What follows belongs to an exercise in optimizing a design on an open flow for small area, a short achievable clock period and few clock cycles per item; a production flow would make more cautious choices. The RTL was checked by simulation tests, not by an equivalence proof against the original design. Power is estimated from default activity; no workload was simulated.

==> flow/design.v <==
`timescale 1ns / 1ps
module pipeline(
 input             clk,
 input             rstn,
 output  [31:0]    imem_addr,
 output            imem_rden,
 input   [31:0]    imem_rdata,
 output  [31:0]    dmem_addr,
 output            dmem_sel,
 output            dmem_enable,
 output            dmem_write,
 output  [3:0]     dmem_wstrb,
 input   [31:0]    dmem_rdata,
 output  [31:0]    dmem_wdata,
 input             ext_intr,
 input             tmr_intr
  );
parameter [31:0] START_PC = 32'h00000000;
parameter NOP = 32'b00000000000000000000000000010011;
parameter pc_4   =  3'b000;    
parameter pc_alu =  3'b001;    
parameter pc_c   =  3'b010;    
parameter pc_epc =  3'b011;    
parameter pc_evec = 3'b100;
parameter a_is_pc     = 2'b00;
parameter a_is_rs1    = 2'b01;
parameter a_is_no     = 2'b00;
parameter a_is_frs1   = 2'b10;
parameter b_is_imm    = 2'b00;
parameter b_is_rs2    = 2'b01;
parameter b_is_no     = 2'b00;
parameter b_is_frs2   = 2'b10;
parameter imm_is_no = 3'b000;
parameter imm_is_i  = 3'b001;
parameter imm_is_s  = 3'b010;
parameter imm_is_u  = 3'b011;
parameter imm_is_j  = 3'b100;
parameter imm_is_b  = 3'b101;
parameter imm_is_z  = 3'b110;
parameter br_is_no  = 3'b000;
parameter br_is_ltu = 3'b001;
parameter br_is_lt  = 3'b010;
parameter br_is_eq  = 3'b011;
parameter br_is_geu = 3'b100;
parameter br_is_ge  = 3'b101;
parameter br_is_neq  = 3'b110;
parameter st_is_no  = 3'b000;
parameter st_is_32  = 3'b001;
parameter st_is_16  = 3'b010;
parameter st_is_8   = 3'b011;
parameter ld_is_no  = 3'b000;
parameter ld_is_32  = 3'b001;
parameter ld_is_16  = 3'b010;
parameter ld_is_8   = 3'b011;
parameter ld_is_16u = 3'b100;
parameter ld_is_8u  = 3'b101;
parameter wb_frm_alu = 2'b00;
parameter wb_frm_mem = 2'b01;
parameter wb_frm_pc4 = 2'b10;
parameter wb_frm_csr = 2'b11;
parameter csr_is_no       = 3'b000;
parameter csr_is_wr       = 3'b001;
parameter csr_is_set      = 3'b010;
parameter csr_is_clr      = 3'b011;
parameter csr_is_ecall    = 3'b100;
parameter csr_is_ebreak   = 3'b101;
parameter csr_is_eret     = 3'b110;
parameter op_is_add        = 5'b00000;
parameter op_is_sub        = 5'b00001;
parameter op_is_and        = 5'b00010;
parameter op_is_or         = 5'b00011;
parameter op_is_xor        = 5'b00100;
parameter op_is_slt        = 5'b00101;
parameter op_is_sll        = 5'b00110;
parameter op_is_sltu       = 5'b00111;
parameter op_is_srl        = 5'b01000;
parameter op_is_sra        = 5'b01001;
parameter op_is_a          = 5'b01010;
parameter op_is_b          = 5'b01011;
parameter op_is_no         = 5'b01111;
parameter op_is_mul          = 5'b11000;
parameter op_is_mulh         = 5'b11001;
parameter op_is_mulhsu       = 5'b11010;
parameter op_is_mulhu        = 5'b11011;
parameter op_is_div          = 5'b10000;
parameter op_is_divu         = 5'b10001;
parameter op_is_rem          = 5'b10010;
parameter op_is_remu         = 5'b10011;
parameter yes = 1'b1;
parameter no  = 1'b0;
parameter multicycle       = 1'b0;
 parameter STRB_8_00 = 4'b0001;
 parameter STRB_8_01 = 4'b0010;
 parameter STRB_8_10 = 4'b0100;
 parameter STRB_8_11 = 4'b1000;
 parameter STRB_16_00 = 4'b0011;
 parameter STRB_16_10 = 4'b1100;
 parameter STRB_32 = 4'b1111;
    reg [31:0] fetch_inst;
    reg [31:0] fetch_pc;
    wire [4:0] fetch_rs1_addr;
    wire [4:0] fetch_rs2_addr;
    wire [4:0] fetch_rs3_addr;
    wire [4:0] fetch_rd_addr;
      reg [31:0] fpu_rslt_r;
    reg [31:0] exewb_inst;
    reg [31:0] exewb_pc  ;
    reg [31:0] exewb_alu_o;
    reg [4:0] exewb_rdaddr;
    wire rs1_fw;
    wire rs2_fw;  
    wire [31:0] rs1;
    wire [31:0] rs2;
     reg [6:0] r_alu_operand;
    reg [31:0] pc;
    wire [31:0] next_pc;
    wire [31:0] inst;
    wire [31:0] next_inst;
    wire [31:0] regfilein;
    wire  [2:0]  w_pc_mux;            
    wire   [1:0]      w_a_mux;             
    wire   [1:0]      w_b_mux;             
    wire  [2:0]  w_immediate_type;   
    wire  [6:0]  w_alu_operand;      
    wire  [2:0]  w_branch_type;  
    wire  [2:0]  w_st_type;           
    wire  [2:0]  w_ld_type;          
    wire  [1:0]  w_wb_type;           
    wire  [2:0]  w_csr_type;          
    wire         w_wb_en;             
    wire         w_nop_next;          
    wire         w_illegal_instruction;
   reg  [2:0]  r_st_type;           
   reg  [2:0]  r_ld_type;          
   reg  [1:0]  r_wb_type;           
   reg  [2:0]  r_csr_type;          
   reg         r_wb_en;             
   reg         r_illegal_instruction; 
   wire branch_taken;
    wire [31:0] rs1data;
    wire [31:0] rs2data;
    wire [31:0] frs1data;
    wire [31:0] frs2data;
    wire [31:0] frs3data;
    reg  [31:0] rs2_r;
    wire  [31:0] w_immediate;
    wire  [31:0] w_alu_out;
    wire  [31:0] w_alu_sum;
    wire  w_csr_exp;
    reg   r_csr_exp;
    wire [31:0] w_csr_rd_out;
    reg [31:0] r_csr_rd_out;
    wire [31:0] evict_pc;
    wire [31:0] exp_pc;
    wire multicyclew;
    wire isFPU;
    reg isFPUr,isFPUrr;
    wire fpu_wb_en,dynamicround;
    reg  multicycler;
    wire [2:0] roundmode;
    parameter csrround = 3'b000;
 decoder u_decoder 
    (
        .inst                  (fetch_inst),
        .pc_mux                (w_pc_mux),
        .a_mux                 (w_a_mux),
        .b_mux                 (w_b_mux),
        .immediate_type        (w_immediate_type),
        .alu_operand           (w_alu_operand),
        .branch_type           (w_branch_type),
        .st_type               (w_st_type),
        .ld_type               (w_ld_type),
        .wb_type               (w_wb_type),
        .csr_type              (w_csr_type),
        .multicycleo           (multicyclew),
        .isFPU                 (isFPU),
        .fpu_wb_en             (fpu_wb_en),
        .roundmode             (roundmode),
        .wb_en                 (w_wb_en),
        .dynamicround          (dynamicround),
        .nop_next              (w_nop_next),
        .illegal_instruction   (w_illegal_instruction)
   );
  imm_gen u_imm_gen(
        .inst                  (fetch_inst),
        .imm_op                (w_immediate_type),
        .imm_out               (w_immediate)
    );  
 wire [31:0] w_a, w_b;
 wire mulvalid, divvalid, mulstart, divstart;
 assign mulstart = (w_alu_operand[4:3] == 2'b11);
 assign divstart = (w_alu_operand[4:3] == 2'b10);
  reg multicyclerr;
 wire [6:0] aluop;
 assign aluop = (multicycler || multicyclerr) ? r_alu_operand : w_alu_operand;
 alu  u_alu( 
          .clock                (clk),
          .rst_n                (rstn),
          .A                    (w_a),
          .B                    (w_b),
          .OUT                  (w_alu_out),
          .SUM                  (w_alu_sum),
          .op                   (aluop),
          .mulvalid             (mulvalid),
          .divvalid		 (divvalid),
          .mulstart             (mulstart),
          .divstart             (divstart)
       ); 
  wire [6:0] fpu_opcode;
  assign fpu_opcode = w_alu_operand;
  wire [2:0] fpuround = dynamicround ? roundmode : csrround;
  wire [63:0] fpu_rslt;
  wire fpu_rdy,fpustart,fpuloadsw;
  wire fpuloadsw_w;
  assign fpuloadsw_w = ((w_ld_type == ld_is_32) || (w_st_type == st_is_32)) ? 1'b1 : 1'b0;
  reg fpuloadsw_r;
  assign fpustart = (isFPU && !fpuloadsw_w) ? 1'b1 : 1'b0;
  wire [31:0] exfrmint ;
  assign exfrmint = (w_a_mux == a_is_frs1) ? frs1data : rs1data  ;
   	     assign fpu_rslt = 0;
	     assign fpu_rdy = 1'b0; 
branch u_branch(
          .rs1                   (rs1),        
          .rs2                   (rs2),
          .br_type               (w_branch_type),
          .taken                 (branch_taken)
    );
 regfile u_regfile(
           .clock                 (clk),
           .rstn                  (rstn),
           .wdata                 (regfilein),
           .rdaddr                (exewb_rdaddr),
           .rs1_addr              (fetch_rs1_addr),
           .rs2_addr              (fetch_rs2_addr),
           .wen                   (r_wb_en),
           .rs1data               (rs1data),
           .rs2data               (rs2data)
 );
 wire [31:0] fpu_rslt32;
 assign fpu_rslt32 = fpuloadsw_r ? dmem_rdata : fpu_rslt[31:0];
   reg fpu_r_wb_en;
  wire fpuregwr;
 assign fpuregwr = ( ((fpu_rdy || fpu_r_wb_en) && multicycler) || (fpu_r_wb_en && !multicycler) ) ;
 assign frs1data = 32'h0000_0000;
 assign frs2data = 32'h0000_0000;
 assign frs3data = 32'h0000_0000;
 assign w_csr_rd_out = 32'h0000_0000;
 assign evict_pc     = 32'h0000_0000;
 assign exp_pc       = 32'h0000_0000;
 assign w_csr_exp = 1'b0;
 assign imem_rden = rstn;
 assign imem_addr = !rstn ? START_PC : next_pc;   
 wire [31:0] next_pc_w;
  assign next_pc_w =  ( (w_pc_mux  == pc_evec) || w_csr_exp) ? evict_pc :
                      ( w_pc_mux  == pc_epc)    ? exp_pc :
                      ((w_pc_mux  == pc_alu)   || branch_taken) ?  (w_alu_out >> 1 << 1) :
                      ( w_pc_mux  == pc_c ) || (multicyclew || multicycler) ? pc  : 
                        pc + 32'h0000_0004;
  assign next_pc = !rstn ? START_PC :   next_pc_w;
  assign inst   = (multicyclew || multicycler) ? NOP :
                  ( w_nop_next || branch_taken || w_csr_exp) ? NOP : imem_rdata ;  
  assign fetch_rs1_addr = fetch_inst[19:15];
  assign fetch_rs2_addr = fetch_inst[24:20];
  assign fetch_rs3_addr = fetch_inst[31:27];
  assign fetch_rd_addr  = fetch_inst[11:7];     
  assign rs1_fw = (r_wb_en && (fetch_rs1_addr != 5'b00000) && (fetch_rs1_addr == exewb_rdaddr) && (r_wb_type == wb_frm_alu));
  assign rs2_fw = (r_wb_en && (fetch_rs2_addr != 5'b00000) && (fetch_rs2_addr == exewb_rdaddr) && (r_wb_type == wb_frm_alu));
  assign rs1 = rs1_fw ? exewb_alu_o : rs1data;
  assign rs2 = rs2_fw ? exewb_alu_o : rs2data;
  assign w_a = (w_a_mux == a_is_rs1) ? rs1 : fetch_pc;
  assign w_b = (w_b_mux == b_is_rs2) ? rs2 : w_immediate;
 wire [31:0] dmem_rdata8_0;
 wire [31:0] dmem_rdata8_1;
 wire [31:0] dmem_rdata8_2;
 wire [31:0] dmem_rdata8_3;
 wire [31:0] dmem_rdata8;
 wire [31:0] dmem_rdata16;
 wire [31:0] dmem_rdata16_0;
 wire [31:0] dmem_rdata16_1;
 assign dmem_rdata8_0 = (r_ld_type == ld_is_8) ?  dmem_rdata[7] ? {24'hFFFFFF,dmem_rdata[7:0]} : {24'h000000,dmem_rdata[7:0]} :
                        (r_ld_type == ld_is_8u) ? {24'h000000,dmem_rdata[7:0]} : 32'h00000000;
  assign dmem_rdata8_1 = (r_ld_type == ld_is_8) ?  dmem_rdata[15] ? {24'hFFFFFF,dmem_rdata[15:8]} : {24'h000000,dmem_rdata[15:8]} :
                        (r_ld_type == ld_is_8u) ? {24'h000000,dmem_rdata[15:8]} : 32'h00000000;  
  assign dmem_rdata8_2 = (r_ld_type == ld_is_8) ?  dmem_rdata[23] ? {24'hFFFFFF,dmem_rdata[23:16]} : {24'h000000,dmem_rdata[23:16]} :
                        (r_ld_type == ld_is_8u) ? {24'h000000,dmem_rdata[23:16]} : 32'h00000000;
  assign dmem_rdata8_3 = (r_ld_type == ld_is_8) ?  dmem_rdata[31] ? {24'hFFFFFF,dmem_rdata[31:24]} : {24'h000000,dmem_rdata[31:24]} :
                        (r_ld_type == ld_is_8u) ? {24'h000000,dmem_rdata[31:24]} : 32'h00000000;  
 assign dmem_rdata8 =   (exewb_alu_o[1:0] == 2'b00)  ? dmem_rdata8_0 :
                        (exewb_alu_o[1:0] == 2'b01)  ? dmem_rdata8_1 :
                        (exewb_alu_o[1:0] == 2'b10)  ? dmem_rdata8_2 :
                        (exewb_alu_o[1:0] == 2'b11)  ? dmem_rdata8_3 : 32'h0000_0000;
  assign dmem_rdata16_0 = (r_ld_type == ld_is_16) ?  dmem_rdata[15] ? {16'hFFFF,dmem_rdata[15:0]} : {16'h0000,dmem_rdata[15:0]} :
                        (r_ld_type == ld_is_16u) ? {16'h0000,dmem_rdata[15:0]} : 32'h00000000;
   assign dmem_rdata16_1 = (r_ld_type == ld_is_16) ?  dmem_rdata[31] ? {16'hFFFF,dmem_rdata[31:16]} : {16'h0000,dmem_rdata[31:16]} :
                        (r_ld_type == ld_is_16u) ? {16'h0000,dmem_rdata[31:16]} : 32'h00000000;
       assign dmem_rdata16 =   (exewb_alu_o[1] == 1'b1)  ? dmem_rdata16_1 : dmem_rdata16_0;
wire [31:0] dmem_rdata_w;
 assign dmem_rdata_w =  (r_ld_type == ld_is_32) ?  dmem_rdata :
                        (r_ld_type == ld_is_16) ?  dmem_rdata16 : 
                        (r_ld_type == ld_is_8)   ? dmem_rdata8 : 
                        (r_ld_type == ld_is_16u)  ? dmem_rdata16 :
                        (r_ld_type == ld_is_8u) ?  dmem_rdata8 : 32'h00000000;
  wire [31:0] intwriteback;
  assign intwriteback = (multicyclerr || multicycler) ? (isFPUrr ? fpu_rslt_r : exewb_alu_o ) : exewb_alu_o;
  assign regfilein = (r_wb_type == wb_frm_alu ) ?  intwriteback :
                     (r_wb_type == wb_frm_pc4 ) ? (exewb_pc + 32'h0000_0004) :
                     (r_wb_type == wb_frm_mem ) ?  dmem_rdata_w :
                     (r_wb_type == wb_frm_csr ) ?  r_csr_rd_out : 32'b0;
  assign dmem_addr =     ((r_ld_type != ld_is_no) || (r_st_type != st_is_no) ) ? exewb_alu_o
                       : ( ((w_ld_type != ld_is_no) || (w_st_type != st_is_no) ) && !w_csr_exp )  ? w_alu_out : 32'b0;
  assign dmem_sel  =     ((r_ld_type != ld_is_no) || (r_st_type != st_is_no) )  ? 1'b1
                       : ( ((w_ld_type != ld_is_no) || (w_st_type != st_is_no) ) && !w_csr_exp ) ? 1'b1 : 1'b0;
  assign dmem_enable =   (r_ld_type != ld_is_no) || (r_st_type != st_is_no);
  assign dmem_write  =  ( (w_st_type != st_is_no) && !w_csr_exp ) || (r_st_type != st_is_no) ? 1'b1 : 1'b0;
  assign dmem_wstrb  =    (r_st_type != st_is_no) ?  (exewb_alu_o[1:0] == 2'b00) && (r_st_type == st_is_8 ) ? STRB_8_00 :
                                                     (exewb_alu_o[1:0] == 2'b01) && (r_st_type == st_is_8 ) ? STRB_8_01 :
                                                     (exewb_alu_o[1:0] == 2'b10) && (r_st_type == st_is_8 ) ? STRB_8_10 :
                                                     (exewb_alu_o[1:0] == 2'b11) && (r_st_type == st_is_8 ) ? STRB_8_11 : 
                                                     (exewb_alu_o[1:0] == 2'b00) && (r_st_type == st_is_16) ? STRB_16_00 :
                                                     (exewb_alu_o[1:0] == 2'b10) && (r_st_type == st_is_16) ? STRB_16_10 :
                                                     (r_st_type == st_is_32) ? STRB_32 : 4'b0000 
                        :  (w_st_type != st_is_no) ?   (w_alu_out[1:0] == 2'b00) &&  (w_st_type == st_is_8 ) ? STRB_8_00 :
                                                     (w_alu_out[1:0] == 2'b01)  &&   (w_st_type == st_is_8 ) ? STRB_8_01 :
                                                     (w_alu_out[1:0] == 2'b10)  &&   (w_st_type == st_is_8 ) ? STRB_8_10 :
                                                     (w_alu_out[1:0] == 2'b11)  &&   (w_st_type == st_is_8 ) ? STRB_8_11 : 
                                                     (w_alu_out[1:0] == 2'b00)  &&   (w_st_type == st_is_16)  ? STRB_16_00 :
                                                     (w_alu_out[1:0] == 2'b10)  &&   (w_st_type == st_is_16)  ? STRB_16_10 :
                                                     (w_st_type == st_is_32) ? STRB_32 : 4'b0000 : 4'b0000 ;
  wire [31:0] stored;
  assign stored = isFPU ? frs2data : rs2;
  reg [31:0] storedr;
  assign dmem_wdata  =      (w_st_type != st_is_no) && !w_csr_exp ?   
                            (w_st_type == st_is_8 ) ? {stored[7:0],stored[7:0],stored[7:0],stored[7:0],stored[7:0],stored[7:0],stored[7:0],stored[7:0]}  :
                            (w_st_type == st_is_16) ? {stored[15:0],stored[15:0]} :
                            (w_st_type == st_is_32) ? stored    : 32'h0000_0000
                          : (r_st_type == st_is_8 ) ? {storedr[7:0],storedr[7:0],storedr[7:0],storedr[7:0],storedr[7:0],storedr[7:0],storedr[7:0],storedr[7:0]}  :
                            (r_st_type == st_is_16) ? {storedr[15:0],storedr[15:0]} :
                            (r_st_type == st_is_32) ? storedr    : 32'h0000_0000 ;
  wire regfile_en ;
  assign regfile_en = w_wb_en && rstn;
  always @(posedge clk or negedge rstn) begin
  if(!rstn) begin
  fetch_inst            <= NOP;
  fetch_pc              <= 32'h0000_0000 ;
  exewb_inst            <= NOP;
  exewb_pc              <= 32'h0000_0000 ;
  exewb_alu_o           <= 32'b0;
  pc                    <= START_PC - 32'h0000_0004;
  r_st_type              <= st_is_no;
  r_ld_type              <= ld_is_no;
  r_wb_type              <= wb_frm_alu;
  r_csr_type             <= csr_is_no;
  r_wb_en                <= no;
  fpu_r_wb_en            <= no;
  r_illegal_instruction  <= no;
  r_csr_rd_out            <= 32'b0;
  r_csr_exp               <= 1'b0;
 multicycler              <= 1'b0;
multicyclerr <= 1'b0;
exewb_rdaddr <= 5'b00000;
r_alu_operand <= 7'b0000000;
storedr <= 32'h00000000;
fpuloadsw_r <= 1'b0;
fpu_rslt_r <= 32'h00000000;
isFPUr <= 1'b0;
  end else begin
  pc           <= next_pc;
  fpu_rslt_r <= fpu_rslt;
  multicycler  <= multicycler ? (mulvalid || divvalid || fpu_rdy) ? 1'b0 : 1'b1 : multicyclew;
  isFPUr <= 1'b0;
  isFPUrr      <= 1'b0;
  multicyclerr <= multicycler;
  fetch_pc     <= pc;
  fetch_inst   <= inst;
        exewb_inst              <=   !w_csr_exp ? (multicycler || multicyclerr && (mulvalid || divvalid || fpu_rdy)) ? exewb_inst : fetch_inst : NOP;
        exewb_pc                <=   !w_csr_exp ? (multicycler || multicyclerr && (mulvalid || divvalid)) ? exewb_pc   :  fetch_pc   : 32'h0000_0000;
        exewb_alu_o             <=   !w_csr_exp ? w_alu_out  : 32'h0000_0000;
        r_st_type               <=   !w_csr_exp ? w_st_type  : st_is_no         ;
        r_ld_type               <=   !w_csr_exp ? w_ld_type  : ld_is_no         ;
        r_wb_type               <=   w_wb_type                                  ;
        r_csr_type              <=   w_csr_type                                 ;
        if(!w_csr_exp) begin 
        		if(multicycler || multicyclew) begin 
        			if (mulvalid || divvalid || fpu_rdy) begin
        				r_wb_en <= 1'b1;
        			end else begin
        				r_wb_en <= 1'b0;
        			end
        		end else begin
        			r_wb_en <= w_wb_en;
        		end
        end else begin
        	r_wb_en <= 1'b0;
        end
        			fpu_r_wb_en <= fpu_wb_en;
        r_illegal_instruction   <=   w_illegal_instruction;
        storedr                  <= stored;
        r_csr_rd_out            <=   w_csr_rd_out;
        exewb_rdaddr            <=   !w_csr_exp ? (multicycler || multicyclerr && (mulvalid || divvalid || fpu_rdy)) ? exewb_rdaddr : fetch_rd_addr : 5'b00000;
        r_alu_operand           <=   !w_csr_exp ? (multicycler || multicyclerr && (mulvalid || divvalid || fpu_rdy)) ? r_alu_operand   :  w_alu_operand   : 7'b0000000;
        fpuloadsw_r <= fpuloadsw_w;
  end
  end     
endmodule
`timescale 1ns / 1ps
module alu(
       input clock,
       input rst_n,
       input  [31:0] A,
       input  [31:0] B,
       output [31:0] OUT,
       output [31:0] SUM,
       input  [6:0]  op,
       output mulvalid,
       output divvalid,
       input  mulstart,
       input  divstart
    );
parameter [31:0] START_PC = 32'h0000_1000;
parameter [31:0] EVICT_PC = 32'h0000_1000;
parameter NOP = 32'b00000000000000000000000000010011;
parameter pc_4   = 2'b00;    
parameter pc_alu = 2'b01;    
parameter pc_c   = 2'b10;    
parameter pc_epc = 2'b11;    
parameter a_is_pc   = 1'b0;
parameter a_is_rs1  = 1'b1;
parameter a_is_no   = 1'b0;
parameter b_is_imm   = 1'b0;
parameter b_is_rs2   = 1'b1;
parameter b_is_no    = 1'b0;
parameter imm_is_no = 3'b000;
parameter imm_is_i  = 3'b001;
parameter imm_is_s  = 3'b010;
parameter imm_is_u  = 3'b011;
parameter imm_is_j  = 3'b100;
parameter imm_is_b  = 3'b101;
parameter imm_is_z  = 3'b110;
parameter br_is_no  = 3'b000;
parameter br_is_ltu = 3'b001;
parameter br_is_lt  = 3'b010;
parameter br_is_eq  = 3'b011;
parameter br_is_geu = 3'b100;
parameter br_is_ge  = 3'b101;
parameter br_is_neq  = 3'b110;
parameter st_is_no  = 3'b000;
parameter st_is_32  = 3'b001;
parameter st_is_16  = 3'b010;
parameter st_is_8   = 3'b011;
parameter ld_is_no  = 3'b000;
parameter ld_is_32  = 3'b001;
parameter ld_is_16  = 3'b010;
parameter ld_is_8   = 3'b011;
parameter ld_is_16u = 3'b100;
parameter ld_is_8u  = 3'b101;
parameter wb_frm_alu = 2'b00;
parameter wb_frm_mem = 2'b01;
parameter wb_frm_pc4 = 2'b10;
parameter wb_frm_csr = 2'b11;
parameter csr_is_no = 3'b000;
parameter csr_is_wr    = 3'b001;
parameter csr_is_set   = 3'b010;
parameter csr_is_clr   = 3'b011;
parameter csr_is_pol   = 3'b100;
parameter op_is_add        = 7'b0000000;
parameter op_is_sub        = 7'b0000001;
parameter op_is_and        = 7'b0000010;
parameter op_is_or         = 7'b0000011;
parameter op_is_xor        = 7'b0000100;
parameter op_is_slt        = 7'b0000101;
parameter op_is_sll        = 7'b0000110;
parameter op_is_sltu       = 7'b0000111;
parameter op_is_srl        = 7'b0001000;
parameter op_is_sra        = 7'b0001001;
parameter op_is_a          = 7'b0001010;
parameter op_is_b          = 7'b0001011;
parameter op_is_no           = 7'b0001111;
parameter op_is_mul          = 7'b0011000;
parameter op_is_mulh         = 7'b0011001;
parameter op_is_mulhsu       = 7'b0011010;
parameter op_is_mulhu        = 7'b0011011;
parameter op_is_div          = 7'b0010000;
parameter op_is_divu         = 7'b0010001;
parameter op_is_rem          = 7'b0010010;
parameter op_is_remu         = 7'b0010011;
parameter yes = 1'b1;
parameter no  = 1'b0;
    wire [4:0] shamt;
    wire [31:0] add_rslt  ;
    wire [31:0] sub_rslt  ;
    wire [31:0] and_rslt  ;
    wire [31:0] or_rslt   ;
    wire [31:0] xor_rslt  ;
    wire [31:0] slt_rslt  ;
    wire [31:0] sll_rslt  ;
    wire [31:0] sltu_rslt ;
    wire [31:0] srl_rslt  ;
    wire [31:0] sra_rslt  ;
    wire [31:0] copya_rslt;
    wire [31:0] copyb_rslt;
    wire muldivop;
    assign add_rslt      = A + B;
    assign sub_rslt      = A - B;
    assign and_rslt      = A & B;
    assign or_rslt       = A | B;
    assign xor_rslt      = A ^ B;
    assign slt_rslt      = ($signed(A) < $signed(B)) ? 31'b1 : 32'b0;
    assign sll_rslt      = A << shamt;
    assign sltu_rslt     = ($unsigned(A) < $unsigned(B)) ? 31'b1 : 32'b0;
    assign srl_rslt      = A >> shamt;
    assign sra_rslt      = $signed(A) >>> shamt;
    assign copya_rslt    = A;
    assign copyb_rslt    = B;
    assign shamt = B[4:0];
    wire [31:0] OUT1,OUT2,MULOUT,DIVOUT;
    assign OUT  = (op[4:3] == 2'b10) || (op[4:3] == 2'b11) ? OUT2 : OUT1;
    assign OUT1 = (op == op_is_add   ) ?  add_rslt   : 
                 (op == op_is_sub   ) ?  sub_rslt   : 
                 (op == op_is_and   ) ?  and_rslt   : 
                 (op == op_is_or    ) ?  or_rslt    : 
                 (op == op_is_xor   ) ?  xor_rslt   : 
                 (op == op_is_slt   ) ?  slt_rslt   : 
                 (op == op_is_sll   ) ?  sll_rslt   : 
                 (op == op_is_sltu  ) ?  sltu_rslt  : 
                 (op == op_is_srl   ) ?  srl_rslt   : 
                 (op == op_is_sra   ) ?  sra_rslt   : 
                 (op == op_is_no    ) ?  32'b0      :
                 (op == op_is_b  ) ?  copyb_rslt      :
                 (op == op_is_a) ?  copya_rslt : 32'b0;
    assign SUM = (op[0] == 1'b1) ? (A + B) : (A - B);
wire AisSigned ;
wire BisSigned;
assign AisSigned   =   (op == op_is_mul) || (op == op_is_mulh) || (op == op_is_mulhsu) || (op == op_is_div) || (op == op_is_rem);
assign BisSigned   =   (op == op_is_mul) || (op == op_is_mulh) || (op == op_is_div) || (op == op_is_rem);
 wire [63:0] mulrslt; 
 wire [31:0] quo; 
 wire [31:0] rem; 
mkIntDiv_32 divunit(    
                  .CLK(clock),
		   .RST_N(rst_n),
		   .start_num_is_signed(AisSigned),
		   .start_den_is_signed(BisSigned),
		   .start_num(A),
		   .start_den(B),
		   .EN_start(divstart),
		   .result_valid(divvalid),
		   .result_quo(quo),
		   .result_rem(rem),
		   .RDY_result_rem()
    );
mkIntMul_32 mulunit(
                  .CLK(clock),
		   .RST_N(rst_n),
		   .put_args_x_is_signed(AisSigned),
		   .put_args_x(A),
		   .put_args_y_is_signed(BisSigned),
		   .put_args_y(B),
		   .EN_put_args(mulstart),
		   .result_valid(mulvalid),
		   .result_value(mulrslt)
		   );
assign OUT2 = mulvalid ? MULOUT : divvalid ? DIVOUT :  32'h00000000;   
assign MULOUT =  (op == op_is_mul)    ?   mulrslt[31:0] :
                 (op == op_is_mulh)   ?   mulrslt[63:32] :
                 (op == op_is_mulhsu) ?   mulrslt[63:32] :
                 (op == op_is_mulhu)  ?   mulrslt[63:32] : 32'h00000000;
assign DIVOUT = (op == op_is_div) || (op == op_is_divu) ? quo :
                (op == op_is_rem) || (op == op_is_remu) ? rem : 32'h00000000;
endmodule
`timescale 1ns / 1ps
module branch(
    input [31:0] rs1,
    input [31:0] rs2,
    input [2:0]  br_type,
    output       taken
    );
parameter [31:0] START_PC = 32'h0000_1000;
parameter [31:0] EVICT_PC = 32'h0000_1000;
parameter NOP = 32'b00000000000000000000000000010011;
parameter pc_4   = 2'b00;    
parameter pc_alu = 2'b01;    
parameter pc_c   = 2'b10;    
parameter pc_epc = 2'b11;    
parameter a_is_pc   = 1'b0;
parameter a_is_rs1  = 1'b1;
parameter a_is_no   = 1'b0;
parameter b_is_imm   = 1'b0;
parameter b_is_rs2   = 1'b1;
parameter b_is_no    = 1'b0;
parameter imm_is_no = 3'b000;
parameter imm_is_i  = 3'b001;
parameter imm_is_s  = 3'b010;
parameter imm_is_u  = 3'b011;
parameter imm_is_j  = 3'b100;
parameter imm_is_b  = 3'b101;
parameter imm_is_z  = 3'b110;
parameter br_is_no  = 3'b000;
parameter br_is_ltu = 3'b001;
parameter br_is_lt  = 3'b010;
parameter br_is_eq  = 3'b011;
parameter br_is_geu = 3'b100;
parameter br_is_ge  = 3'b101;
parameter br_is_neq  = 3'b110;
parameter st_is_no  = 3'b000;
parameter st_is_32  = 3'b001;
parameter st_is_16  = 3'b010;
parameter st_is_8   = 3'b011;
parameter ld_is_no  = 3'b000;
parameter ld_is_32  = 3'b001;
parameter ld_is_16  = 3'b010;
parameter ld_is_8   = 3'b011;
parameter ld_is_16u = 3'b100;
parameter ld_is_8u  = 3'b101;
parameter wb_frm_alu = 2'b00;
parameter wb_frm_mem = 2'b01;
parameter wb_frm_pc4 = 2'b10;
parameter wb_frm_csr = 2'b11;
parameter csr_is_no = 3'b000;
parameter csr_is_wr    = 3'b001;
parameter csr_is_set   = 3'b010;
parameter csr_is_clr   = 3'b011;
parameter csr_is_pol   = 3'b100;
parameter op_is_add        = 4'b0000;
parameter op_is_sub        = 4'b0001;
parameter op_is_and        = 4'b0010;
parameter op_is_or         = 4'b0011;
parameter op_is_xor        = 4'b0100;
parameter op_is_slt        = 4'b0101;
parameter op_is_sll        = 4'b0110;
parameter op_is_sltu       = 4'b0111;
parameter op_is_srl        = 4'b1000;
parameter op_is_sra        = 4'b1001;
parameter op_is_a          = 4'b1010;
parameter op_is_b          = 4'b1011;
parameter op_is_no         = 4'b1111;
parameter yes = 1'b1;
parameter no  = 1'b0;
 parameter [27:0]   cs_0      = {pc_4  , a_is_no,   b_is_no,  imm_is_no, op_is_no    , br_is_no,   st_is_no,  ld_is_no,  wb_frm_alu, csr_is_no,   no,  no,  yes};
 parameter [27:0]   cs_LUI    = {pc_4  , a_is_pc,   b_is_imm, imm_is_u,  op_is_b     , br_is_no,   st_is_no,  ld_is_no,  wb_frm_alu, csr_is_no,   yes, no,  no};
 parameter [27:0]   cs_AUIPC  = {pc_4  , a_is_pc,   b_is_imm, imm_is_u,  op_is_add   , br_is_no,   st_is_no,  ld_is_no,  wb_frm_alu, csr_is_no,   yes, no,  no};
 parameter [27:0]   cs_JAL    = {pc_alu, a_is_pc,   b_is_imm, imm_is_j,  op_is_add   , br_is_no,   st_is_no,  ld_is_no,  wb_frm_pc4, csr_is_no,   yes, yes, no};
 parameter [27:0]   cs_JALR   = {pc_alu, a_is_rs1,  b_is_imm, imm_is_i,  op_is_add   , br_is_no,   st_is_no,  ld_is_no,  wb_frm_pc4, csr_is_no,   yes, yes, no};
 parameter [27:0]   cs_BEQ    = {pc_4  , a_is_pc,   b_is_imm, imm_is_b,  op_is_add   , br_is_eq ,  st_is_no,  ld_is_no,  wb_frm_alu, csr_is_no,   no,  no,  no};
 parameter [27:0]   cs_BNE    = {pc_4  , a_is_pc,   b_is_imm, imm_is_b,  op_is_add   , br_is_neq ,  st_is_no,  ld_is_no,  wb_frm_alu, csr_is_no,   no,  no,  no};
 parameter [27:0]   cs_BLT    = {pc_4  , a_is_pc,   b_is_imm, imm_is_b,  op_is_add   , br_is_lt ,  st_is_no,  ld_is_no,  wb_frm_alu, csr_is_no,   no,  no,  no};
 parameter [27:0]   cs_BGE    = {pc_4  , a_is_pc,   b_is_imm, imm_is_b,  op_is_add   , br_is_ge ,  st_is_no,  ld_is_no,  wb_frm_alu, csr_is_no,   no,  no,  no};
 parameter [27:0]   cs_BLTU   = {pc_4  , a_is_pc,   b_is_imm, imm_is_b,  op_is_add   , br_is_ltu,  st_is_no,  ld_is_no,  wb_frm_alu, csr_is_no,   no,  no,  no};
 parameter [27:0]   cs_BGEU   = {pc_4  , a_is_pc,   b_is_imm, imm_is_b,  op_is_add   , br_is_geu,  st_is_no,  ld_is_no,  wb_frm_alu, csr_is_no,   no,  no,  no};
 parameter [27:0]   cs_LB     = {pc_c    , a_is_rs1,  b_is_imm, imm_is_i,  op_is_add   , br_is_no,   st_is_no,  ld_is_8 ,  wb_frm_mem, csr_is_no,   yes, yes, no};
 parameter [27:0]   cs_LH     = {pc_c    , a_is_rs1,  b_is_imm, imm_is_i,  op_is_add   , br_is_no,   st_is_no,  ld_is_16 , wb_frm_mem, csr_is_no,   yes, yes, no};
 parameter [27:0]   cs_LW     = {pc_c    , a_is_rs1,  b_is_imm, imm_is_i,  op_is_add   , br_is_no,   st_is_no,  ld_is_32 , wb_frm_mem, csr_is_no,   yes, yes, no};
 parameter [27:0]   cs_LBU    = {pc_c    , a_is_rs1,  b_is_imm, imm_is_i,  op_is_add   , br_is_no,   st_is_no,  ld_is_8u,  wb_frm_mem, csr_is_no,   yes, yes, no};
 parameter [27:0]   cs_LHU    = {pc_c    , a_is_rs1,  b_is_imm, imm_is_i,  op_is_add   , br_is_no,   st_is_no,  ld_is_16u, wb_frm_mem, csr_is_no,   yes, yes, no};
 parameter [27:0]   cs_SB     = {pc_4  , a_is_rs1,  b_is_imm, imm_is_s,  op_is_add   , br_is_no,   st_is_8 ,  ld_is_no,  wb_frm_alu, csr_is_no,   no,  no,  no};
 parameter [27:0]   cs_SH     = {pc_4  , a_is_rs1,  b_is_imm, imm_is_s,  op_is_add   , br_is_no,   st_is_16 , ld_is_no,  wb_frm_alu, csr_is_no,   no,  no,  no};
 parameter [27:0]   cs_SW     = {pc_4  , a_is_rs1,  b_is_imm, imm_is_s,  op_is_add   , br_is_no,   st_is_32 , ld_is_no,  wb_frm_alu, csr_is_no,   no,  no,  no};
 parameter [27:0]   cs_ADDI   = {pc_4  , a_is_rs1,  b_is_imm, imm_is_i,  op_is_add   , br_is_no,   st_is_no,  ld_is_no,  wb_frm_alu, csr_is_no,   yes, no,  no};
 parameter [27:0]   cs_SLTI   = {pc_4  , a_is_rs1,  b_is_imm, imm_is_i,  op_is_slt   , br_is_no,   st_is_no,  ld_is_no,  wb_frm_alu, csr_is_no,   yes, no,  no};
 parameter [27:0]   cs_SLTIU  = {pc_4  , a_is_rs1,  b_is_imm, imm_is_i,  op_is_sltu  , br_is_no,   st_is_no,  ld_is_no,  wb_frm_alu, csr_is_no,   yes, no,  no};
 parameter [27:0]   cs_XORI   = {pc_4  , a_is_rs1,  b_is_imm, imm_is_i,  op_is_xor   , br_is_no,   st_is_no,  ld_is_no,  wb_frm_alu, csr_is_no,   yes, no,  no};
 parameter [27:0]   cs_ORI    = {pc_4  , a_is_rs1,  b_is_imm, imm_is_i,  op_is_or    , br_is_no,   st_is_no,  ld_is_no,  wb_frm_alu, csr_is_no,   yes, no,  no};
 parameter [27:0]   cs_ANDI   = {pc_4  , a_is_rs1,  b_is_imm, imm_is_i,  op_is_and   , br_is_no,   st_is_no,  ld_is_no,  wb_frm_alu, csr_is_no,   yes, no,  no};
 parameter [27:0]   cs_SLLI   = {pc_4  , a_is_rs1,  b_is_imm, imm_is_i,  op_is_sll   , br_is_no,   st_is_no,  ld_is_no,  wb_frm_alu, csr_is_no,   yes, no,  no};
 parameter [27:0]   cs_SRLI   = {pc_4  , a_is_rs1,  b_is_imm, imm_is_i,  op_is_srl   , br_is_no,   st_is_no,  ld_is_no,  wb_frm_alu, csr_is_no,   yes, no,  no};
 parameter [27:0]   cs_SRAI   = {pc_4  , a_is_rs1,  b_is_imm, imm_is_i,  op_is_sra   , br_is_no,   st_is_no,  ld_is_no,  wb_frm_alu, csr_is_no,   yes, no,  no};
 parameter [27:0]   cs_ADD    = {pc_4  , a_is_rs1,  b_is_rs2, imm_is_no, op_is_add   , br_is_no,   st_is_no,  ld_is_no,  wb_frm_alu, csr_is_no,   yes, no,  no};
 parameter [27:0]   cs_SUB    = {pc_4  , a_is_rs1,  b_is_rs2, imm_is_no, op_is_sub   , br_is_no,   st_is_no,  ld_is_no,  wb_frm_alu, csr_is_no,   yes, no,  no};
 parameter [27:0]   cs_SLL    = {pc_4  , a_is_rs1,  b_is_rs2, imm_is_no, op_is_sll   , br_is_no,   st_is_no,  ld_is_no,  wb_frm_alu, csr_is_no,   yes, no,  no};
 parameter [27:0]   cs_SLT    = {pc_4  , a_is_rs1,  b_is_rs2, imm_is_no, op_is_slt   , br_is_no,   st_is_no,  ld_is_no,  wb_frm_alu, csr_is_no,   yes, no,  no};
 parameter [27:0]   cs_SLTU   = {pc_4  , a_is_rs1,  b_is_rs2, imm_is_no, op_is_sltu  , br_is_no,   st_is_no,  ld_is_no,  wb_frm_alu, csr_is_no,   yes, no,  no};
 parameter [27:0]   cs_XOR    = {pc_4  , a_is_rs1,  b_is_rs2, imm_is_no, op_is_xor   , br_is_no,   st_is_no,  ld_is_no,  wb_frm_alu, csr_is_no,   yes, no,  no};
 parameter [27:0]   cs_SRL    = {pc_4  , a_is_rs1,  b_is_rs2, imm_is_no, op_is_srl   , br_is_no,   st_is_no,  ld_is_no,  wb_frm_alu, csr_is_no,   yes, no,  no};
 parameter [27:0]   cs_SRA    = {pc_4  , a_is_rs1,  b_is_rs2, imm_is_no, op_is_sra   , br_is_no,   st_is_no,  ld_is_no,  wb_frm_alu, csr_is_no,   yes, no,  no};
 parameter [27:0]   cs_OR     = {pc_4  , a_is_rs1,  b_is_rs2, imm_is_no, op_is_or    , br_is_no,   st_is_no,  ld_is_no,  wb_frm_alu, csr_is_no,   yes, no,  no};
 parameter [27:0]   cs_AND    = {pc_4  , a_is_rs1,  b_is_rs2, imm_is_no, op_is_and   , br_is_no,   st_is_no,  ld_is_no,  wb_frm_alu, csr_is_no,   yes, no,  no};
 parameter [27:0]   cs_FENCE  = {pc_4  , a_is_no,   b_is_no,  imm_is_no, op_is_no    , br_is_no,   st_is_no,  ld_is_no,  wb_frm_alu, csr_is_no,   no,  no,  no};
 parameter [27:0]   cs_FENCEI = {pc_c    , a_is_no,   b_is_no,  imm_is_no, op_is_no    , br_is_no,   st_is_no,  ld_is_no,  wb_frm_alu, csr_is_no,   no,  yes, no};
 parameter [27:0]   cs_CSRRW  = {pc_c    , a_is_rs1,  b_is_no,  imm_is_no, op_is_a     , br_is_no,   st_is_no,  ld_is_no,  wb_frm_csr, csr_is_wr,   yes, yes, no};
 parameter [27:0]   cs_CSRRS  = {pc_c    , a_is_rs1,  b_is_no,  imm_is_no, op_is_a     , br_is_no,   st_is_no,  ld_is_no,  wb_frm_csr, csr_is_set,  yes, yes, no};
 parameter [27:0]   cs_CSRRC  = {pc_c    , a_is_rs1,  b_is_no,  imm_is_no, op_is_a     , br_is_no,   st_is_no,  ld_is_no,  wb_frm_csr, csr_is_clr,  yes, yes, no};
 parameter [27:0]   cs_CSRRWI = {pc_c    , a_is_no,   b_is_no,  imm_is_z,  op_is_no    , br_is_no,   st_is_no,  ld_is_no,  wb_frm_csr, csr_is_wr,   yes, yes, no};
 parameter [27:0]   cs_CSRRSI = {pc_c    , a_is_no,   b_is_no,  imm_is_z,  op_is_no    , br_is_no,   st_is_no,  ld_is_no,  wb_frm_csr, csr_is_set,  yes, yes, no};
 parameter [27:0]   cs_CSRRCI = {pc_c    , a_is_no,   b_is_no,  imm_is_z,  op_is_no    , br_is_no,   st_is_no,  ld_is_no,  wb_frm_csr, csr_is_clr,  yes, yes, no};
  parameter LUI    = 7'b0110111;
  parameter AUIPC  = 7'b0010111;  
  parameter JAL    = 7'b1101111;
  parameter JALR   = {3'b000,7'b1100111}; 
  parameter BRANCH = 7'b1100011;
  parameter BEQ    = 3'b000;
  parameter BNE    = 3'b001;
  parameter BLT    = 3'b100;
  parameter BGE    = 3'b101;
  parameter BLTU   = 3'b110;
  parameter BGEU   = 3'b111;
  parameter LOAD   = 7'b0000011;              
  parameter LB     = 3'b000;
  parameter LH     = 3'b001;
  parameter LW     = 3'b010;
  parameter LBU    = 3'b100;
  parameter LHU    = 3'b101;
  parameter STORE  = 7'b0100011;
  parameter SB     = 3'b000;
  parameter SH     = 3'b001;  
  parameter SW     = 3'b010;  
  parameter IMMEDIATE = 7'b0010011;
  parameter ADDI   = 3'b000;
  parameter SLTI   = 3'b010;
  parameter SLTIU  = 3'b011;
  parameter XORI   = 3'b100;
  parameter ORI    = 3'b110;
  parameter ANDI   = 3'b111;
  parameter SLLI   = 3'b001;  
  parameter SRLI   = 3'b101;  
  parameter SRAI   = 3'b101;  
  parameter REGOP = 7'b0110011;
  parameter ADD    = 3'b000;   
  parameter SUB    = 3'b000;   
  parameter SLL    = 3'b001;   
  parameter SLT    = 3'b010;   
  parameter SLTU   = 3'b011;   
  parameter XOR    = 3'b100;   
  parameter SRL    = 3'b101;   
  parameter SRA    = 3'b101;   
  parameter OR     = 3'b110;   
  parameter AND    = 3'b111;   
  parameter MEMOP    = 7'b0001111;
  parameter FENCE    = 3'b000;
  parameter FENCEI   = 3'b001;
  parameter CSROP  = 7'b1110011;
  parameter CSRRW  = 3'b001;
  parameter CSRRS  = 3'b010;
  parameter CSRRC  = 3'b011;
  parameter CSRRWI = 3'b101;
  parameter CSRRSI = 3'b110;
  parameter CSRRCI = 3'b111;
 parameter STRB_8_00 = 4'b0001;
 parameter STRB_8_01 = 4'b0010;
 parameter STRB_8_10 = 4'b0100;
 parameter STRB_8_11 = 4'b1000;
 parameter STRB_16_00 = 4'b0011;
 parameter STRB_16_10 = 4'b1100;
 parameter STRB_32 = 4'b1111;
  wire  eq   = (rs1 == rs2);
  wire  neq  = !eq;
  wire  lt   = $signed(rs1) < $signed(rs2);
  wire  ge   = !lt;
  wire  ltu  = rs1 < rs2;
  wire  geu  = !ltu;
  wire  br_inst = (br_type != 3'b000);
  wire  cond;
  assign taken = cond & br_inst;
  assign cond = ((br_type == br_is_eq)   &  eq)  |
                 ((br_type == br_is_neq) &  neq) |
                 ((br_type == br_is_lt)  &  lt)  |
                 ((br_type == br_is_ge)  &  ge)  |
                 ((br_type == br_is_ltu) &  ltu) |
                 ((br_type == br_is_geu) &  geu) ;
endmodule
`timescale 1ns / 1ps
module decoder(
    input  [31:0] inst,
    output [2:0] pc_mux,
    output  [1:0]     a_mux,
    output  [1:0]      b_mux,
    output [2:0] immediate_type,
    output [6:0] alu_operand,
    output [2:0] branch_type,
    output [2:0] st_type,
    output [2:0] ld_type,
    output [1:0] wb_type,
    output [2:0]      csr_type,
    output       wb_en,
    output       nop_next,
    output       multicycleo,
    output       isFPU,
    output       fpu_wb_en,
    output       [2:0] roundmode,
    output       dynamicround,
    output       illegal_instruction);
parameter [31:0] START_PC = 32'h0000_1000;
parameter [31:0] EVICT_PC = 32'h0000_1000;
parameter NOP = 32'b00000000000000000000000000010011;
parameter pc_4   =  3'b000;    
parameter pc_alu =  3'b001;    
parameter pc_c   =  3'b010;    
parameter pc_epc =  3'b011;    
parameter pc_evec = 3'b100;
parameter a_is_pc     = 2'b00;
parameter a_is_rs1    = 2'b01;
parameter a_is_no     = 2'b00;
parameter a_is_frs1   = 2'b10;
parameter b_is_imm    = 2'b00;
parameter b_is_rs2    = 2'b01;
parameter b_is_no     = 2'b00;
parameter b_is_frs2   = 2'b10;
parameter imm_is_no = 3'b000;
parameter imm_is_i  = 3'b001;
parameter imm_is_s  = 3'b010;
parameter imm_is_u  = 3'b011;
parameter imm_is_j  = 3'b100;
parameter imm_is_b  = 3'b101;
parameter imm_is_z  = 3'b110;
parameter br_is_no  = 3'b000;
parameter br_is_ltu = 3'b001;
parameter br_is_lt  = 3'b010;
parameter br_is_eq  = 3'b011;
parameter br_is_geu = 3'b100;
parameter br_is_ge  = 3'b101;
parameter br_is_neq  = 3'b110;
parameter st_is_no  = 3'b000;
parameter st_is_32  = 3'b001;
parameter st_is_16  = 3'b010;
parameter st_is_8   = 3'b011;
parameter ld_is_no  = 3'b000;
parameter ld_is_32  = 3'b001;
parameter ld_is_16  = 3'b010;
parameter ld_is_8   = 3'b011;
parameter ld_is_16u = 3'b100;
parameter ld_is_8u  = 3'b101;
parameter wb_frm_alu = 3'b000;
parameter wb_frm_mem = 3'b001;
parameter wb_frm_pc4 = 3'b010;
parameter wb_frm_csr = 3'b011;
parameter wb_frm_fpu = 3'b100;
parameter csr_is_no       = 3'b000;
parameter csr_is_wr       = 3'b001;
parameter csr_is_set      = 3'b010;
parameter csr_is_clr      = 3'b011;
parameter csr_is_ecall    = 3'b100;
parameter csr_is_ebreak   = 3'b101;
parameter csr_is_eret     = 3'b110;
parameter op_is_add        = 7'b0000000;
parameter op_is_sub        = 7'b0000001;
parameter op_is_and        = 7'b0000010;
parameter op_is_or         = 7'b0000011;
parameter op_is_xor        = 7'b0000100;
parameter op_is_slt        = 7'b0000101;
parameter op_is_sll        = 7'b0000110;
parameter op_is_sltu       = 7'b0000111;
parameter op_is_srl        = 7'b0001000;
parameter op_is_sra        = 7'b0001001;
parameter op_is_a          = 7'b0001010;
parameter op_is_b          = 7'b0001011;
parameter op_is_no           = 7'b0001111;
parameter op_is_mul          = 7'b0011000;
parameter op_is_mulh         = 7'b0011001;
parameter op_is_mulhsu       = 7'b0011010;
parameter op_is_mulhu        = 7'b0011011;
parameter op_is_div          = 7'b0010000;
parameter op_is_divu         = 7'b0010001;
parameter op_is_rem          = 7'b0010010;
parameter op_is_remu         = 7'b0010011;
parameter op_is_FMADD_S    = 7'h0; 
parameter op_is_FMSUB_S    = 7'h0; 
parameter op_is_FNMSUB_S   = 7'h0; 
parameter op_is_FNMADD_S   = 7'h0; 
parameter op_is_FADD_S      = 7'h0 ;
parameter op_is_FSUB_S      = 7'h4 ;
parameter op_is_FMUL_S      = 7'h8 ;
parameter op_is_FDIV_S      = 7'hC ;
parameter op_is_FSQRT_S     = 7'h2C;
parameter op_is_FCMP_S      = 7'h50;
parameter op_is_FLT_S      = 7'h50;
parameter op_is_FLE_S      = 7'h50;
parameter op_is_FMIN_S      = 7'h14;
parameter op_is_FMAX_S      = 7'h14;
parameter op_is_FSGNJ_S     = 7'h10;  
parameter op_is_FCVT_W_S    = 7'h60;
parameter op_is_FCVT_WU_S   = 7'h60;
parameter op_is_FCVT_S_W    = 7'h68;
parameter op_is_FCVT_S_WU   = 7'h68;
parameter op_is_FMV_X_W     = 7'h70;  
parameter op_is_FMV_W_X     = 7'h78;
parameter op_is_FCLASS_S    = 7'h70;
parameter yes = 1'b1;
parameter no  = 1'b0;
parameter multicycle       = 1'b0;
parameter drm = 1'b1;  
 parameter drmv = 3'b000;
 parameter [39:0]   cs_0      = {drm,3'b000,no,multicycle,pc_4  , a_is_no,   b_is_no,  imm_is_no, op_is_no    , br_is_no,   st_is_no,  ld_is_no,  wb_frm_alu, csr_is_no, no,  no,  no,  no};
 parameter [39:0]   cs_NOP    = {drm,3'b000,no,multicycle,pc_4  , a_is_no,   b_is_no,  imm_is_no, op_is_no    , br_is_no,   st_is_no,  ld_is_no,  wb_frm_alu, csr_is_no, no,  no,  no,  no};
 parameter [39:0]   cs_LUI    = {drm,3'b000,no,multicycle,pc_4  , a_is_pc,   b_is_imm, imm_is_u,  op_is_b     , br_is_no,   st_is_no,  ld_is_no,  wb_frm_alu, csr_is_no, no,  yes, no,  no};
 parameter [39:0]   cs_AUIPC  = {drm,3'b000,no,multicycle,pc_4  , a_is_pc,   b_is_imm, imm_is_u,  op_is_add   , br_is_no,   st_is_no,  ld_is_no,  wb_frm_alu, csr_is_no, no,  yes, no,  no};
 parameter [39:0]   cs_JAL    = {drm,3'b000,no,multicycle,pc_alu, a_is_pc,   b_is_imm, imm_is_j,  op_is_add   , br_is_no,   st_is_no,  ld_is_no,  wb_frm_pc4,   csr_is_no, no,  yes, yes, no};
 parameter [39:0]   cs_JALR   = {drm,3'b000,no,multicycle,pc_alu, a_is_rs1,  b_is_imm, imm_is_i,  op_is_add   , br_is_no,   st_is_no,  ld_is_no,  wb_frm_pc4,   csr_is_no, no,  yes, yes, no};
 parameter [39:0]   cs_BEQ    = {drm,3'b000,no,multicycle,pc_4  , a_is_pc,   b_is_imm, imm_is_b,  op_is_add   , br_is_eq ,  st_is_no,  ld_is_no,  wb_frm_alu, csr_is_no, no,  no,  no,  no};
 parameter [39:0]   cs_BNE    = {drm,3'b000,no,multicycle,pc_4  , a_is_pc,   b_is_imm, imm_is_b,  op_is_add   , br_is_neq , st_is_no,  ld_is_no,  wb_frm_alu, csr_is_no, no,  no,  no,  no};
 parameter [39:0]   cs_BLT    = {drm,3'b000,no,multicycle,pc_4  , a_is_pc,   b_is_imm, imm_is_b,  op_is_add   , br_is_lt ,  st_is_no,  ld_is_no,  wb_frm_alu, csr_is_no, no,  no,  no,  no};
 parameter [39:0]   cs_BGE    = {drm,3'b000,no,multicycle,pc_4  , a_is_pc,   b_is_imm, imm_is_b,  op_is_add   , br_is_ge ,  st_is_no,  ld_is_no,  wb_frm_alu, csr_is_no, no,  no,  no,  no};
 parameter [39:0]   cs_BLTU   = {drm,3'b000,no,multicycle,pc_4  , a_is_pc,   b_is_imm, imm_is_b,  op_is_add   , br_is_ltu,  st_is_no,  ld_is_no,  wb_frm_alu, csr_is_no, no,  no,  no,  no};
 parameter [39:0]   cs_BGEU   = {drm,3'b000,no,multicycle,pc_4  , a_is_pc,   b_is_imm, imm_is_b,  op_is_add   , br_is_geu,  st_is_no,  ld_is_no,  wb_frm_alu, csr_is_no, no,  no,  no,  no};
 parameter [39:0]   cs_LB     = {drm,3'b000,no,multicycle,pc_c  , a_is_rs1,  b_is_imm, imm_is_i,  op_is_add   , br_is_no,   st_is_no,  ld_is_8 ,  wb_frm_mem, csr_is_no, no,  yes, yes, no};
 parameter [39:0]   cs_LH     = {drm,3'b000,no,multicycle,pc_c  , a_is_rs1,  b_is_imm, imm_is_i,  op_is_add   , br_is_no,   st_is_no,  ld_is_16 , wb_frm_mem, csr_is_no, no,  yes, yes, no};
 parameter [39:0]   cs_LW     = {drm,3'b000,no,multicycle,pc_c  , a_is_rs1,  b_is_imm, imm_is_i,  op_is_add   , br_is_no,   st_is_no,  ld_is_32 , wb_frm_mem, csr_is_no, no,  yes, yes, no};
 parameter [39:0]   cs_LBU    = {drm,3'b000,no,multicycle,pc_c  , a_is_rs1,  b_is_imm, imm_is_i,  op_is_add   , br_is_no,   st_is_no,  ld_is_8u,  wb_frm_mem, csr_is_no, no,  yes, yes, no};
 parameter [39:0]   cs_LHU    = {drm,3'b000,no,multicycle,pc_c  , a_is_rs1,  b_is_imm, imm_is_i,  op_is_add   , br_is_no,   st_is_no,  ld_is_16u, wb_frm_mem, csr_is_no, no,  yes, yes, no};
 parameter [39:0]   cs_SB     = {drm,3'b000,no,multicycle,pc_c  , a_is_rs1,  b_is_imm, imm_is_s,  op_is_add   , br_is_no,   st_is_8 ,  ld_is_no,  wb_frm_alu, csr_is_no, no,  no,  yes, no};
 parameter [39:0]   cs_SH     = {drm,3'b000,no,multicycle,pc_c  , a_is_rs1,  b_is_imm, imm_is_s,  op_is_add   , br_is_no,   st_is_16 , ld_is_no,  wb_frm_alu, csr_is_no, no,  no,  yes, no};
 parameter [39:0]   cs_SW     = {drm,3'b000,no,multicycle,pc_c  , a_is_rs1,  b_is_imm, imm_is_s,  op_is_add   , br_is_no,   st_is_32 , ld_is_no,  wb_frm_alu, csr_is_no, no,  no,  yes, no};
 parameter [39:0]   cs_ADDI   = {drm,3'b000,no,multicycle,pc_4  , a_is_rs1,  b_is_imm, imm_is_i,  op_is_add   , br_is_no,   st_is_no,  ld_is_no,  wb_frm_alu, csr_is_no, no,  yes, no,  no};
 parameter [39:0]   cs_SLTI   = {drm,3'b000,no,multicycle,pc_4  , a_is_rs1,  b_is_imm, imm_is_i,  op_is_slt   , br_is_no,   st_is_no,  ld_is_no,  wb_frm_alu, csr_is_no, no,  yes, no,  no};
 parameter [39:0]   cs_SLTIU  = {drm,3'b000,no,multicycle,pc_4  , a_is_rs1,  b_is_imm, imm_is_i,  op_is_sltu  , br_is_no,   st_is_no,  ld_is_no,  wb_frm_alu, csr_is_no, no,  yes, no,  no};
 parameter [39:0]   cs_XORI   = {drm,3'b000,no,multicycle,pc_4  , a_is_rs1,  b_is_imm, imm_is_i,  op_is_xor   , br_is_no,   st_is_no,  ld_is_no,  wb_frm_alu, csr_is_no, no,  yes, no,  no};
 parameter [39:0]   cs_ORI    = {drm,3'b000,no,multicycle,pc_4  , a_is_rs1,  b_is_imm, imm_is_i,  op_is_or    , br_is_no,   st_is_no,  ld_is_no,  wb_frm_alu, csr_is_no, no,  yes, no,  no};
 parameter [39:0]   cs_ANDI   = {drm,3'b000,no,multicycle,pc_4  , a_is_rs1,  b_is_imm, imm_is_i,  op_is_and   , br_is_no,   st_is_no,  ld_is_no,  wb_frm_alu, csr_is_no, no,  yes, no,  no};
 parameter [39:0]   cs_SLLI   = {drm,3'b000,no,multicycle,pc_4  , a_is_rs1,  b_is_imm, imm_is_i,  op_is_sll   , br_is_no,   st_is_no,  ld_is_no,  wb_frm_alu, csr_is_no, no,  yes, no,  no};
 parameter [39:0]   cs_SRLI   = {drm,3'b000,no,multicycle,pc_4  , a_is_rs1,  b_is_imm, imm_is_i,  op_is_srl   , br_is_no,   st_is_no,  ld_is_no,  wb_frm_alu, csr_is_no, no,  yes, no,  no};
 parameter [39:0]   cs_SRAI   = {drm,3'b000,no,multicycle,pc_4  , a_is_rs1,  b_is_imm, imm_is_i,  op_is_sra   , br_is_no,   st_is_no,  ld_is_no,  wb_frm_alu, csr_is_no, no,  yes, no,  no};
 parameter [39:0]   cs_ADD    = {drm,3'b000,no,multicycle,pc_4  , a_is_rs1,  b_is_rs2, imm_is_no, op_is_add   , br_is_no,   st_is_no,  ld_is_no,  wb_frm_alu, csr_is_no, no,  yes, no,  no};
 parameter [39:0]   cs_SUB    = {drm,3'b000,no,multicycle,pc_4  , a_is_rs1,  b_is_rs2, imm_is_no, op_is_sub   , br_is_no,   st_is_no,  ld_is_no,  wb_frm_alu, csr_is_no, no,  yes, no,  no};
 parameter [39:0]   cs_SLL    = {drm,3'b000,no,multicycle,pc_4  , a_is_rs1,  b_is_rs2, imm_is_no, op_is_sll   , br_is_no,   st_is_no,  ld_is_no,  wb_frm_alu, csr_is_no, no,  yes, no,  no};
 parameter [39:0]   cs_SLT    = {drm,3'b000,no,multicycle,pc_4  , a_is_rs1,  b_is_rs2, imm_is_no, op_is_slt   , br_is_no,   st_is_no,  ld_is_no,  wb_frm_alu, csr_is_no, no,  yes, no,  no};
 parameter [39:0]   cs_SLTU   = {drm,3'b000,no,multicycle,pc_4  , a_is_rs1,  b_is_rs2, imm_is_no, op_is_sltu  , br_is_no,   st_is_no,  ld_is_no,  wb_frm_alu, csr_is_no, no,  yes, no,  no};
 parameter [39:0]   cs_XOR    = {drm,3'b000,no,multicycle,pc_4  , a_is_rs1,  b_is_rs2, imm_is_no, op_is_xor   , br_is_no,   st_is_no,  ld_is_no,  wb_frm_alu, csr_is_no, no,  yes, no,  no};
 parameter [39:0]   cs_SRL    = {drm,3'b000,no,multicycle,pc_4  , a_is_rs1,  b_is_rs2, imm_is_no, op_is_srl   , br_is_no,   st_is_no,  ld_is_no,  wb_frm_alu, csr_is_no, no,  yes, no,  no};
 parameter [39:0]   cs_SRA    = {drm,3'b000,no,multicycle,pc_4  , a_is_rs1,  b_is_rs2, imm_is_no, op_is_sra   , br_is_no,   st_is_no,  ld_is_no,  wb_frm_alu, csr_is_no, no,  yes, no,  no};
 parameter [39:0]   cs_OR     = {drm,3'b000,no,multicycle,pc_4  , a_is_rs1,  b_is_rs2, imm_is_no, op_is_or    , br_is_no,   st_is_no,  ld_is_no,  wb_frm_alu, csr_is_no, no,  yes, no,  no};
 parameter [39:0]   cs_AND    = {drm,3'b000,no,multicycle,pc_4  , a_is_rs1,  b_is_rs2, imm_is_no, op_is_and   , br_is_no,   st_is_no,  ld_is_no,  wb_frm_alu, csr_is_no, no,  yes, no,  no};
 parameter [39:0]   cs_FENCE  = {drm,3'b000,no,multicycle,pc_4  , a_is_no,   b_is_no,  imm_is_no, op_is_no    , br_is_no,   st_is_no,  ld_is_no,  wb_frm_alu, csr_is_no, no,  no,  no,  no};
 parameter [39:0]   cs_FENCEI = {drm,3'b000,no,multicycle,pc_4    , a_is_no,   b_is_no,  imm_is_no, op_is_no  , br_is_no,   st_is_no,  ld_is_no,  wb_frm_alu, csr_is_no, no,  no,  no, no};
 parameter [39:0]   cs_CSRRW  = {drm,3'b000,no,multicycle,pc_4    , a_is_rs1,  b_is_no,  imm_is_no, op_is_a     , br_is_no,   st_is_no,  ld_is_no,  wb_frm_csr, csr_is_wr,  no, yes, no, no};
 parameter [39:0]   cs_CSRRS  = {drm,3'b000,no,multicycle,pc_4    , a_is_rs1,  b_is_no,  imm_is_no, op_is_a     , br_is_no,   st_is_no,  ld_is_no,  wb_frm_csr, csr_is_set, no, yes, no, no};
 parameter [39:0]   cs_CSRRC  = {drm,3'b000,no,multicycle,pc_4    , a_is_rs1,  b_is_no,  imm_is_no, op_is_a     , br_is_no,   st_is_no,  ld_is_no,  wb_frm_csr, csr_is_clr, no, yes, no, no};
 parameter [39:0]   cs_CSRRWI = {drm,3'b000,no,multicycle,pc_4    , a_is_no,   b_is_no,  imm_is_z,  op_is_no    , br_is_no,   st_is_no,  ld_is_no,  wb_frm_csr, csr_is_wr,  no, yes, no, no};
 parameter [39:0]   cs_CSRRSI = {drm,3'b000,no,multicycle,pc_4    , a_is_no,   b_is_no,  imm_is_z,  op_is_no    , br_is_no,   st_is_no,  ld_is_no,  wb_frm_csr, csr_is_set, no, yes, no, no};
 parameter [39:0]   cs_CSRRCI = {drm,3'b000,no,multicycle,pc_4    , a_is_no,   b_is_no,  imm_is_z,  op_is_no    , br_is_no,   st_is_no,  ld_is_no,  wb_frm_csr, csr_is_clr, no, yes, no, no};
 parameter [39:0]   cs_ECALL  = {drm,3'b000,no,multicycle,pc_evec  , a_is_no,   b_is_no,  imm_is_no, op_is_no    , br_is_no,   st_is_no,  ld_is_no,  wb_frm_csr, csr_is_ecall,  no, no,  yes,  no};
 parameter [39:0]   cs_EBREAK = {drm,3'b000,no,multicycle,pc_evec  , a_is_no,   b_is_no,  imm_is_no, op_is_no    , br_is_no,   st_is_no,  ld_is_no,  wb_frm_csr, csr_is_ebreak, no, no,  yes,  no};
 parameter [39:0]   cs_ERET   = {drm,3'b000,no,multicycle,pc_epc, a_is_no,   b_is_no,  imm_is_no, op_is_no    , br_is_no,   st_is_no,  ld_is_no,  wb_frm_csr, csr_is_eret,     no, no,  yes, no};
 parameter [39:0]   cs_WFI    = {drm,3'b000,no,multicycle,pc_4  , a_is_no,   b_is_no,  imm_is_no, op_is_no    , br_is_no, st_is_no,  ld_is_no,  wb_frm_alu, csr_is_no,       no, no,  no, no};                                                                               
 parameter [39:0]   cs_MUL      = {drm,3'b000,no,!multicycle,pc_4  , a_is_rs1,  b_is_rs2, imm_is_no, op_is_mul   , br_is_no,   st_is_no,  ld_is_no,  wb_frm_alu, csr_is_no,   no,  no, yes,  no};
 parameter [39:0]   cs_MULH     = {drm,3'b000,no,!multicycle,pc_4  , a_is_rs1,  b_is_rs2, imm_is_no, op_is_mulh   , br_is_no,   st_is_no,  ld_is_no,  wb_frm_alu, csr_is_no,  no,  no, yes,  no};
 parameter [39:0]   cs_MULHSU   = {drm,3'b000,no,!multicycle,pc_4  , a_is_rs1,  b_is_rs2, imm_is_no, op_is_mulhsu   , br_is_no,   st_is_no,  ld_is_no,  wb_frm_alu, csr_is_no,no,  no, yes,  no};
 parameter [39:0]   cs_MULHU    = {drm,3'b000,no,!multicycle,pc_4  , a_is_rs1,  b_is_rs2, imm_is_no, op_is_mulhu   , br_is_no,   st_is_no,  ld_is_no,  wb_frm_alu, csr_is_no, no,  no, yes,  no};
 parameter [39:0]   cs_DIV      = {drm,3'b000,no,!multicycle,pc_4  , a_is_rs1,  b_is_rs2, imm_is_no, op_is_div   , br_is_no,   st_is_no,  ld_is_no,  wb_frm_alu, csr_is_no,   no,  no, yes,  no};
 parameter [39:0]   cs_DIVU     = {drm,3'b000,no,!multicycle,pc_4  , a_is_rs1,  b_is_rs2, imm_is_no, op_is_divu   , br_is_no,   st_is_no,  ld_is_no,  wb_frm_alu, csr_is_no,  no,  no, yes,  no};
 parameter [39:0]   cs_REM      = {drm,3'b000,no,!multicycle,pc_4  , a_is_rs1,  b_is_rs2, imm_is_no, op_is_rem   , br_is_no,   st_is_no,  ld_is_no,  wb_frm_alu, csr_is_no,   no,  no, yes,  no};
 parameter [39:0]   cs_REMU     = {drm,3'b000,no,!multicycle,pc_4  , a_is_rs1,  b_is_rs2, imm_is_no, op_is_remu   , br_is_no,   st_is_no,  ld_is_no,  wb_frm_alu, csr_is_no,  no,  no, yes,  no};
 parameter [39:0]   cs_FLW     = {!drm,3'b010,yes,multicycle,pc_c  , a_is_rs1,  b_is_imm, imm_is_i,  op_is_FMADD_S   , br_is_no,   st_is_no,  ld_is_32 , wb_frm_fpu, csr_is_no, yes,  no, yes, no};
 parameter [39:0]   cs_FSW     = {!drm,3'b010,yes,multicycle,pc_c  , a_is_rs1,  b_is_imm, imm_is_s,  op_is_FMADD_S   , br_is_no,   st_is_32 , ld_is_no,  wb_frm_fpu, csr_is_no, no,  no,  yes,  no};
 parameter [39:0]   cs_FMADD_S    = {drm,drmv,yes,!multicycle,pc_4  , a_is_frs1,  b_is_frs2, imm_is_no, op_is_FMADD_S   , br_is_no,   st_is_no,  ld_is_no,  wb_frm_fpu, csr_is_no, yes,  no, no,  no};
 parameter [39:0]   cs_FMSUB_S    = {drm,drmv,yes,!multicycle,pc_4  , a_is_frs1,  b_is_frs2, imm_is_no, op_is_FMSUB_S   , br_is_no,   st_is_no,  ld_is_no,  wb_frm_fpu, csr_is_no, yes,  no, no,  no};
 parameter [39:0]   cs_FNMSUB_S   = {drm,drmv,yes,!multicycle,pc_4  , a_is_frs1,  b_is_frs2, imm_is_no, op_is_FNMSUB_S  , br_is_no,   st_is_no,  ld_is_no,  wb_frm_fpu, csr_is_no, yes,  no, no,  no};
 parameter [39:0]   cs_FNMADD_S   = {drm,drmv,yes,!multicycle,pc_4  , a_is_frs1,  b_is_frs2, imm_is_no, op_is_FNMADD_S  , br_is_no,   st_is_no,  ld_is_no,  wb_frm_fpu, csr_is_no, yes,  no, no,  no};
 parameter [39:0]   cs_FADD_S    = {drm,drmv,yes,!multicycle,pc_4  , a_is_frs1,  b_is_frs2, imm_is_no, op_is_FADD_S   , br_is_no,   st_is_no,  ld_is_no,  wb_frm_fpu, csr_is_no,  yes, no, no,  no};
 parameter [39:0]   cs_FSUB_S    = {drm,drmv,yes,!multicycle,pc_4  , a_is_frs1,  b_is_frs2, imm_is_no, op_is_FSUB_S   , br_is_no,   st_is_no,  ld_is_no,  wb_frm_fpu, csr_is_no,  yes, no, no,  no};
 parameter [39:0]   cs_FMUL_S    = {drm,drmv,yes,!multicycle,pc_4  , a_is_frs1,  b_is_frs2, imm_is_no, op_is_FMUL_S   , br_is_no,   st_is_no,  ld_is_no,  wb_frm_fpu, csr_is_no,  yes, no, no,  no};
 parameter [39:0]   cs_FDIV_S    = {drm,drmv,yes,!multicycle,pc_4  , a_is_frs1,  b_is_frs2, imm_is_no, op_is_FDIV_S   , br_is_no,   st_is_no,  ld_is_no,  wb_frm_fpu, csr_is_no,  yes, no, no,  no};
 parameter [39:0]   cs_FSQRT_S   = {drm,drmv,yes,!multicycle,pc_4  , a_is_frs1,  b_is_frs2, imm_is_no, op_is_FSQRT_S   , br_is_no,   st_is_no,  ld_is_no,  wb_frm_fpu, csr_is_no, yes,  no, no,  no};
 parameter [39:0]   cs_FSGNJ_S    = {!drm,3'b000,yes,!multicycle,pc_4  , a_is_frs1,  b_is_frs2, imm_is_no, op_is_FSGNJ_S   , br_is_no,   st_is_no,  ld_is_no,  wb_frm_fpu, csr_is_no, yes,   no, no,  no};
 parameter [39:0]   cs_FSGNJN_S   = {!drm,3'b001,yes,!multicycle,pc_4  , a_is_frs1,  b_is_frs2, imm_is_no, op_is_FSGNJ_S   , br_is_no,   st_is_no,  ld_is_no,  wb_frm_fpu, csr_is_no, yes,   no, no,  no};
 parameter [39:0]   cs_FSGNJX_S   = {!drm,3'b010,yes,!multicycle,pc_4  , a_is_frs1,  b_is_frs2, imm_is_no, op_is_FSGNJ_S   , br_is_no,   st_is_no,  ld_is_no,  wb_frm_fpu, csr_is_no, yes,   no, no,  no};
 parameter [39:0]   cs_FMIN_S    = {!drm,3'b000,yes,!multicycle,pc_4  , a_is_frs1,  b_is_frs2, imm_is_no, op_is_FMIN_S   , br_is_no,   st_is_no,  ld_is_no,  wb_frm_fpu, csr_is_no, yes,  no, no,  no};
 parameter [39:0]   cs_FMAX_S    = {!drm,3'b001,yes,!multicycle,pc_4  , a_is_frs1,  b_is_frs2, imm_is_no, op_is_FMAX_S   , br_is_no,   st_is_no,  ld_is_no,  wb_frm_fpu, csr_is_no, yes,  no, no,  no};
 parameter  [39:0]   cs_FCMP_S    = {!drm,3'b010,yes,!multicycle,pc_4  , a_is_frs1,  b_is_frs2, imm_is_no, op_is_FCMP_S   , br_is_no,   st_is_no,  ld_is_no,  wb_frm_fpu, csr_is_no, yes,  no, no,  no};
  parameter [39:0]   cs_FLT_S    = {!drm,3'b001,yes,!multicycle,pc_4  , a_is_frs1,  b_is_frs2, imm_is_no, op_is_FCMP_S   , br_is_no,   st_is_no,  ld_is_no,  wb_frm_fpu, csr_is_no, yes,  no, no,  no};
  parameter [39:0]   cs_FLE_S    = {!drm,3'b000,yes,!multicycle,pc_4  , a_is_frs1,  b_is_frs2, imm_is_no, op_is_FCMP_S   , br_is_no,   st_is_no,  ld_is_no,  wb_frm_fpu, csr_is_no, yes,  no, no,  no};
 parameter [39:0]   cs_FCVT_W_S    = {drm,drmv,yes,!multicycle,pc_4  , a_is_frs1,  b_is_frs2, imm_is_no, op_is_FCVT_W_S   , br_is_no,   st_is_no,  ld_is_no,  wb_frm_fpu, csr_is_no, no,  yes, no,  no};
 parameter [39:0]   cs_FCVT_WU_S   = {drm,drmv,yes,!multicycle,pc_4  , a_is_frs1,  b_is_frs2, imm_is_no, op_is_FCVT_WU_S   , br_is_no,   st_is_no,  ld_is_no,  wb_frm_fpu, csr_is_no,no,  yes, no,  no};
 parameter [39:0]   cs_FCVT_S_W    = {drm,drmv,yes,!multicycle,pc_4  , a_is_rs1,  b_is_frs2, imm_is_no, op_is_FCVT_S_W   , br_is_no,   st_is_no,  ld_is_no,  wb_frm_fpu, csr_is_no, yes,  no, no,  no};
 parameter [39:0]   cs_FCVT_S_WU   = {drm,drmv,yes,!multicycle,pc_4  , a_is_rs1,  b_is_frs2, imm_is_no, op_is_FCVT_S_WU   , br_is_no,   st_is_no,  ld_is_no,  wb_frm_fpu, csr_is_no,yes,  no, no,  no};
 parameter [39:0]   cs_FMV_W_X    = {drm,drmv,yes,!multicycle,pc_4  , a_is_rs1,  b_is_frs2, imm_is_no, op_is_FMV_W_X   , br_is_no,   st_is_no,  ld_is_no,  wb_frm_fpu, csr_is_no,   yes, no, no,  no};
 parameter [39:0]   cs_FMV_X_W    = {drm,drmv,yes,!multicycle,pc_4  , a_is_frs1,  b_is_frs2, imm_is_no, op_is_FMV_X_W   , br_is_no,   st_is_no,  ld_is_no,  wb_frm_fpu, csr_is_no,  no, yes, no,  no};
 parameter [39:0]   cs_FCLASS_S   = {drm,drmv,yes,!multicycle,pc_4  , a_is_frs1,  b_is_frs2, imm_is_no, op_is_FCLASS_S   , br_is_no,   st_is_no,  ld_is_no,  wb_frm_fpu, csr_is_no, no, yes, no,  no};
  parameter LUI    = 7'b0110111;
  parameter AUIPC  = 7'b0010111;  
  parameter JAL    = 7'b1101111;
  parameter JALR   = {3'b000,7'b1100111}; 
  parameter BRANCH = 7'b1100011;
  parameter BEQ    = 3'b000;
  parameter BNE    = 3'b001;
  parameter BLT    = 3'b100;
  parameter BGE    = 3'b101;
  parameter BLTU   = 3'b110;
  parameter BGEU   = 3'b111;
  parameter LOAD   = 7'b0000011;              
  parameter LB     = 3'b000;
  parameter LH     = 3'b001;
  parameter LW     = 3'b010;
  parameter LBU    = 3'b100;
  parameter LHU    = 3'b101;
  parameter STORE  = 7'b0100011;
  parameter SB     = 3'b000;
  parameter SH     = 3'b001;  
  parameter SW     = 3'b010;  
  parameter IMMEDIATE = 7'b0010011;
  parameter ADDI   = 3'b000;
  parameter SLTI   = 3'b010;
  parameter SLTIU  = 3'b011;
  parameter XORI   = 3'b100;
  parameter ORI    = 3'b110;
  parameter ANDI   = 3'b111;
  parameter SLLI   = 3'b001;  
  parameter SRLI   = 3'b101;  
  parameter SRAI   = 3'b101;  
  parameter REGOP = 7'b0110011; 
  parameter ADD    = 3'b000;   
  parameter SUB    = 3'b000;   
  parameter SLL    = 3'b001;   
  parameter SLT    = 3'b010;   
  parameter SLTU   = 3'b011;   
  parameter XOR    = 3'b100;   
  parameter SRL    = 3'b101;   
  parameter SRA    = 3'b101;   
  parameter OR     = 3'b110;   
  parameter AND    = 3'b111;   
  parameter MD     = 7'b0000001;
  parameter MEMOP    = 7'b0001111;
  parameter FENCE    = 3'b000;
  parameter FENCEI   = 3'b001;
  parameter CSROP  = 7'b1110011;
  parameter CSRRW  = 3'b001;
  parameter CSRRS  = 3'b010;
  parameter CSRRC  = 3'b011;
  parameter CSRRWI = 3'b101;
  parameter CSRRSI = 3'b110;
  parameter CSRRCI = 3'b111;
  parameter EOPCODE = 7'b1110011;
  parameter ECALL   = 2'b00;
  parameter EBREAK  = 2'b01;
  parameter ERET    = 2'b10;
 parameter STRB_8_00 = 4'b0001;
 parameter STRB_8_01 = 4'b0010;
 parameter STRB_8_10 = 4'b0100;
 parameter STRB_8_11 = 4'b1000;
 parameter STRB_16_00 = 4'b0011;
 parameter STRB_16_10 = 4'b1100;
 parameter STRB_32 = 4'b1111;
  parameter MULDIV = 7'b0110011;
  parameter MUL    = 3'b000;
  parameter MULH   = 3'b001;
  parameter MULHSU = 3'b010;
  parameter MULHU  = 3'b011;
  parameter DIV    = 3'b100;
  parameter DIVU   = 3'b101;
  parameter REM    = 3'b110;
  parameter REMU   = 3'b111;
parameter FLW           = 7'b0000111;
parameter FSW           = 7'b0100111;
parameter FMADD_S       = 7'b1000011;
parameter FMSUB_S       = 7'b1000111;
parameter FNMSUB_S      = 7'b1001011;
parameter FNMADD_S      = 7'b1001111;
parameter FPUOP         = 7'b1010011;
parameter FADD_S        = 7'b0000000;
parameter FSUB_S        = 7'b0000100;
parameter FMUL_S        = 7'b0001000;
parameter FDIV_S        = 7'b0001100;
parameter FSQRT_S       = 7'b0101100;
parameter FSGNJ_S       = 7'b0010000;
parameter FSGNJN_S      = 7'b0010000;
parameter FSGNJX_S      = 7'b0010000;
parameter FMIN_S        = 7'b0010100;
parameter FMAX_S        = 7'b0010100;
parameter FCVT_W_S      = 7'b1100000;
parameter FCVT_WU_S     = 7'b1100000;
parameter FMV_X_W       = 7'b1110000;
parameter FEQ_S         = 7'b1010000;
parameter FLT_S         = 7'b1010000;
parameter FLE_S         = 7'b1010000;
parameter FCLASS_S      = 7'b1110000;
parameter FCVT_S_W      = 7'b1101000;
parameter FCVT_S_WU     = 7'b1101000;
parameter FMV_W_X       = 7'b1111000;
  reg [41:0] control_sig;
  wire [6:0]  func7;
  wire [2:0]  func3;
  wire [31:25] inst31_25;
  wire [11:0] inst31_20;
  assign func7     = inst[6:0];
  assign func3     = inst[14:12];
  assign inst31_25 = inst[31:25];
  assign inst31_20 = inst[31:20];
   assign dynamicround             = control_sig[41];
   assign roundmode                = control_sig[40:38];
   assign isFPU                    = control_sig[37];
   assign multicycleo              = control_sig[36];
   assign pc_mux                   = control_sig[35:33];      
   assign a_mux                    = control_sig[32:31];
   assign b_mux                    = control_sig[30:29];
   assign immediate_type           = control_sig[28:26];
   assign alu_operand              = control_sig[25:19];
   assign branch_type              = control_sig[18:16];
   assign st_type                  = control_sig[15:13];
   assign ld_type                  = control_sig[12:10];
   assign wb_type                  = control_sig[9:7];
   assign csr_type                 = control_sig[6:4];
   assign fpu_wb_en                = control_sig[3]; 
   assign wb_en                    = control_sig[2];
   assign nop_next                 = control_sig[1];
   assign illegal_instruction      = control_sig[0];
 always @(*) begin
 if (inst == 32'h00000013) begin
 control_sig <= cs_NOP ;
 end else begin
 case(func7) 
    LUI:   begin control_sig <= cs_LUI;  end
    AUIPC: begin control_sig <= cs_AUIPC; end
    JAL:   begin control_sig <= cs_JAL; end
    JALR[6:0]: begin 
           control_sig <= (func3 == JALR[9:7]) ? cs_JALR : cs_0;
    end
    BRANCH: begin 
        case(func3) 
            BEQ :     begin control_sig <= cs_BEQ ; end
            BNE :     begin control_sig <= cs_BNE ; end
            BLT :     begin control_sig <= cs_BLT ; end
            BGE :     begin control_sig <= cs_BGE ; end
            BLTU:     begin control_sig <= cs_BLTU; end
            BGEU:     begin control_sig <= cs_BGEU; end
            default : begin control_sig <= cs_0;    end
        endcase
    end
   LOAD: begin
         case(func3)
            LB      : begin control_sig <= cs_LB ; end
            LH      : begin control_sig <= cs_LH ; end
            LW      : begin control_sig <= cs_LW ; end
            LBU     : begin control_sig <= cs_LBU; end
            LHU     : begin control_sig <= cs_LHU; end
            default : begin control_sig <= cs_0  ; end
         endcase
    end
   STORE: begin
         case(func3)   
            SB       : begin control_sig <= cs_SB; end
            SH       : begin control_sig <= cs_SH; end
            SW       : begin control_sig <= cs_SW; end
            default  : begin control_sig <= cs_0;  end
         endcase
   end
   IMMEDIATE: begin
         case(func3) 
            ADDI     : begin control_sig <= cs_ADDI ; end
            SLTI     : begin control_sig <= cs_SLTI ; end
            SLTIU    : begin control_sig <= cs_SLTIU; end
            XORI     : begin control_sig <= cs_XORI ; end
            ORI      : begin control_sig <= cs_ORI  ; end
            ANDI     : begin control_sig <= cs_ANDI ; end
            SLLI     : begin control_sig <= (inst31_25 == 7'b0000000) ?  cs_SLLI : cs_0; end
            SRLI     : begin control_sig <= (inst31_25 == 7'b0000000) ?  cs_SRLI : (inst31_25 == 7'b0100000) ? cs_SRAI : cs_0; end
            default  : begin control_sig <= cs_0    ; end
         endcase
   end
   REGOP: begin
            case(inst31_25) 
            7'b0000000: begin
                case(func3) 
                    ADD      : control_sig <= cs_ADD  ;
                    SLL      : control_sig <= cs_SLL  ;
                    SLT      : control_sig <= cs_SLT  ;
                    SLTU     : control_sig <= cs_SLTU ;
                    XOR      : control_sig <= cs_XOR  ;
                    SRL      : control_sig <= cs_SRL  ;
                    OR       : control_sig <= cs_OR   ;
                    AND      : control_sig <= cs_AND  ;
                    default  : control_sig <= cs_0    ;
                endcase
            end
            7'b0100000: begin
                case(func3)
                    SUB      : control_sig <= cs_SUB  ;
                    SRA      : control_sig <= cs_SRA  ;
                    default  : control_sig <= cs_0    ;
                endcase
            end
            7'b0000001:  begin
            	case(func3)
            		MUL   : control_sig <= cs_MUL  ;		
            		MULH   : control_sig <= cs_MULH  ;	
            		MULHSU   : control_sig <= cs_MULHSU  ;	
            		MULHU   : control_sig <= cs_MULHU  ;	
            	        DIV     : control_sig <= cs_DIV  ;	
            	        DIVU     : control_sig <= cs_DIVU  ;	
            	        REM     : control_sig <= cs_REM  ;	
            	        REMU     : control_sig <= cs_REMU  ;	
            	endcase
            end
            default: begin control_sig <= cs_0; end
            endcase
    end
    MEMOP: begin
        case(func3) 
            FENCE:  begin control_sig <= cs_FENCE;  end 
            FENCEI: begin control_sig <= cs_FENCEI; end
            default  : control_sig <= cs_0    ;    
        endcase
    end
    CSROP: begin
        case(func3)
            CSRRW  : begin control_sig <= cs_CSRRW  ; end
            CSRRS  : begin control_sig <= cs_CSRRS  ; end
            CSRRC  : begin control_sig <= cs_CSRRC  ; end
            CSRRWI : begin control_sig <= cs_CSRRWI ; end
            CSRRSI : begin control_sig <= cs_CSRRSI ; end
            CSRRCI : begin control_sig <= cs_CSRRCI ; end
            3'b000 : begin  
                case(inst31_20[1:0]) 
                    ERET   : begin control_sig <= cs_ERET; end
                    ECALL  : begin control_sig <= cs_ECALL; end
                    EBREAK : begin control_sig <= cs_EBREAK; end
                    default  : control_sig <= cs_0    ;  
                endcase
            end
             default  : control_sig <= cs_0    ;    
        endcase
    end
    FLW      : begin control_sig <= cs_FLW; end
    FSW      : begin control_sig <= cs_FSW; end
    FMADD_S  : begin control_sig <= cs_FMADD_S; end
    FMSUB_S  : begin control_sig <= cs_FMSUB_S; end
    FNMSUB_S  : begin control_sig <= cs_FNMSUB_S; end
    FNMADD_S : begin control_sig <= cs_FNMADD_S; end
    FPUOP : begin
    case (inst31_25)
    		FADD_S   : begin control_sig <= cs_FADD_S; end
    		FSUB_S   : begin control_sig <= cs_FSUB_S ; end
    		FMUL_S   : begin control_sig <= cs_FMUL_S ; end
    		FDIV_S   : begin control_sig <= cs_FDIV_S ; end
    		FSQRT_S  : begin control_sig <= cs_FSQRT_S ; end
    		FSGNJ_S  : begin control_sig <= cs_FSGNJ_S ; end
    		FMIN_S   : begin control_sig <= cs_FMIN_S ; end
    		FMAX_S   : begin control_sig <= cs_FMAX_S ; end
    		FCVT_W_S : begin control_sig <= cs_FCVT_W_S ; end 
    		FEQ_S    : begin control_sig <= cs_FCMP_S ; end 
    		FCVT_S_W : begin control_sig <= cs_FCVT_S_W ; end   
    		FMV_W_X  : begin control_sig <= cs_FMV_W_X ; end 		
    default  : begin control_sig <= cs_0; end
    endcase
    end
     default  : control_sig <= cs_0    ;    
 endcase
 end
 end
endmodule
`timescale 1ns / 1ps
module imm_gen(
    input  [31:0] inst,
    input  [2:0]  imm_op,
    output [31:0] imm_out
    );
parameter [31:0] START_PC = 32'h0000_1000;
parameter [31:0] EVICT_PC = 32'h0000_1000;
parameter NOP = 32'b00000000000000000000000000010011;
parameter pc_4   = 2'b00;    
parameter pc_alu = 2'b01;    
parameter pc_c   = 2'b10;    
parameter pc_epc = 2'b11;    
parameter a_is_pc   = 1'b0;
parameter a_is_rs1  = 1'b1;
parameter a_is_no   = 1'b0;
parameter b_is_imm   = 1'b0;
parameter b_is_rs2   = 1'b1;
parameter b_is_no    = 1'b0;
parameter imm_is_no = 3'b000;
parameter imm_is_i  = 3'b001;
parameter imm_is_s  = 3'b010;
parameter imm_is_u  = 3'b011;
parameter imm_is_j  = 3'b100;
parameter imm_is_b  = 3'b101;
parameter imm_is_z  = 3'b110;
parameter br_is_no  = 3'b000;
parameter br_is_ltu = 3'b001;
parameter br_is_lt  = 3'b010;
parameter br_is_eq  = 3'b011;
parameter br_is_geu = 3'b100;
parameter br_is_ge  = 3'b101;
parameter br_is_neq  = 3'b110;
parameter st_is_no  = 3'b000;
parameter st_is_32  = 3'b001;
parameter st_is_16  = 3'b010;
parameter st_is_8   = 3'b011;
parameter ld_is_no  = 3'b000;
parameter ld_is_32  = 3'b001;
parameter ld_is_16  = 3'b010;
parameter ld_is_8   = 3'b011;
parameter ld_is_16u = 3'b100;
parameter ld_is_8u  = 3'b101;
parameter wb_frm_alu = 2'b00;
parameter wb_frm_mem = 2'b01;
parameter wb_frm_pc4 = 2'b10;
parameter wb_frm_csr = 2'b11;
parameter csr_is_no = 3'b000;
parameter csr_is_wr    = 3'b001;
parameter csr_is_set   = 3'b010;
parameter csr_is_clr   = 3'b011;
parameter csr_is_pol   = 3'b100;
parameter op_is_add        = 4'b0000;
parameter op_is_sub        = 4'b0001;
parameter op_is_and        = 4'b0010;
parameter op_is_or         = 4'b0011;
parameter op_is_xor        = 4'b0100;
parameter op_is_slt        = 4'b0101;
parameter op_is_sll        = 4'b0110;
parameter op_is_sltu       = 4'b0111;
parameter op_is_srl        = 4'b1000;
parameter op_is_sra        = 4'b1001;
parameter op_is_a          = 4'b1010;
parameter op_is_b          = 4'b1011;
parameter op_is_no         = 4'b1111;
parameter yes = 1'b1;
parameter no  = 1'b0;
 parameter [27:0]   cs_0      = {pc_4  , a_is_no,   b_is_no,  imm_is_no, op_is_no    , br_is_no,   st_is_no,  ld_is_no,  wb_frm_alu, csr_is_no,   no,  no,  yes};
 parameter [27:0]   cs_LUI    = {pc_4  , a_is_pc,   b_is_imm, imm_is_u,  op_is_b     , br_is_no,   st_is_no,  ld_is_no,  wb_frm_alu, csr_is_no,   yes, no,  no};
 parameter [27:0]   cs_AUIPC  = {pc_4  , a_is_pc,   b_is_imm, imm_is_u,  op_is_add   , br_is_no,   st_is_no,  ld_is_no,  wb_frm_alu, csr_is_no,   yes, no,  no};
 parameter [27:0]   cs_JAL    = {pc_alu, a_is_pc,   b_is_imm, imm_is_j,  op_is_add   , br_is_no,   st_is_no,  ld_is_no,  wb_frm_pc4, csr_is_no,   yes, yes, no};
 parameter [27:0]   cs_JALR   = {pc_alu, a_is_rs1,  b_is_imm, imm_is_i,  op_is_add   , br_is_no,   st_is_no,  ld_is_no,  wb_frm_pc4, csr_is_no,   yes, yes, no};
 parameter [27:0]   cs_BEQ    = {pc_4  , a_is_pc,   b_is_imm, imm_is_b,  op_is_add   , br_is_eq ,  st_is_no,  ld_is_no,  wb_frm_alu, csr_is_no,   no,  no,  no};
 parameter [27:0]   cs_BNE    = {pc_4  , a_is_pc,   b_is_imm, imm_is_b,  op_is_add   , br_is_neq ,  st_is_no,  ld_is_no,  wb_frm_alu, csr_is_no,   no,  no,  no};
 parameter [27:0]   cs_BLT    = {pc_4  , a_is_pc,   b_is_imm, imm_is_b,  op_is_add   , br_is_lt ,  st_is_no,  ld_is_no,  wb_frm_alu, csr_is_no,   no,  no,  no};
 parameter [27:0]   cs_BGE    = {pc_4  , a_is_pc,   b_is_imm, imm_is_b,  op_is_add   , br_is_ge ,  st_is_no,  ld_is_no,  wb_frm_alu, csr_is_no,   no,  no,  no};
 parameter [27:0]   cs_BLTU   = {pc_4  , a_is_pc,   b_is_imm, imm_is_b,  op_is_add   , br_is_ltu,  st_is_no,  ld_is_no,  wb_frm_alu, csr_is_no,   no,  no,  no};
 parameter [27:0]   cs_BGEU   = {pc_4  , a_is_pc,   b_is_imm, imm_is_b,  op_is_add   , br_is_geu,  st_is_no,  ld_is_no,  wb_frm_alu, csr_is_no,   no,  no,  no};
 parameter [27:0]   cs_LB     = {pc_c    , a_is_rs1,  b_is_imm, imm_is_i,  op_is_add   , br_is_no,   st_is_no,  ld_is_8 ,  wb_frm_mem, csr_is_no,   yes, yes, no};
 parameter [27:0]   cs_LH     = {pc_c    , a_is_rs1,  b_is_imm, imm_is_i,  op_is_add   , br_is_no,   st_is_no,  ld_is_16 , wb_frm_mem, csr_is_no,   yes, yes, no};
 parameter [27:0]   cs_LW     = {pc_c    , a_is_rs1,  b_is_imm, imm_is_i,  op_is_add   , br_is_no,   st_is_no,  ld_is_32 , wb_frm_mem, csr_is_no,   yes, yes, no};
 parameter [27:0]   cs_LBU    = {pc_c    , a_is_rs1,  b_is_imm, imm_is_i,  op_is_add   , br_is_no,   st_is_no,  ld_is_8u,  wb_frm_mem, csr_is_no,   yes, yes, no};
 parameter [27:0]   cs_LHU    = {pc_c    , a_is_rs1,  b_is_imm, imm_is_i,  op_is_add   , br_is_no,   st_is_no,  ld_is_16u, wb_frm_mem, csr_is_no,   yes, yes, no};
 parameter [27:0]   cs_SB     = {pc_4  , a_is_rs1,  b_is_imm, imm_is_s,  op_is_add   , br_is_no,   st_is_8 ,  ld_is_no,  wb_frm_alu, csr_is_no,   no,  no,  no};
 parameter [27:0]   cs_SH     = {pc_4  , a_is_rs1,  b_is_imm, imm_is_s,  op_is_add   , br_is_no,   st_is_16 , ld_is_no,  wb_frm_alu, csr_is_no,   no,  no,  no};
 parameter [27:0]   cs_SW     = {pc_4  , a_is_rs1,  b_is_imm, imm_is_s,  op_is_add   , br_is_no,   st_is_32 , ld_is_no,  wb_frm_alu, csr_is_no,   no,  no,  no};
 parameter [27:0]   cs_ADDI   = {pc_4  , a_is_rs1,  b_is_imm, imm_is_i,  op_is_add   , br_is_no,   st_is_no,  ld_is_no,  wb_frm_alu, csr_is_no,   yes, no,  no};
 parameter [27:0]   cs_SLTI   = {pc_4  , a_is_rs1,  b_is_imm, imm_is_i,  op_is_slt   , br_is_no,   st_is_no,  ld_is_no,  wb_frm_alu, csr_is_no,   yes, no,  no};
 parameter [27:0]   cs_SLTIU  = {pc_4  , a_is_rs1,  b_is_imm, imm_is_i,  op_is_sltu  , br_is_no,   st_is_no,  ld_is_no,  wb_frm_alu, csr_is_no,   yes, no,  no};
 parameter [27:0]   cs_XORI   = {pc_4  , a_is_rs1,  b_is_imm, imm_is_i,  op_is_xor   , br_is_no,   st_is_no,  ld_is_no,  wb_frm_alu, csr_is_no,   yes, no,  no};
 parameter [27:0]   cs_ORI    = {pc_4  , a_is_rs1,  b_is_imm, imm_is_i,  op_is_or    , br_is_no,   st_is_no,  ld_is_no,  wb_frm_alu, csr_is_no,   yes, no,  no};
 parameter [27:0]   cs_ANDI   = {pc_4  , a_is_rs1,  b_is_imm, imm_is_i,  op_is_and   , br_is_no,   st_is_no,  ld_is_no,  wb_frm_alu, csr_is_no,   yes, no,  no};
 parameter [27:0]   cs_SLLI   = {pc_4  , a_is_rs1,  b_is_imm, imm_is_i,  op_is_sll   , br_is_no,   st_is_no,  ld_is_no,  wb_frm_alu, csr_is_no,   yes, no,  no};
 parameter [27:0]   cs_SRLI   = {pc_4  , a_is_rs1,  b_is_imm, imm_is_i,  op_is_srl   , br_is_no,   st_is_no,  ld_is_no,  wb_frm_alu, csr_is_no,   yes, no,  no};
 parameter [27:0]   cs_SRAI   = {pc_4  , a_is_rs1,  b_is_imm, imm_is_i,  op_is_sra   , br_is_no,   st_is_no,  ld_is_no,  wb_frm_alu, csr_is_no,   yes, no,  no};
 parameter [27:0]   cs_ADD    = {pc_4  , a_is_rs1,  b_is_rs2, imm_is_no, op_is_add   , br_is_no,   st_is_no,  ld_is_no,  wb_frm_alu, csr_is_no,   yes, no,  no};
 parameter [27:0]   cs_SUB    = {pc_4  , a_is_rs1,  b_is_rs2, imm_is_no, op_is_sub   , br_is_no,   st_is_no,  ld_is_no,  wb_frm_alu, csr_is_no,   yes, no,  no};
 parameter [27:0]   cs_SLL    = {pc_4  , a_is_rs1,  b_is_rs2, imm_is_no, op_is_sll   , br_is_no,   st_is_no,  ld_is_no,  wb_frm_alu, csr_is_no,   yes, no,  no};
 parameter [27:0]   cs_SLT    = {pc_4  , a_is_rs1,  b_is_rs2, imm_is_no, op_is_slt   , br_is_no,   st_is_no,  ld_is_no,  wb_frm_alu, csr_is_no,   yes, no,  no};
 parameter [27:0]   cs_SLTU   = {pc_4  , a_is_rs1,  b_is_rs2, imm_is_no, op_is_sltu  , br_is_no,   st_is_no,  ld_is_no,  wb_frm_alu, csr_is_no,   yes, no,  no};
 parameter [27:0]   cs_XOR    = {pc_4  , a_is_rs1,  b_is_rs2, imm_is_no, op_is_xor   , br_is_no,   st_is_no,  ld_is_no,  wb_frm_alu, csr_is_no,   yes, no,  no};
 parameter [27:0]   cs_SRL    = {pc_4  , a_is_rs1,  b_is_rs2, imm_is_no, op_is_srl   , br_is_no,   st_is_no,  ld_is_no,  wb_frm_alu, csr_is_no,   yes, no,  no};
 parameter [27:0]   cs_SRA    = {pc_4  , a_is_rs1,  b_is_rs2, imm_is_no, op_is_sra   , br_is_no,   st_is_no,  ld_is_no,  wb_frm_alu, csr_is_no,   yes, no,  no};
 parameter [27:0]   cs_OR     = {pc_4  , a_is_rs1,  b_is_rs2, imm_is_no, op_is_or    , br_is_no,   st_is_no,  ld_is_no,  wb_frm_alu, csr_is_no,   yes, no,  no};
 parameter [27:0]   cs_AND    = {pc_4  , a_is_rs1,  b_is_rs2, imm_is_no, op_is_and   , br_is_no,   st_is_no,  ld_is_no,  wb_frm_alu, csr_is_no,   yes, no,  no};
 parameter [27:0]   cs_FENCE  = {pc_4  , a_is_no,   b_is_no,  imm_is_no, op_is_no    , br_is_no,   st_is_no,  ld_is_no,  wb_frm_alu, csr_is_no,   no,  no,  no};
 parameter [27:0]   cs_FENCEI = {pc_c    , a_is_no,   b_is_no,  imm_is_no, op_is_no    , br_is_no,   st_is_no,  ld_is_no,  wb_frm_alu, csr_is_no,   no,  yes, no};
 parameter [27:0]   cs_CSRRW  = {pc_c    , a_is_rs1,  b_is_no,  imm_is_no, op_is_a     , br_is_no,   st_is_no,  ld_is_no,  wb_frm_csr, csr_is_wr,   yes, yes, no};
 parameter [27:0]   cs_CSRRS  = {pc_c    , a_is_rs1,  b_is_no,  imm_is_no, op_is_a     , br_is_no,   st_is_no,  ld_is_no,  wb_frm_csr, csr_is_set,  yes, yes, no};
 parameter [27:0]   cs_CSRRC  = {pc_c    , a_is_rs1,  b_is_no,  imm_is_no, op_is_a     , br_is_no,   st_is_no,  ld_is_no,  wb_frm_csr, csr_is_clr,  yes, yes, no};
 parameter [27:0]   cs_CSRRWI = {pc_c    , a_is_no,   b_is_no,  imm_is_z,  op_is_no    , br_is_no,   st_is_no,  ld_is_no,  wb_frm_csr, csr_is_wr,   yes, yes, no};
 parameter [27:0]   cs_CSRRSI = {pc_c    , a_is_no,   b_is_no,  imm_is_z,  op_is_no    , br_is_no,   st_is_no,  ld_is_no,  wb_frm_csr, csr_is_set,  yes, yes, no};
 parameter [27:0]   cs_CSRRCI = {pc_c    , a_is_no,   b_is_no,  imm_is_z,  op_is_no    , br_is_no,   st_is_no,  ld_is_no,  wb_frm_csr, csr_is_clr,  yes, yes, no};
  parameter LUI    = 7'b0110111;
  parameter AUIPC  = 7'b0010111;  
  parameter JAL    = 7'b1101111;
  parameter JALR   = {3'b000,7'b1100111}; 
  parameter BRANCH = 7'b1100011;
  parameter BEQ    = 3'b000;
  parameter BNE    = 3'b001;
  parameter BLT    = 3'b100;
  parameter BGE    = 3'b101;
  parameter BLTU   = 3'b110;
  parameter BGEU   = 3'b111;
  parameter LOAD   = 7'b0000011;              
  parameter LB     = 3'b000;
  parameter LH     = 3'b001;
  parameter LW     = 3'b010;
  parameter LBU    = 3'b100;
  parameter LHU    = 3'b101;
  parameter STORE  = 7'b0100011;
  parameter SB     = 3'b000;
  parameter SH     = 3'b001;  
  parameter SW     = 3'b010;  
  parameter IMMEDIATE = 7'b0010011;
  parameter ADDI   = 3'b000;
  parameter SLTI   = 3'b010;
  parameter SLTIU  = 3'b011;
  parameter XORI   = 3'b100;
  parameter ORI    = 3'b110;
  parameter ANDI   = 3'b111;
  parameter SLLI   = 3'b001;  
  parameter SRLI   = 3'b101;  
  parameter SRAI   = 3'b101;  
  parameter REGOP = 7'b0110011;
  parameter ADD    = 3'b000;   
  parameter SUB    = 3'b000;   
  parameter SLL    = 3'b001;   
  parameter SLT    = 3'b010;   
  parameter SLTU   = 3'b011;   
  parameter XOR    = 3'b100;   
  parameter SRL    = 3'b101;   
  parameter SRA    = 3'b101;   
  parameter OR     = 3'b110;   
  parameter AND    = 3'b111;   
  parameter MEMOP    = 7'b0001111;
  parameter FENCE    = 3'b000;
  parameter FENCEI   = 3'b001;
  parameter CSROP  = 7'b1110011;
  parameter CSRRW  = 3'b001;
  parameter CSRRS  = 3'b010;
  parameter CSRRC  = 3'b011;
  parameter CSRRWI = 3'b101;
  parameter CSRRSI = 3'b110;
  parameter CSRRCI = 3'b111;
 parameter STRB_8_00 = 4'b0001;
 parameter STRB_8_01 = 4'b0010;
 parameter STRB_8_10 = 4'b0100;
 parameter STRB_8_11 = 4'b1000;
 parameter STRB_16_00 = 4'b0011;
 parameter STRB_16_10 = 4'b1100;
 parameter STRB_32 = 4'b1111;
  reg [31:0] w_imm_out;
 assign imm_out =  w_imm_out;
 always @(*) begin
 case(imm_op) 
 imm_is_no :  begin w_imm_out  <= 32'b0; end
 imm_is_i  :  begin w_imm_out  <= $signed(inst[31:20]) ; end                                                    
 imm_is_s  :  begin w_imm_out  <= $signed( {inst[31:25],inst[11:7]} ) ; end                                        
 imm_is_b  :  begin w_imm_out  <= $signed( {inst[31],inst[7],inst[30:25],inst[11:8],1'b0} ) ; end                  
 imm_is_u  :  begin w_imm_out  <= $signed( {inst[31:12],12'h0} ) ; end                                            
 imm_is_j  :  begin w_imm_out  <= $signed( {inst[31], inst[19:12],inst[20],inst[30:25],inst[24:21],1'b0} ); end   
 imm_is_z  :  begin w_imm_out  <= $unsigned(inst[19:15])   ; end                                        
 default   :  begin w_imm_out  <= 32'b0; end
 endcase 
 end                    
 endmodule
module mkIntDiv_32(CLK,
		   RST_N,
		   start_num_is_signed,
		   start_den_is_signed,
		   start_num,
		   start_den,
		   EN_start,
		   result_valid,
		   result_quo,
		   result_rem,
		   RDY_result_rem);
  input  CLK;
  input  RST_N;
  input  start_num_is_signed;
  input  start_den_is_signed;
  input  [31 : 0] start_num;
  input  [31 : 0] start_den;
  input  EN_start;
  output result_valid;
  output [31 : 0] result_quo;
  output [31 : 0] result_rem;
  output RDY_result_rem;
  wire [31 : 0] result_quo, result_rem;
  wire RDY_result_rem, result_valid;
  reg [31 : 0] m_rg_denom;
  wire [31 : 0] m_rg_denom_D_IN;
  wire m_rg_denom_EN;
  reg [31 : 0] m_rg_denom2;
  reg [31 : 0] m_rg_denom2_D_IN;
  wire m_rg_denom2_EN;
  reg m_rg_denom_is_signed;
  wire m_rg_denom_is_signed_D_IN, m_rg_denom_is_signed_EN;
  reg [31 : 0] m_rg_n;
  reg [31 : 0] m_rg_n_D_IN;
  wire m_rg_n_EN;
  reg [31 : 0] m_rg_numer;
  reg [31 : 0] m_rg_numer_D_IN;
  wire m_rg_numer_EN;
  reg m_rg_numer_is_signed;
  wire m_rg_numer_is_signed_D_IN, m_rg_numer_is_signed_EN;
  reg [31 : 0] m_rg_quo;
  reg [31 : 0] m_rg_quo_D_IN;
  wire m_rg_quo_EN;
  reg m_rg_quoIsNeg;
  wire m_rg_quoIsNeg_D_IN, m_rg_quoIsNeg_EN;
  reg m_rg_remIsNeg;
  wire m_rg_remIsNeg_D_IN, m_rg_remIsNeg_EN;
  reg [2 : 0] m_rg_state;
  reg [2 : 0] m_rg_state_D_IN;
  wire m_rg_state_EN;
  wire WILL_FIRE_RL_m_rl_start_div_by_zero,
       WILL_FIRE_RL_m_rl_start_overflow,
       WILL_FIRE_RL_m_rl_start_s;
  wire [31 : 0] MUX_m_rg_denom_write_1__VAL_2,
		MUX_m_rg_denom2_write_1__VAL_1,
		MUX_m_rg_denom2_write_1__VAL_2,
		MUX_m_rg_n_write_1__VAL_1,
		MUX_m_rg_n_write_1__VAL_2,
		MUX_m_rg_numer_write_1__VAL_2,
		MUX_m_rg_numer_write_1__VAL_3,
		MUX_m_rg_quo_write_1__VAL_1;
  wire MUX_m_rg_denom2_write_1__SEL_1,
       MUX_m_rg_denom2_write_1__SEL_2,
       MUX_m_rg_numer_write_1__SEL_2,
       MUX_m_rg_quo_write_1__SEL_1,
       MUX_m_rg_state_write_1__SEL_3,
       MUX_m_rg_state_write_1__SEL_4;
  wire [31 : 0] _theResult___fst__h631,
		_theResult___snd_fst__h626,
		denom___1__h564,
		numer___1__h563,
		x__h2520,
		x__h2624,
		x__h2683,
		x__h2698,
		y__h2379;
  wire IF_m_rg_numer_is_signed_THEN_m_rg_numer_BIT_31_ETC___d39,
       m_rg_denom2_4_ULE_0_CONCAT_m_rg_numer_BITS_31__ETC___d47,
       m_rg_numer_ULT_m_rg_denom2_4___d59,
       m_rg_numer_ULT_m_rg_denom___d55;
  assign result_valid = m_rg_state == 3'd4 ;
  assign result_quo = m_rg_quo ;
  assign result_rem = m_rg_numer ;
  assign RDY_result_rem = 1'd1 ;
  assign WILL_FIRE_RL_m_rl_start_div_by_zero =
	     m_rg_state == 3'd1 && m_rg_denom == 32'd0 ;
  assign WILL_FIRE_RL_m_rl_start_overflow =
	     m_rg_state == 3'd1 && m_rg_numer_is_signed &&
	     m_rg_numer == 32'h80000000 &&
	     m_rg_denom_is_signed &&
	     m_rg_denom == 32'hFFFFFFFF ;
  assign WILL_FIRE_RL_m_rl_start_s =
	     m_rg_state == 3'd1 && m_rg_denom != 32'd0 &&
	     (!m_rg_numer_is_signed || m_rg_numer != 32'h80000000 ||
	      !m_rg_denom_is_signed ||
	      m_rg_denom != 32'hFFFFFFFF) ;
  assign MUX_m_rg_denom2_write_1__SEL_1 =
	     m_rg_state == 3'd2 &&
	     m_rg_denom2_4_ULE_0_CONCAT_m_rg_numer_BITS_31__ETC___d47 ;
  assign MUX_m_rg_denom2_write_1__SEL_2 =
	     m_rg_state == 3'd3 && !m_rg_numer_ULT_m_rg_denom___d55 &&
	     m_rg_numer_ULT_m_rg_denom2_4___d59 ;
  assign MUX_m_rg_numer_write_1__SEL_2 =
	     m_rg_state == 3'd3 &&
	     (m_rg_numer_ULT_m_rg_denom___d55 && m_rg_remIsNeg ||
	      !m_rg_numer_ULT_m_rg_denom___d55 &&
	      !m_rg_numer_ULT_m_rg_denom2_4___d59) ;
  assign MUX_m_rg_quo_write_1__SEL_1 =
	     m_rg_state == 3'd3 &&
	     (m_rg_numer_ULT_m_rg_denom___d55 && m_rg_quoIsNeg ||
	      !m_rg_numer_ULT_m_rg_denom___d55 &&
	      !m_rg_numer_ULT_m_rg_denom2_4___d59) ;
  assign MUX_m_rg_state_write_1__SEL_3 =
	     m_rg_state == 3'd3 && m_rg_numer_ULT_m_rg_denom___d55 ;
  assign MUX_m_rg_state_write_1__SEL_4 =
	     m_rg_state == 3'd2 &&
	     !m_rg_denom2_4_ULE_0_CONCAT_m_rg_numer_BITS_31__ETC___d47 ;
  assign MUX_m_rg_denom_write_1__VAL_2 =
	     (m_rg_numer_is_signed && m_rg_denom_is_signed) ?
	       denom___1__h564 :
	       _theResult___snd_fst__h626 ;
  assign MUX_m_rg_denom2_write_1__VAL_1 = { m_rg_denom2[30:0], 1'd0 } ;
  assign MUX_m_rg_denom2_write_1__VAL_2 = { 1'd0, m_rg_denom2[31:1] } ;
  assign MUX_m_rg_n_write_1__VAL_1 = { m_rg_n[30:0], 1'd0 } ;
  assign MUX_m_rg_n_write_1__VAL_2 = { 1'd0, m_rg_n[31:1] } ;
  assign MUX_m_rg_numer_write_1__VAL_2 =
	     m_rg_numer_ULT_m_rg_denom___d55 ? x__h2683 : x__h2520 ;
  assign MUX_m_rg_numer_write_1__VAL_3 =
	     m_rg_numer_is_signed ? numer___1__h563 : m_rg_numer ;
  assign MUX_m_rg_quo_write_1__VAL_1 =
	     m_rg_numer_ULT_m_rg_denom___d55 ? x__h2624 : x__h2698 ;
  assign m_rg_denom_D_IN =
	     EN_start ? start_den : MUX_m_rg_denom_write_1__VAL_2 ;
  assign m_rg_denom_EN = EN_start || WILL_FIRE_RL_m_rl_start_s ;
  always@(MUX_m_rg_denom2_write_1__SEL_1 or
	  MUX_m_rg_denom2_write_1__VAL_1 or
	  MUX_m_rg_denom2_write_1__SEL_2 or
	  MUX_m_rg_denom2_write_1__VAL_2 or
	  WILL_FIRE_RL_m_rl_start_s or MUX_m_rg_denom_write_1__VAL_2)
  begin
    case (1'b1) 
      MUX_m_rg_denom2_write_1__SEL_1:
	  m_rg_denom2_D_IN = MUX_m_rg_denom2_write_1__VAL_1;
      MUX_m_rg_denom2_write_1__SEL_2:
	  m_rg_denom2_D_IN = MUX_m_rg_denom2_write_1__VAL_2;
      WILL_FIRE_RL_m_rl_start_s:
	  m_rg_denom2_D_IN = MUX_m_rg_denom_write_1__VAL_2;
      default: m_rg_denom2_D_IN = 32'hAAAAAAAA   ;
    endcase
  end
  assign m_rg_denom2_EN =
	     m_rg_state == 3'd2 &&
	     m_rg_denom2_4_ULE_0_CONCAT_m_rg_numer_BITS_31__ETC___d47 ||
	     m_rg_state == 3'd3 && !m_rg_numer_ULT_m_rg_denom___d55 &&
	     m_rg_numer_ULT_m_rg_denom2_4___d59 ||
	     WILL_FIRE_RL_m_rl_start_s ;
  assign m_rg_denom_is_signed_D_IN = start_den_is_signed ;
  assign m_rg_denom_is_signed_EN = EN_start ;
  always@(MUX_m_rg_denom2_write_1__SEL_1 or
	  MUX_m_rg_n_write_1__VAL_1 or
	  MUX_m_rg_denom2_write_1__SEL_2 or
	  MUX_m_rg_n_write_1__VAL_2 or WILL_FIRE_RL_m_rl_start_s)
  begin
    case (1'b1) 
      MUX_m_rg_denom2_write_1__SEL_1: m_rg_n_D_IN = MUX_m_rg_n_write_1__VAL_1;
      MUX_m_rg_denom2_write_1__SEL_2: m_rg_n_D_IN = MUX_m_rg_n_write_1__VAL_2;
      WILL_FIRE_RL_m_rl_start_s: m_rg_n_D_IN = 32'd1;
      default: m_rg_n_D_IN = 32'hAAAAAAAA   ;
    endcase
  end
  assign m_rg_n_EN =
	     m_rg_state == 3'd2 &&
	     m_rg_denom2_4_ULE_0_CONCAT_m_rg_numer_BITS_31__ETC___d47 ||
	     m_rg_state == 3'd3 && !m_rg_numer_ULT_m_rg_denom___d55 &&
	     m_rg_numer_ULT_m_rg_denom2_4___d59 ||
	     WILL_FIRE_RL_m_rl_start_s ;
  always@(EN_start or
	  start_num or
	  MUX_m_rg_numer_write_1__SEL_2 or
	  MUX_m_rg_numer_write_1__VAL_2 or
	  WILL_FIRE_RL_m_rl_start_s or
	  MUX_m_rg_numer_write_1__VAL_3 or WILL_FIRE_RL_m_rl_start_overflow)
  case (1'b1)
    EN_start: m_rg_numer_D_IN = start_num;
    MUX_m_rg_numer_write_1__SEL_2:
	m_rg_numer_D_IN = MUX_m_rg_numer_write_1__VAL_2;
    WILL_FIRE_RL_m_rl_start_s:
	m_rg_numer_D_IN = MUX_m_rg_numer_write_1__VAL_3;
    WILL_FIRE_RL_m_rl_start_overflow: m_rg_numer_D_IN = 32'd0;
    default: m_rg_numer_D_IN = 32'hAAAAAAAA   ;
  endcase
  assign m_rg_numer_EN =
	     MUX_m_rg_numer_write_1__SEL_2 || EN_start ||
	     WILL_FIRE_RL_m_rl_start_s ||
	     WILL_FIRE_RL_m_rl_start_overflow ;
  assign m_rg_numer_is_signed_D_IN = start_num_is_signed ;
  assign m_rg_numer_is_signed_EN = EN_start ;
  always@(MUX_m_rg_quo_write_1__SEL_1 or
	  MUX_m_rg_quo_write_1__VAL_1 or
	  WILL_FIRE_RL_m_rl_start_overflow or
	  m_rg_numer or
	  WILL_FIRE_RL_m_rl_start_s or WILL_FIRE_RL_m_rl_start_div_by_zero)
  begin
    case (1'b1) 
      MUX_m_rg_quo_write_1__SEL_1:
	  m_rg_quo_D_IN = MUX_m_rg_quo_write_1__VAL_1;
      WILL_FIRE_RL_m_rl_start_overflow: m_rg_quo_D_IN = m_rg_numer;
      WILL_FIRE_RL_m_rl_start_s: m_rg_quo_D_IN = 32'd0;
      WILL_FIRE_RL_m_rl_start_div_by_zero: m_rg_quo_D_IN = 32'hFFFFFFFF;
      default: m_rg_quo_D_IN = 32'hAAAAAAAA   ;
    endcase
  end
  assign m_rg_quo_EN =
	     MUX_m_rg_quo_write_1__SEL_1 ||
	     WILL_FIRE_RL_m_rl_start_overflow ||
	     WILL_FIRE_RL_m_rl_start_s ||
	     WILL_FIRE_RL_m_rl_start_div_by_zero ;
  assign m_rg_quoIsNeg_D_IN =
	     (m_rg_numer_is_signed && m_rg_denom_is_signed) ?
	       m_rg_numer[31] != m_rg_denom[31] :
	       IF_m_rg_numer_is_signed_THEN_m_rg_numer_BIT_31_ETC___d39 ;
  assign m_rg_quoIsNeg_EN = WILL_FIRE_RL_m_rl_start_s ;
  assign m_rg_remIsNeg_D_IN =
	     (m_rg_numer_is_signed && m_rg_denom_is_signed) ?
	       m_rg_numer[31] :
	       m_rg_numer_is_signed && m_rg_numer[31] ;
  assign m_rg_remIsNeg_EN = WILL_FIRE_RL_m_rl_start_s ;
  always@(EN_start or
	  m_rg_state or
	  MUX_m_rg_state_write_1__SEL_3 or
	  MUX_m_rg_state_write_1__SEL_4 or
	  WILL_FIRE_RL_m_rl_start_s or
	  WILL_FIRE_RL_m_rl_start_overflow or
	  WILL_FIRE_RL_m_rl_start_div_by_zero)
  case (1'b1)
    EN_start: m_rg_state_D_IN = 3'd1;
    m_rg_state == 3'd4: m_rg_state_D_IN = 3'd5;
    MUX_m_rg_state_write_1__SEL_3: m_rg_state_D_IN = 3'd4;
    MUX_m_rg_state_write_1__SEL_4: m_rg_state_D_IN = 3'd3;
    WILL_FIRE_RL_m_rl_start_s: m_rg_state_D_IN = 3'd2;
    WILL_FIRE_RL_m_rl_start_overflow || WILL_FIRE_RL_m_rl_start_div_by_zero:
	m_rg_state_D_IN = 3'd4;
    default: m_rg_state_D_IN = 3'b010   ;
  endcase
  assign m_rg_state_EN =
	     m_rg_state == 3'd3 && m_rg_numer_ULT_m_rg_denom___d55 ||
	     m_rg_state == 3'd2 &&
	     !m_rg_denom2_4_ULE_0_CONCAT_m_rg_numer_BITS_31__ETC___d47 ||
	     EN_start ||
	     WILL_FIRE_RL_m_rl_start_s ||
	     WILL_FIRE_RL_m_rl_start_overflow ||
	     WILL_FIRE_RL_m_rl_start_div_by_zero ||
	     m_rg_state == 3'd4 ;
  assign IF_m_rg_numer_is_signed_THEN_m_rg_numer_BIT_31_ETC___d39 =
	     m_rg_numer_is_signed ?
	       m_rg_numer[31] :
	       m_rg_denom_is_signed && m_rg_denom[31] ;
  assign _theResult___fst__h631 =
	     m_rg_denom_is_signed ? denom___1__h564 : m_rg_denom ;
  assign _theResult___snd_fst__h626 =
	     m_rg_numer_is_signed ? m_rg_denom : _theResult___fst__h631 ;
  assign denom___1__h564 = m_rg_denom[31] ? -m_rg_denom : m_rg_denom ;
  assign m_rg_denom2_4_ULE_0_CONCAT_m_rg_numer_BITS_31__ETC___d47 =
	     m_rg_denom2 <= y__h2379 ;
  assign m_rg_numer_ULT_m_rg_denom2_4___d59 = m_rg_numer < m_rg_denom2 ;
  assign m_rg_numer_ULT_m_rg_denom___d55 = m_rg_numer < m_rg_denom ;
  assign numer___1__h563 = m_rg_numer[31] ? x__h2683 : m_rg_numer ;
  assign x__h2520 = m_rg_numer - m_rg_denom2 ;
  assign x__h2624 = -m_rg_quo ;
  assign x__h2683 = -m_rg_numer ;
  assign x__h2698 = m_rg_quo + m_rg_n ;
  assign y__h2379 = { 1'd0, m_rg_numer[31:1] } ;
  always@(posedge CLK)
  begin
    if (RST_N == 1'b0)
      begin
        m_rg_state <=  3'd0;
      end
    else
      begin
        if (m_rg_state_EN)
	  m_rg_state <=  m_rg_state_D_IN;
      end
    if (m_rg_denom_EN) m_rg_denom <=  m_rg_denom_D_IN;
    if (m_rg_denom2_EN) m_rg_denom2 <=  m_rg_denom2_D_IN;
    if (m_rg_denom_is_signed_EN)
      m_rg_denom_is_signed <=  m_rg_denom_is_signed_D_IN;
    if (m_rg_n_EN) m_rg_n <=  m_rg_n_D_IN;
    if (m_rg_numer_EN) m_rg_numer <=  m_rg_numer_D_IN;
    if (m_rg_numer_is_signed_EN)
      m_rg_numer_is_signed <=  m_rg_numer_is_signed_D_IN;
    if (m_rg_quo_EN) m_rg_quo <=  m_rg_quo_D_IN;
    if (m_rg_quoIsNeg_EN)
      m_rg_quoIsNeg <=  m_rg_quoIsNeg_D_IN;
    if (m_rg_remIsNeg_EN)
      m_rg_remIsNeg <=  m_rg_remIsNeg_D_IN;
  end
endmodule   
module mkIntMul_32(CLK,
		   RST_N,
		   put_args_x_is_signed,
		   put_args_x,
		   put_args_y_is_signed,
		   put_args_y,
		   EN_put_args,
		   result_valid,
		   result_value);
  input  CLK;
  input  RST_N;
  input  put_args_x_is_signed;
  input  [31 : 0] put_args_x;
  input  put_args_y_is_signed;
  input  [31 : 0] put_args_y;
  input  EN_put_args;
  output result_valid;
  output [63 : 0] result_value;
  wire [63 : 0] result_value;
  wire result_valid;
  reg m_rg_isNeg;
  wire m_rg_isNeg_D_IN, m_rg_isNeg_EN;
  reg m_rg_signed;
  wire m_rg_signed_D_IN, m_rg_signed_EN;
  reg [1 : 0] m_rg_state;
  reg [1 : 0] m_rg_state_D_IN;
  wire m_rg_state_EN;
  reg [63 : 0] m_rg_x;
  wire [63 : 0] m_rg_x_D_IN;
  wire m_rg_x_EN;
  reg [63 : 0] m_rg_xy;
  wire [63 : 0] m_rg_xy_D_IN;
  wire m_rg_xy_EN;
  reg [31 : 0] m_rg_y;
  wire [31 : 0] m_rg_y_D_IN;
  wire m_rg_y_EN;
  wire [63 : 0] MUX_m_rg_x_write_1__VAL_1,
		MUX_m_rg_x_write_1__VAL_2,
		MUX_m_rg_xy_write_1__VAL_2;
  wire [31 : 0] MUX_m_rg_y_write_1__VAL_1, MUX_m_rg_y_write_1__VAL_2;
  wire MUX_m_rg_state_write_1__SEL_2;
  wire [63 : 0] x__h256, x__h358, xy___1__h282;
  wire [31 : 0] _theResult___fst__h526,
		_theResult___fst__h529,
		_theResult___fst__h580,
		_theResult___fst__h583,
		_theResult___snd_fst__h575;
  wire IF_put_args_x_is_signed_THEN_put_args_x_BIT_31_ETC___d35;
  assign result_valid = m_rg_state == 2'd2 ;
  assign result_value = m_rg_xy ;
  assign MUX_m_rg_state_write_1__SEL_2 =
	     m_rg_state == 2'd1 && m_rg_y == 32'd0 ;
  assign MUX_m_rg_x_write_1__VAL_1 = { 32'd0, _theResult___fst__h526 } ;
  assign MUX_m_rg_x_write_1__VAL_2 = { m_rg_x[62:0], 1'd0 } ;
  assign MUX_m_rg_xy_write_1__VAL_2 = (m_rg_y == 32'd0) ? x__h256 : x__h358 ;
  assign MUX_m_rg_y_write_1__VAL_1 =
	     (put_args_x_is_signed && put_args_y_is_signed) ?
	       _theResult___fst__h583 :
	       _theResult___snd_fst__h575 ;
  assign MUX_m_rg_y_write_1__VAL_2 = { 1'd0, m_rg_y[31:1] } ;
  assign m_rg_isNeg_D_IN =
	     (put_args_x_is_signed && put_args_y_is_signed) ?
	       put_args_x[31] != put_args_y[31] :
	       IF_put_args_x_is_signed_THEN_put_args_x_BIT_31_ETC___d35 ;
  assign m_rg_isNeg_EN = EN_put_args ;
  assign m_rg_signed_D_IN = 1'b0 ;
  assign m_rg_signed_EN = 1'b0 ;
  always@(EN_put_args or MUX_m_rg_state_write_1__SEL_2 or m_rg_state)
  case (1'b1)
    EN_put_args: m_rg_state_D_IN = 2'd1;
    MUX_m_rg_state_write_1__SEL_2: m_rg_state_D_IN = 2'd2;
    m_rg_state == 2'd2: m_rg_state_D_IN = 2'd3;
    default: m_rg_state_D_IN = 2'b10   ;
  endcase
  assign m_rg_state_EN =
	     m_rg_state == 2'd1 && m_rg_y == 32'd0 || EN_put_args ||
	     m_rg_state == 2'd2 ;
  assign m_rg_x_D_IN =
	     EN_put_args ?
	       MUX_m_rg_x_write_1__VAL_1 :
	       MUX_m_rg_x_write_1__VAL_2 ;
  assign m_rg_x_EN = m_rg_state == 2'd1 && m_rg_y != 32'd0 || EN_put_args ;
  assign m_rg_xy_D_IN = EN_put_args ? 64'd0 : MUX_m_rg_xy_write_1__VAL_2 ;
  assign m_rg_xy_EN =
	     m_rg_state == 2'd1 && (m_rg_y == 32'd0 || m_rg_y[0]) ||
	     EN_put_args ;
  assign m_rg_y_D_IN =
	     EN_put_args ?
	       MUX_m_rg_y_write_1__VAL_1 :
	       MUX_m_rg_y_write_1__VAL_2 ;
  assign m_rg_y_EN = m_rg_state == 2'd1 && m_rg_y != 32'd0 || EN_put_args ;
  assign IF_put_args_x_is_signed_THEN_put_args_x_BIT_31_ETC___d35 =
	     put_args_x_is_signed ?
	       put_args_x[31] :
	       put_args_y_is_signed && put_args_y[31] ;
  assign _theResult___fst__h526 =
	     put_args_x_is_signed ? _theResult___fst__h529 : put_args_x ;
  assign _theResult___fst__h529 = put_args_x[31] ? -put_args_x : put_args_x ;
  assign _theResult___fst__h580 =
	     put_args_y_is_signed ? _theResult___fst__h583 : put_args_y ;
  assign _theResult___fst__h583 = put_args_y[31] ? -put_args_y : put_args_y ;
  assign _theResult___snd_fst__h575 =
	     put_args_x_is_signed ? put_args_y : _theResult___fst__h580 ;
  assign x__h256 = m_rg_isNeg ? xy___1__h282 : m_rg_xy ;
  assign x__h358 = m_rg_xy + m_rg_x ;
  assign xy___1__h282 = -m_rg_xy ;
  always@(posedge CLK)
  begin
    if (RST_N == 1'b0)
      begin
        m_rg_state <=  2'd0;
      end
    else
      begin
        if (m_rg_state_EN)
	  m_rg_state <=  m_rg_state_D_IN;
      end
    if (m_rg_isNeg_EN) m_rg_isNeg <=  m_rg_isNeg_D_IN;
    if (m_rg_signed_EN) m_rg_signed <=  m_rg_signed_D_IN;
    if (m_rg_x_EN) m_rg_x <=  m_rg_x_D_IN;
    if (m_rg_xy_EN) m_rg_xy <=  m_rg_xy_D_IN;
    if (m_rg_y_EN) m_rg_y <=  m_rg_y_D_IN;
  end
endmodule   
`timescale 1ns / 1ps
module regfile(
    input        clock,
    input        rstn,
    input [31:0] wdata,
    input [4:0] rdaddr,
    input [4:0] rs1_addr,
    input [4:0] rs2_addr,
    input wen,
    output [31:0] rs1data,
    output [31:0] rs2data
    );
     reg [31:0] regfile [31:0];
    assign rs1data = regfile[rs1_addr];
    assign rs2data = regfile[rs2_addr];
    always @(posedge clock or negedge rstn) begin
    if(!rstn) begin
    regfile[0]  <=  32'h0000_0000;
    regfile[1]  <=  32'h0000_0000;
    regfile[2]  <=  32'h0001_FFFF;
    regfile[3]  <=  32'h0000_0000;
    regfile[4]  <=  32'h0000_0000;
    regfile[5]  <=  32'h0000_0000;
    regfile[6]  <=  32'h0000_0000;
    regfile[7]  <=  32'h0000_0000;
    regfile[8]  <=  32'h0000_0000;
    regfile[9]  <=  32'h0000_0000;
    regfile[10] <=  32'h0000_0000;
    regfile[11] <=  32'h0000_0000;
    regfile[12] <=  32'h0000_0000;
    regfile[13] <=  32'h0000_0000;
    regfile[14] <=  32'h0000_0000;
    regfile[15] <=  32'h0000_0000;
    regfile[16] <=  32'h0000_0000;
    regfile[17] <=  32'h0000_0000;
    regfile[18] <=  32'h0000_0000;
    regfile[19] <=  32'h0000_0000;
    regfile[20] <=  32'h0000_0000;
    regfile[21] <=  32'h0000_0000;
    regfile[22] <=  32'h0000_0000;
    regfile[23] <=  32'h0000_0000;
    regfile[24] <=  32'h0000_0000;
    regfile[25] <=  32'h0000_0000;
    regfile[26] <=  32'h0000_0000;
    regfile[27] <=  32'h0000_0000;
    regfile[28] <=  32'h0000_0000;
    regfile[29] <=  32'h0000_0000;
    regfile[30] <=  32'h0000_0000;
    regfile[31] <=  32'h0000_0000;
    end else begin
    if(wen && rdaddr != 5'b00000) begin
    regfile[rdaddr] <= wdata;
    end
    end
    end
endmodule
==> flow/run.sh <==
#!/bin/bash
# synth_recipe.tcl (not shown) runs the flow's synth.tcl, then flattens the netlist and writes it again
# the make line also repeats each setting of config.mk as NAME=value (left out here)
make -C /OpenROAD-flow-scripts/flow DESIGN_CONFIG=/design/flow/config.mk WORK_HOME=/design/flow/orfs CLKGATE_MAP_FILE= SYNTH_SCRIPT=/design/flow/synth_recipe.tcl finish
==> flow/config.mk <==
export PLATFORM = sky130hd
export DESIGN_NAME = pipeline
export DESIGN_NICKNAME = pipeline
export VERILOG_FILES = /design/flow/design.v
export SDC_FILE = /design/flow/constraint.sdc
export NUM_CORES = 8
export LEC_CHECK = 0
export CAP_MARGIN = 30
export CORE_MARGIN = 2
export CORE_UTILIZATION = 40
export SETUP_SLACK_MARGIN = 0.8
export SLEW_MARGIN = 30
==> flow/constraint.sdc <==
create_clock -name core_clock -period 11.0 [get_ports {clk}]
set_input_delay 2.2000 -clock core_clock [delete_from_list [all_inputs] [get_ports {clk}]]
set_output_delay 2.2000 -clock core_clock [all_outputs]
set_load 0.01 [all_outputs]
met1.png
The bar under the picture is 200 um long. Supply wires on this layer in grey.
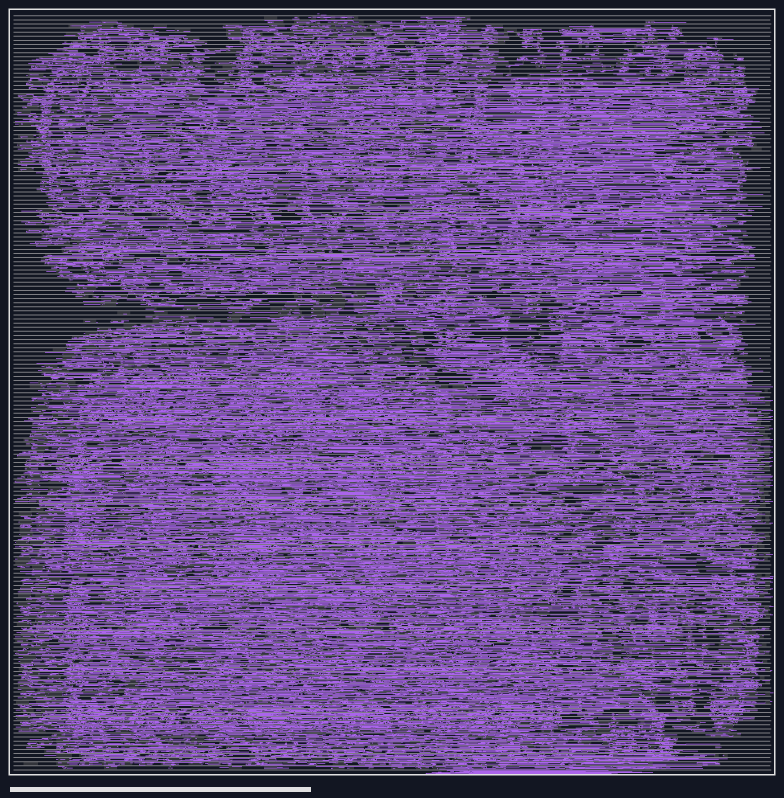
main direction	horizontal
wire length on this layer	234 mm
DR vias: 111.2k
drt total wl: 626.1 mm
grt met1 use: 0.5940

==> notes.md <==
setup_tns=0 ns; final std cells w/o fill=16.02k; Pre-antenna DRT Iters=15; core area=approximately 250000 um^2; post-synthesis average cell area=around 8.5 um^2; max cap viols=0; TritonCTS Buffers=180; RD Place Congestion=~1.1; Fmax achieved=~0.096 GHz; IO buf count=roughly 170; VDD IR max=between 0.2 and 0.25 mV; Remaining DRCs=0; post-layout minimum cycle time=10.43 ns; dpl cell area=between 100000 and 150000 um^2; yosys warns=7; Fillers=approximately 24k; maximum buffer depth of the clock tree=3; Layout Cell Area excl Fill=122700 um^2; RSZ-0062 raised after global routing=true; nets=12.83k; htree depth=4; metal3 WL=98.88 mm; Worst Setup Path Type=flop to primary output; die area=257100 um^2; first-pass GRT wire length=about 840 mm; CP arrival=roughly 8 ns; P_int=just over 20 mW; pwr dens=roughly 350 nW/um^2; Sw Share=0.5261; Root Buffer Master=clkbuf_16; Logic pwr share=0.631; Post-CTS Hold Buffers=0; wire length on met2=around 240 mm; post-DP HPWL=448.7 mm; leakage power=around 54 nW; largest net degree at the start of global routing=~160; # IOs=~170; Required @ worst endpoint=about 8.8 ns; Seq/Total Area, Yosys=0.4041; Core Rows=~180; Top Metal Used=met5; Syn Inst Count=~12k; chip height=507.0 um; switching power=between 20 and 25 mW; Vias/cell=6.944; outcome=finished clean; GRT overflow=0; Metal-1 WL=approximately 230 mm; Slew Viols, Final=0; Cell Area, Synth=slightly above 100000 um^2; Die X=about 510 um; Clk pin slew, worst setup/hold paths=approximately 0.060 ns; Slew HR=0.1544; Largest regs=u_regfile.regfile x1024, u_alu.mulunit.m_rg_x x64, u_alu.mulunit.m_rg_xy x64; Yosys reg bits=approximately 1.6k; Async S/R FF share, synth=0.7895; Finish-stage setup viols=0; DP Cell Count=15.42k; Initial Utilization=0.4026; syn nets=12.28k; Worst-Margin Slew=between 1 and 1.5 ns; Final ANT Viol Nets=0; critical path endpoint category=primary output; Critical Path Fanout Max=26; Layout area overhead=21.25%; CTS tree=yes; vias in the first global route=between 100k and 150k; layout cells sized above 1=0.1666; Clk pwr share=0.150; final hold violations=0; Critical Path Start Type=flop; initial antenna violation count=83; number of synthesized flops with an enable pin=325; Yosys cell types=124; main flop type after synthesis=dfrtp_1; Largest register FFs=just over 1k; routed len/inst=between 30 and 40 um; area of the multi-input gates=between 50000 and 60000 um^2; sequential power share=0.220; Biggest register=u_regfile.regfile; Tot GR Track Use=0.4693; register area=slightly above 40000 um^2; Tcrit/Tclk final=0.9481; hold crit path type=flop to flop; First DRT Iteration DRCs=approximately 20k
Testbench counts, summed over its fixed seeds: cycles 62,907, instrs 38,627.
final_clocks.png
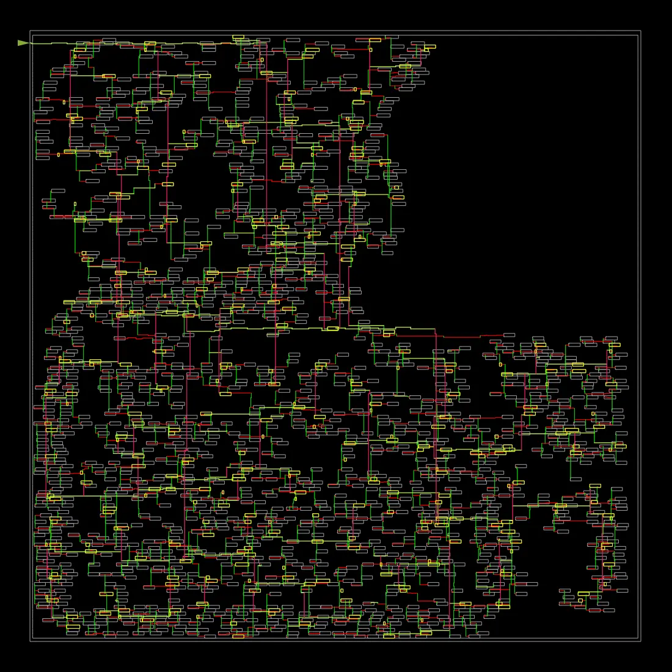
FFs & Latches: 1568
Sink Count: 1568
skew final: 0.1169 ns
Clock group: 6.47 mW
worst-skew pair later-pin latency: 0.94 ns

path summary, 6_finish.rpt:
kind,to,start,cells after the start,slack [ns]
worst min-delay path,fetch_pc[1]$_DFF_PN0_,pc[1]$_DFF_PN0_,0,0.40
min in group asynchronous,u_regfile.regfile[9][22]$_DFFE_PN0P_,rstn,1,1.12
worst max-delay path,dmem_addr[14],fetch_inst[15]$_DFF_PN0_,24,0.57
worst max register to register,fetch_inst[14]$_DFF_PN0_,fetch_inst[15]$_DFF_PN0_,28,3.79
max in group asynchronous,fetch_inst[31]$_DFF_PN0_,rstn,7,5.71
worst min register to register,fetch_pc[1]$_DFF_PN0_,pc[1]$_DFF_PN0_,0,0.40
per-layer routing:
layer,up-vias,global-route usage
li1,44900,-
met1,54110,0.5940
met2,9574,0.6257
met3,2576,0.2262
met4,72,0.3073
met5,-,0.02519
cells in the mapped netlist, types with 168 or more instances:
cell type / n / area, um^2
nand2_1: 1692 / 6351
o21ai_0: 1438 / 7197
dfrtp_1: 1188 / 29730
clkbuf_1: 796 / 2988
nor2_1: 689 / 2586
a21oi_1: 579 / 2898
a22oi_1: 499 / 3746
and3_1: 470 / 2940
nand3_1: 348 / 1742
ha_1: 327 / 4091
edfxtp_1: 325 / 9759
inv_1: 293 / 1100
xnor2_1: 275 / 2409
nand4_1: 197 / 1232
mux2i_1: 183 / 1832
nor3_1: 168 / 840.8
critical path, stage by stage (launching register included):
cell	delay, ns
dfrtp_2	0.49
buf_4	0.18
nor2b_4	0.22
buf_16	0.21
buf_4	0.28
and3_1	0.27
a2111oi_4	0.33
nand4_1	0.21
nor4_4	0.68
o21ai_1	0.20
buf_4	0.21
mux2_2	0.43
buf_4	0.25
buf_4	0.22
mux2i_1	0.24
a21oi_1	0.16
buf_4	0.21
mux2i_2	0.26
mux2i_1	0.12
o211ai_1	0.64
a32o_2	0.30
nand3_1	0.15
buf_12	0.20
a22o_1	0.25
clkdlybuf4s50_1	0.52
power by group through the flow:
stage,combinational (mW),sequential (mW),clock (mW)
after detailed placement,24.3,9.42,0
after global routing,27.7,9.56,6.70
after floorplan,11.3,8.59,0
after CTS,25.1,9.32,6.48
after global placement,24.2,9.38,0
final,27.3,9.50,6.47
cell usage in the layout (no fill, tap or decap), types with 83 or more instances in the layout:
cell             netlist  layout
a22oi_1              499     496
edfxtp_1             325     325
nand3_1              348     331
nand2_1             1692    1668
clkdlybuf4s50_1        0     128
nand4_1              197     197
o22ai_1              114     102
mux2i_1              183     176
dfrtp_1             1188    1174
a21oi_1              579     547
and3_1               470     467
o21ai_0             1438    1413
and2_1               102      97
nand2b_1              88      83
inv_1                293     291
a2111oi_0            142      83
ha_1                 327     324
nor2_1               689     619
a21o_1               111     110
buf_4                 10     989
buf_12                 0      94
a211oi_1             154     138
xnor2_1              275     275
clkbuf_16              0     181
nor3_1               168     155
a221oi_1             115     100
xor2_1               114     114
area by class of cell:
type,count,area share
clock buffers,244,0.04119
multi-input cells,9053,0.4726
flip-flops and latches,1568,0.3335
inverters,305,0.009338
diodes,80,0.001631
well taps,3348,0.03413
clock inverters,95,0.01022
repair buffers,1325,0.09743
repair_timing:
| action | in CTS | in global routing |
|---|---|---|
| cloned | 3 | 2 |
| resized for setup | 244 | 213 |
| setup buffers | 113 | 51 |
| setup endpoints to repair | 67 | 61 |
| pin swaps | 47 | 68 |
cell families (layout without fill, tap and decap cells):
family          Yosys count  after routing  share of synthesized area
flops                  1568           1568                     0.4041
mux                     251            251                    0.02626
compound gates         3853           3853                     0.2447
fa+ha+maj               332            332                    0.04141
simple gates           4225           4228                     0.2006
xor+xnor                389            389                    0.03366
other cells               0             80                          0
buf+inv                1258           1969                    0.04926
stage by stage:
stage / hold WS, ns / utilization / power, mW / setup WS, ns
after floorplan: 0.3461 / - / 19.88 / 2.356
after global placement: 0.3682 / 0.4473 / 33.59 / 0.2395
after detailed placement: 0.3672 / 0.4486 / 33.75 / 0.3275
after CTS: 0.4008 / 0.4814 / 40.93 / 0.6176
after global routing: 0.4063 / 0.4876 / 43.99 / 0.5978
final: 0.3990 / 0.4882 / 43.24 / 0.5713

[what the ideal ports hide]
The flow's constraints put no driver on any port. The routed layout listed below was extracted and timed again, unchanged, in two steps. Step 1 assumes that a clkbuf_16 drives the clock port and a buf_2 every other input. Step 2 times the ports against the registers' clock, not the clock port: input delays grow and output delays shrink by t, the midpoint of the rising clock arrivals with the driver on. Three values: ideal ports, drivers, drivers and shift; two values: the first two.
t (ns): 0.982
setup WS [ns]: 0.571 / 0.470 / 1.453
worst data-port slew with drivers (ns): 0.20
cell pins on the clock port's net: 1
After both steps this run still meets setup and hold. The setup slack of this run moves by -0.101 ns with the drivers and by +0.882 ns with both steps.
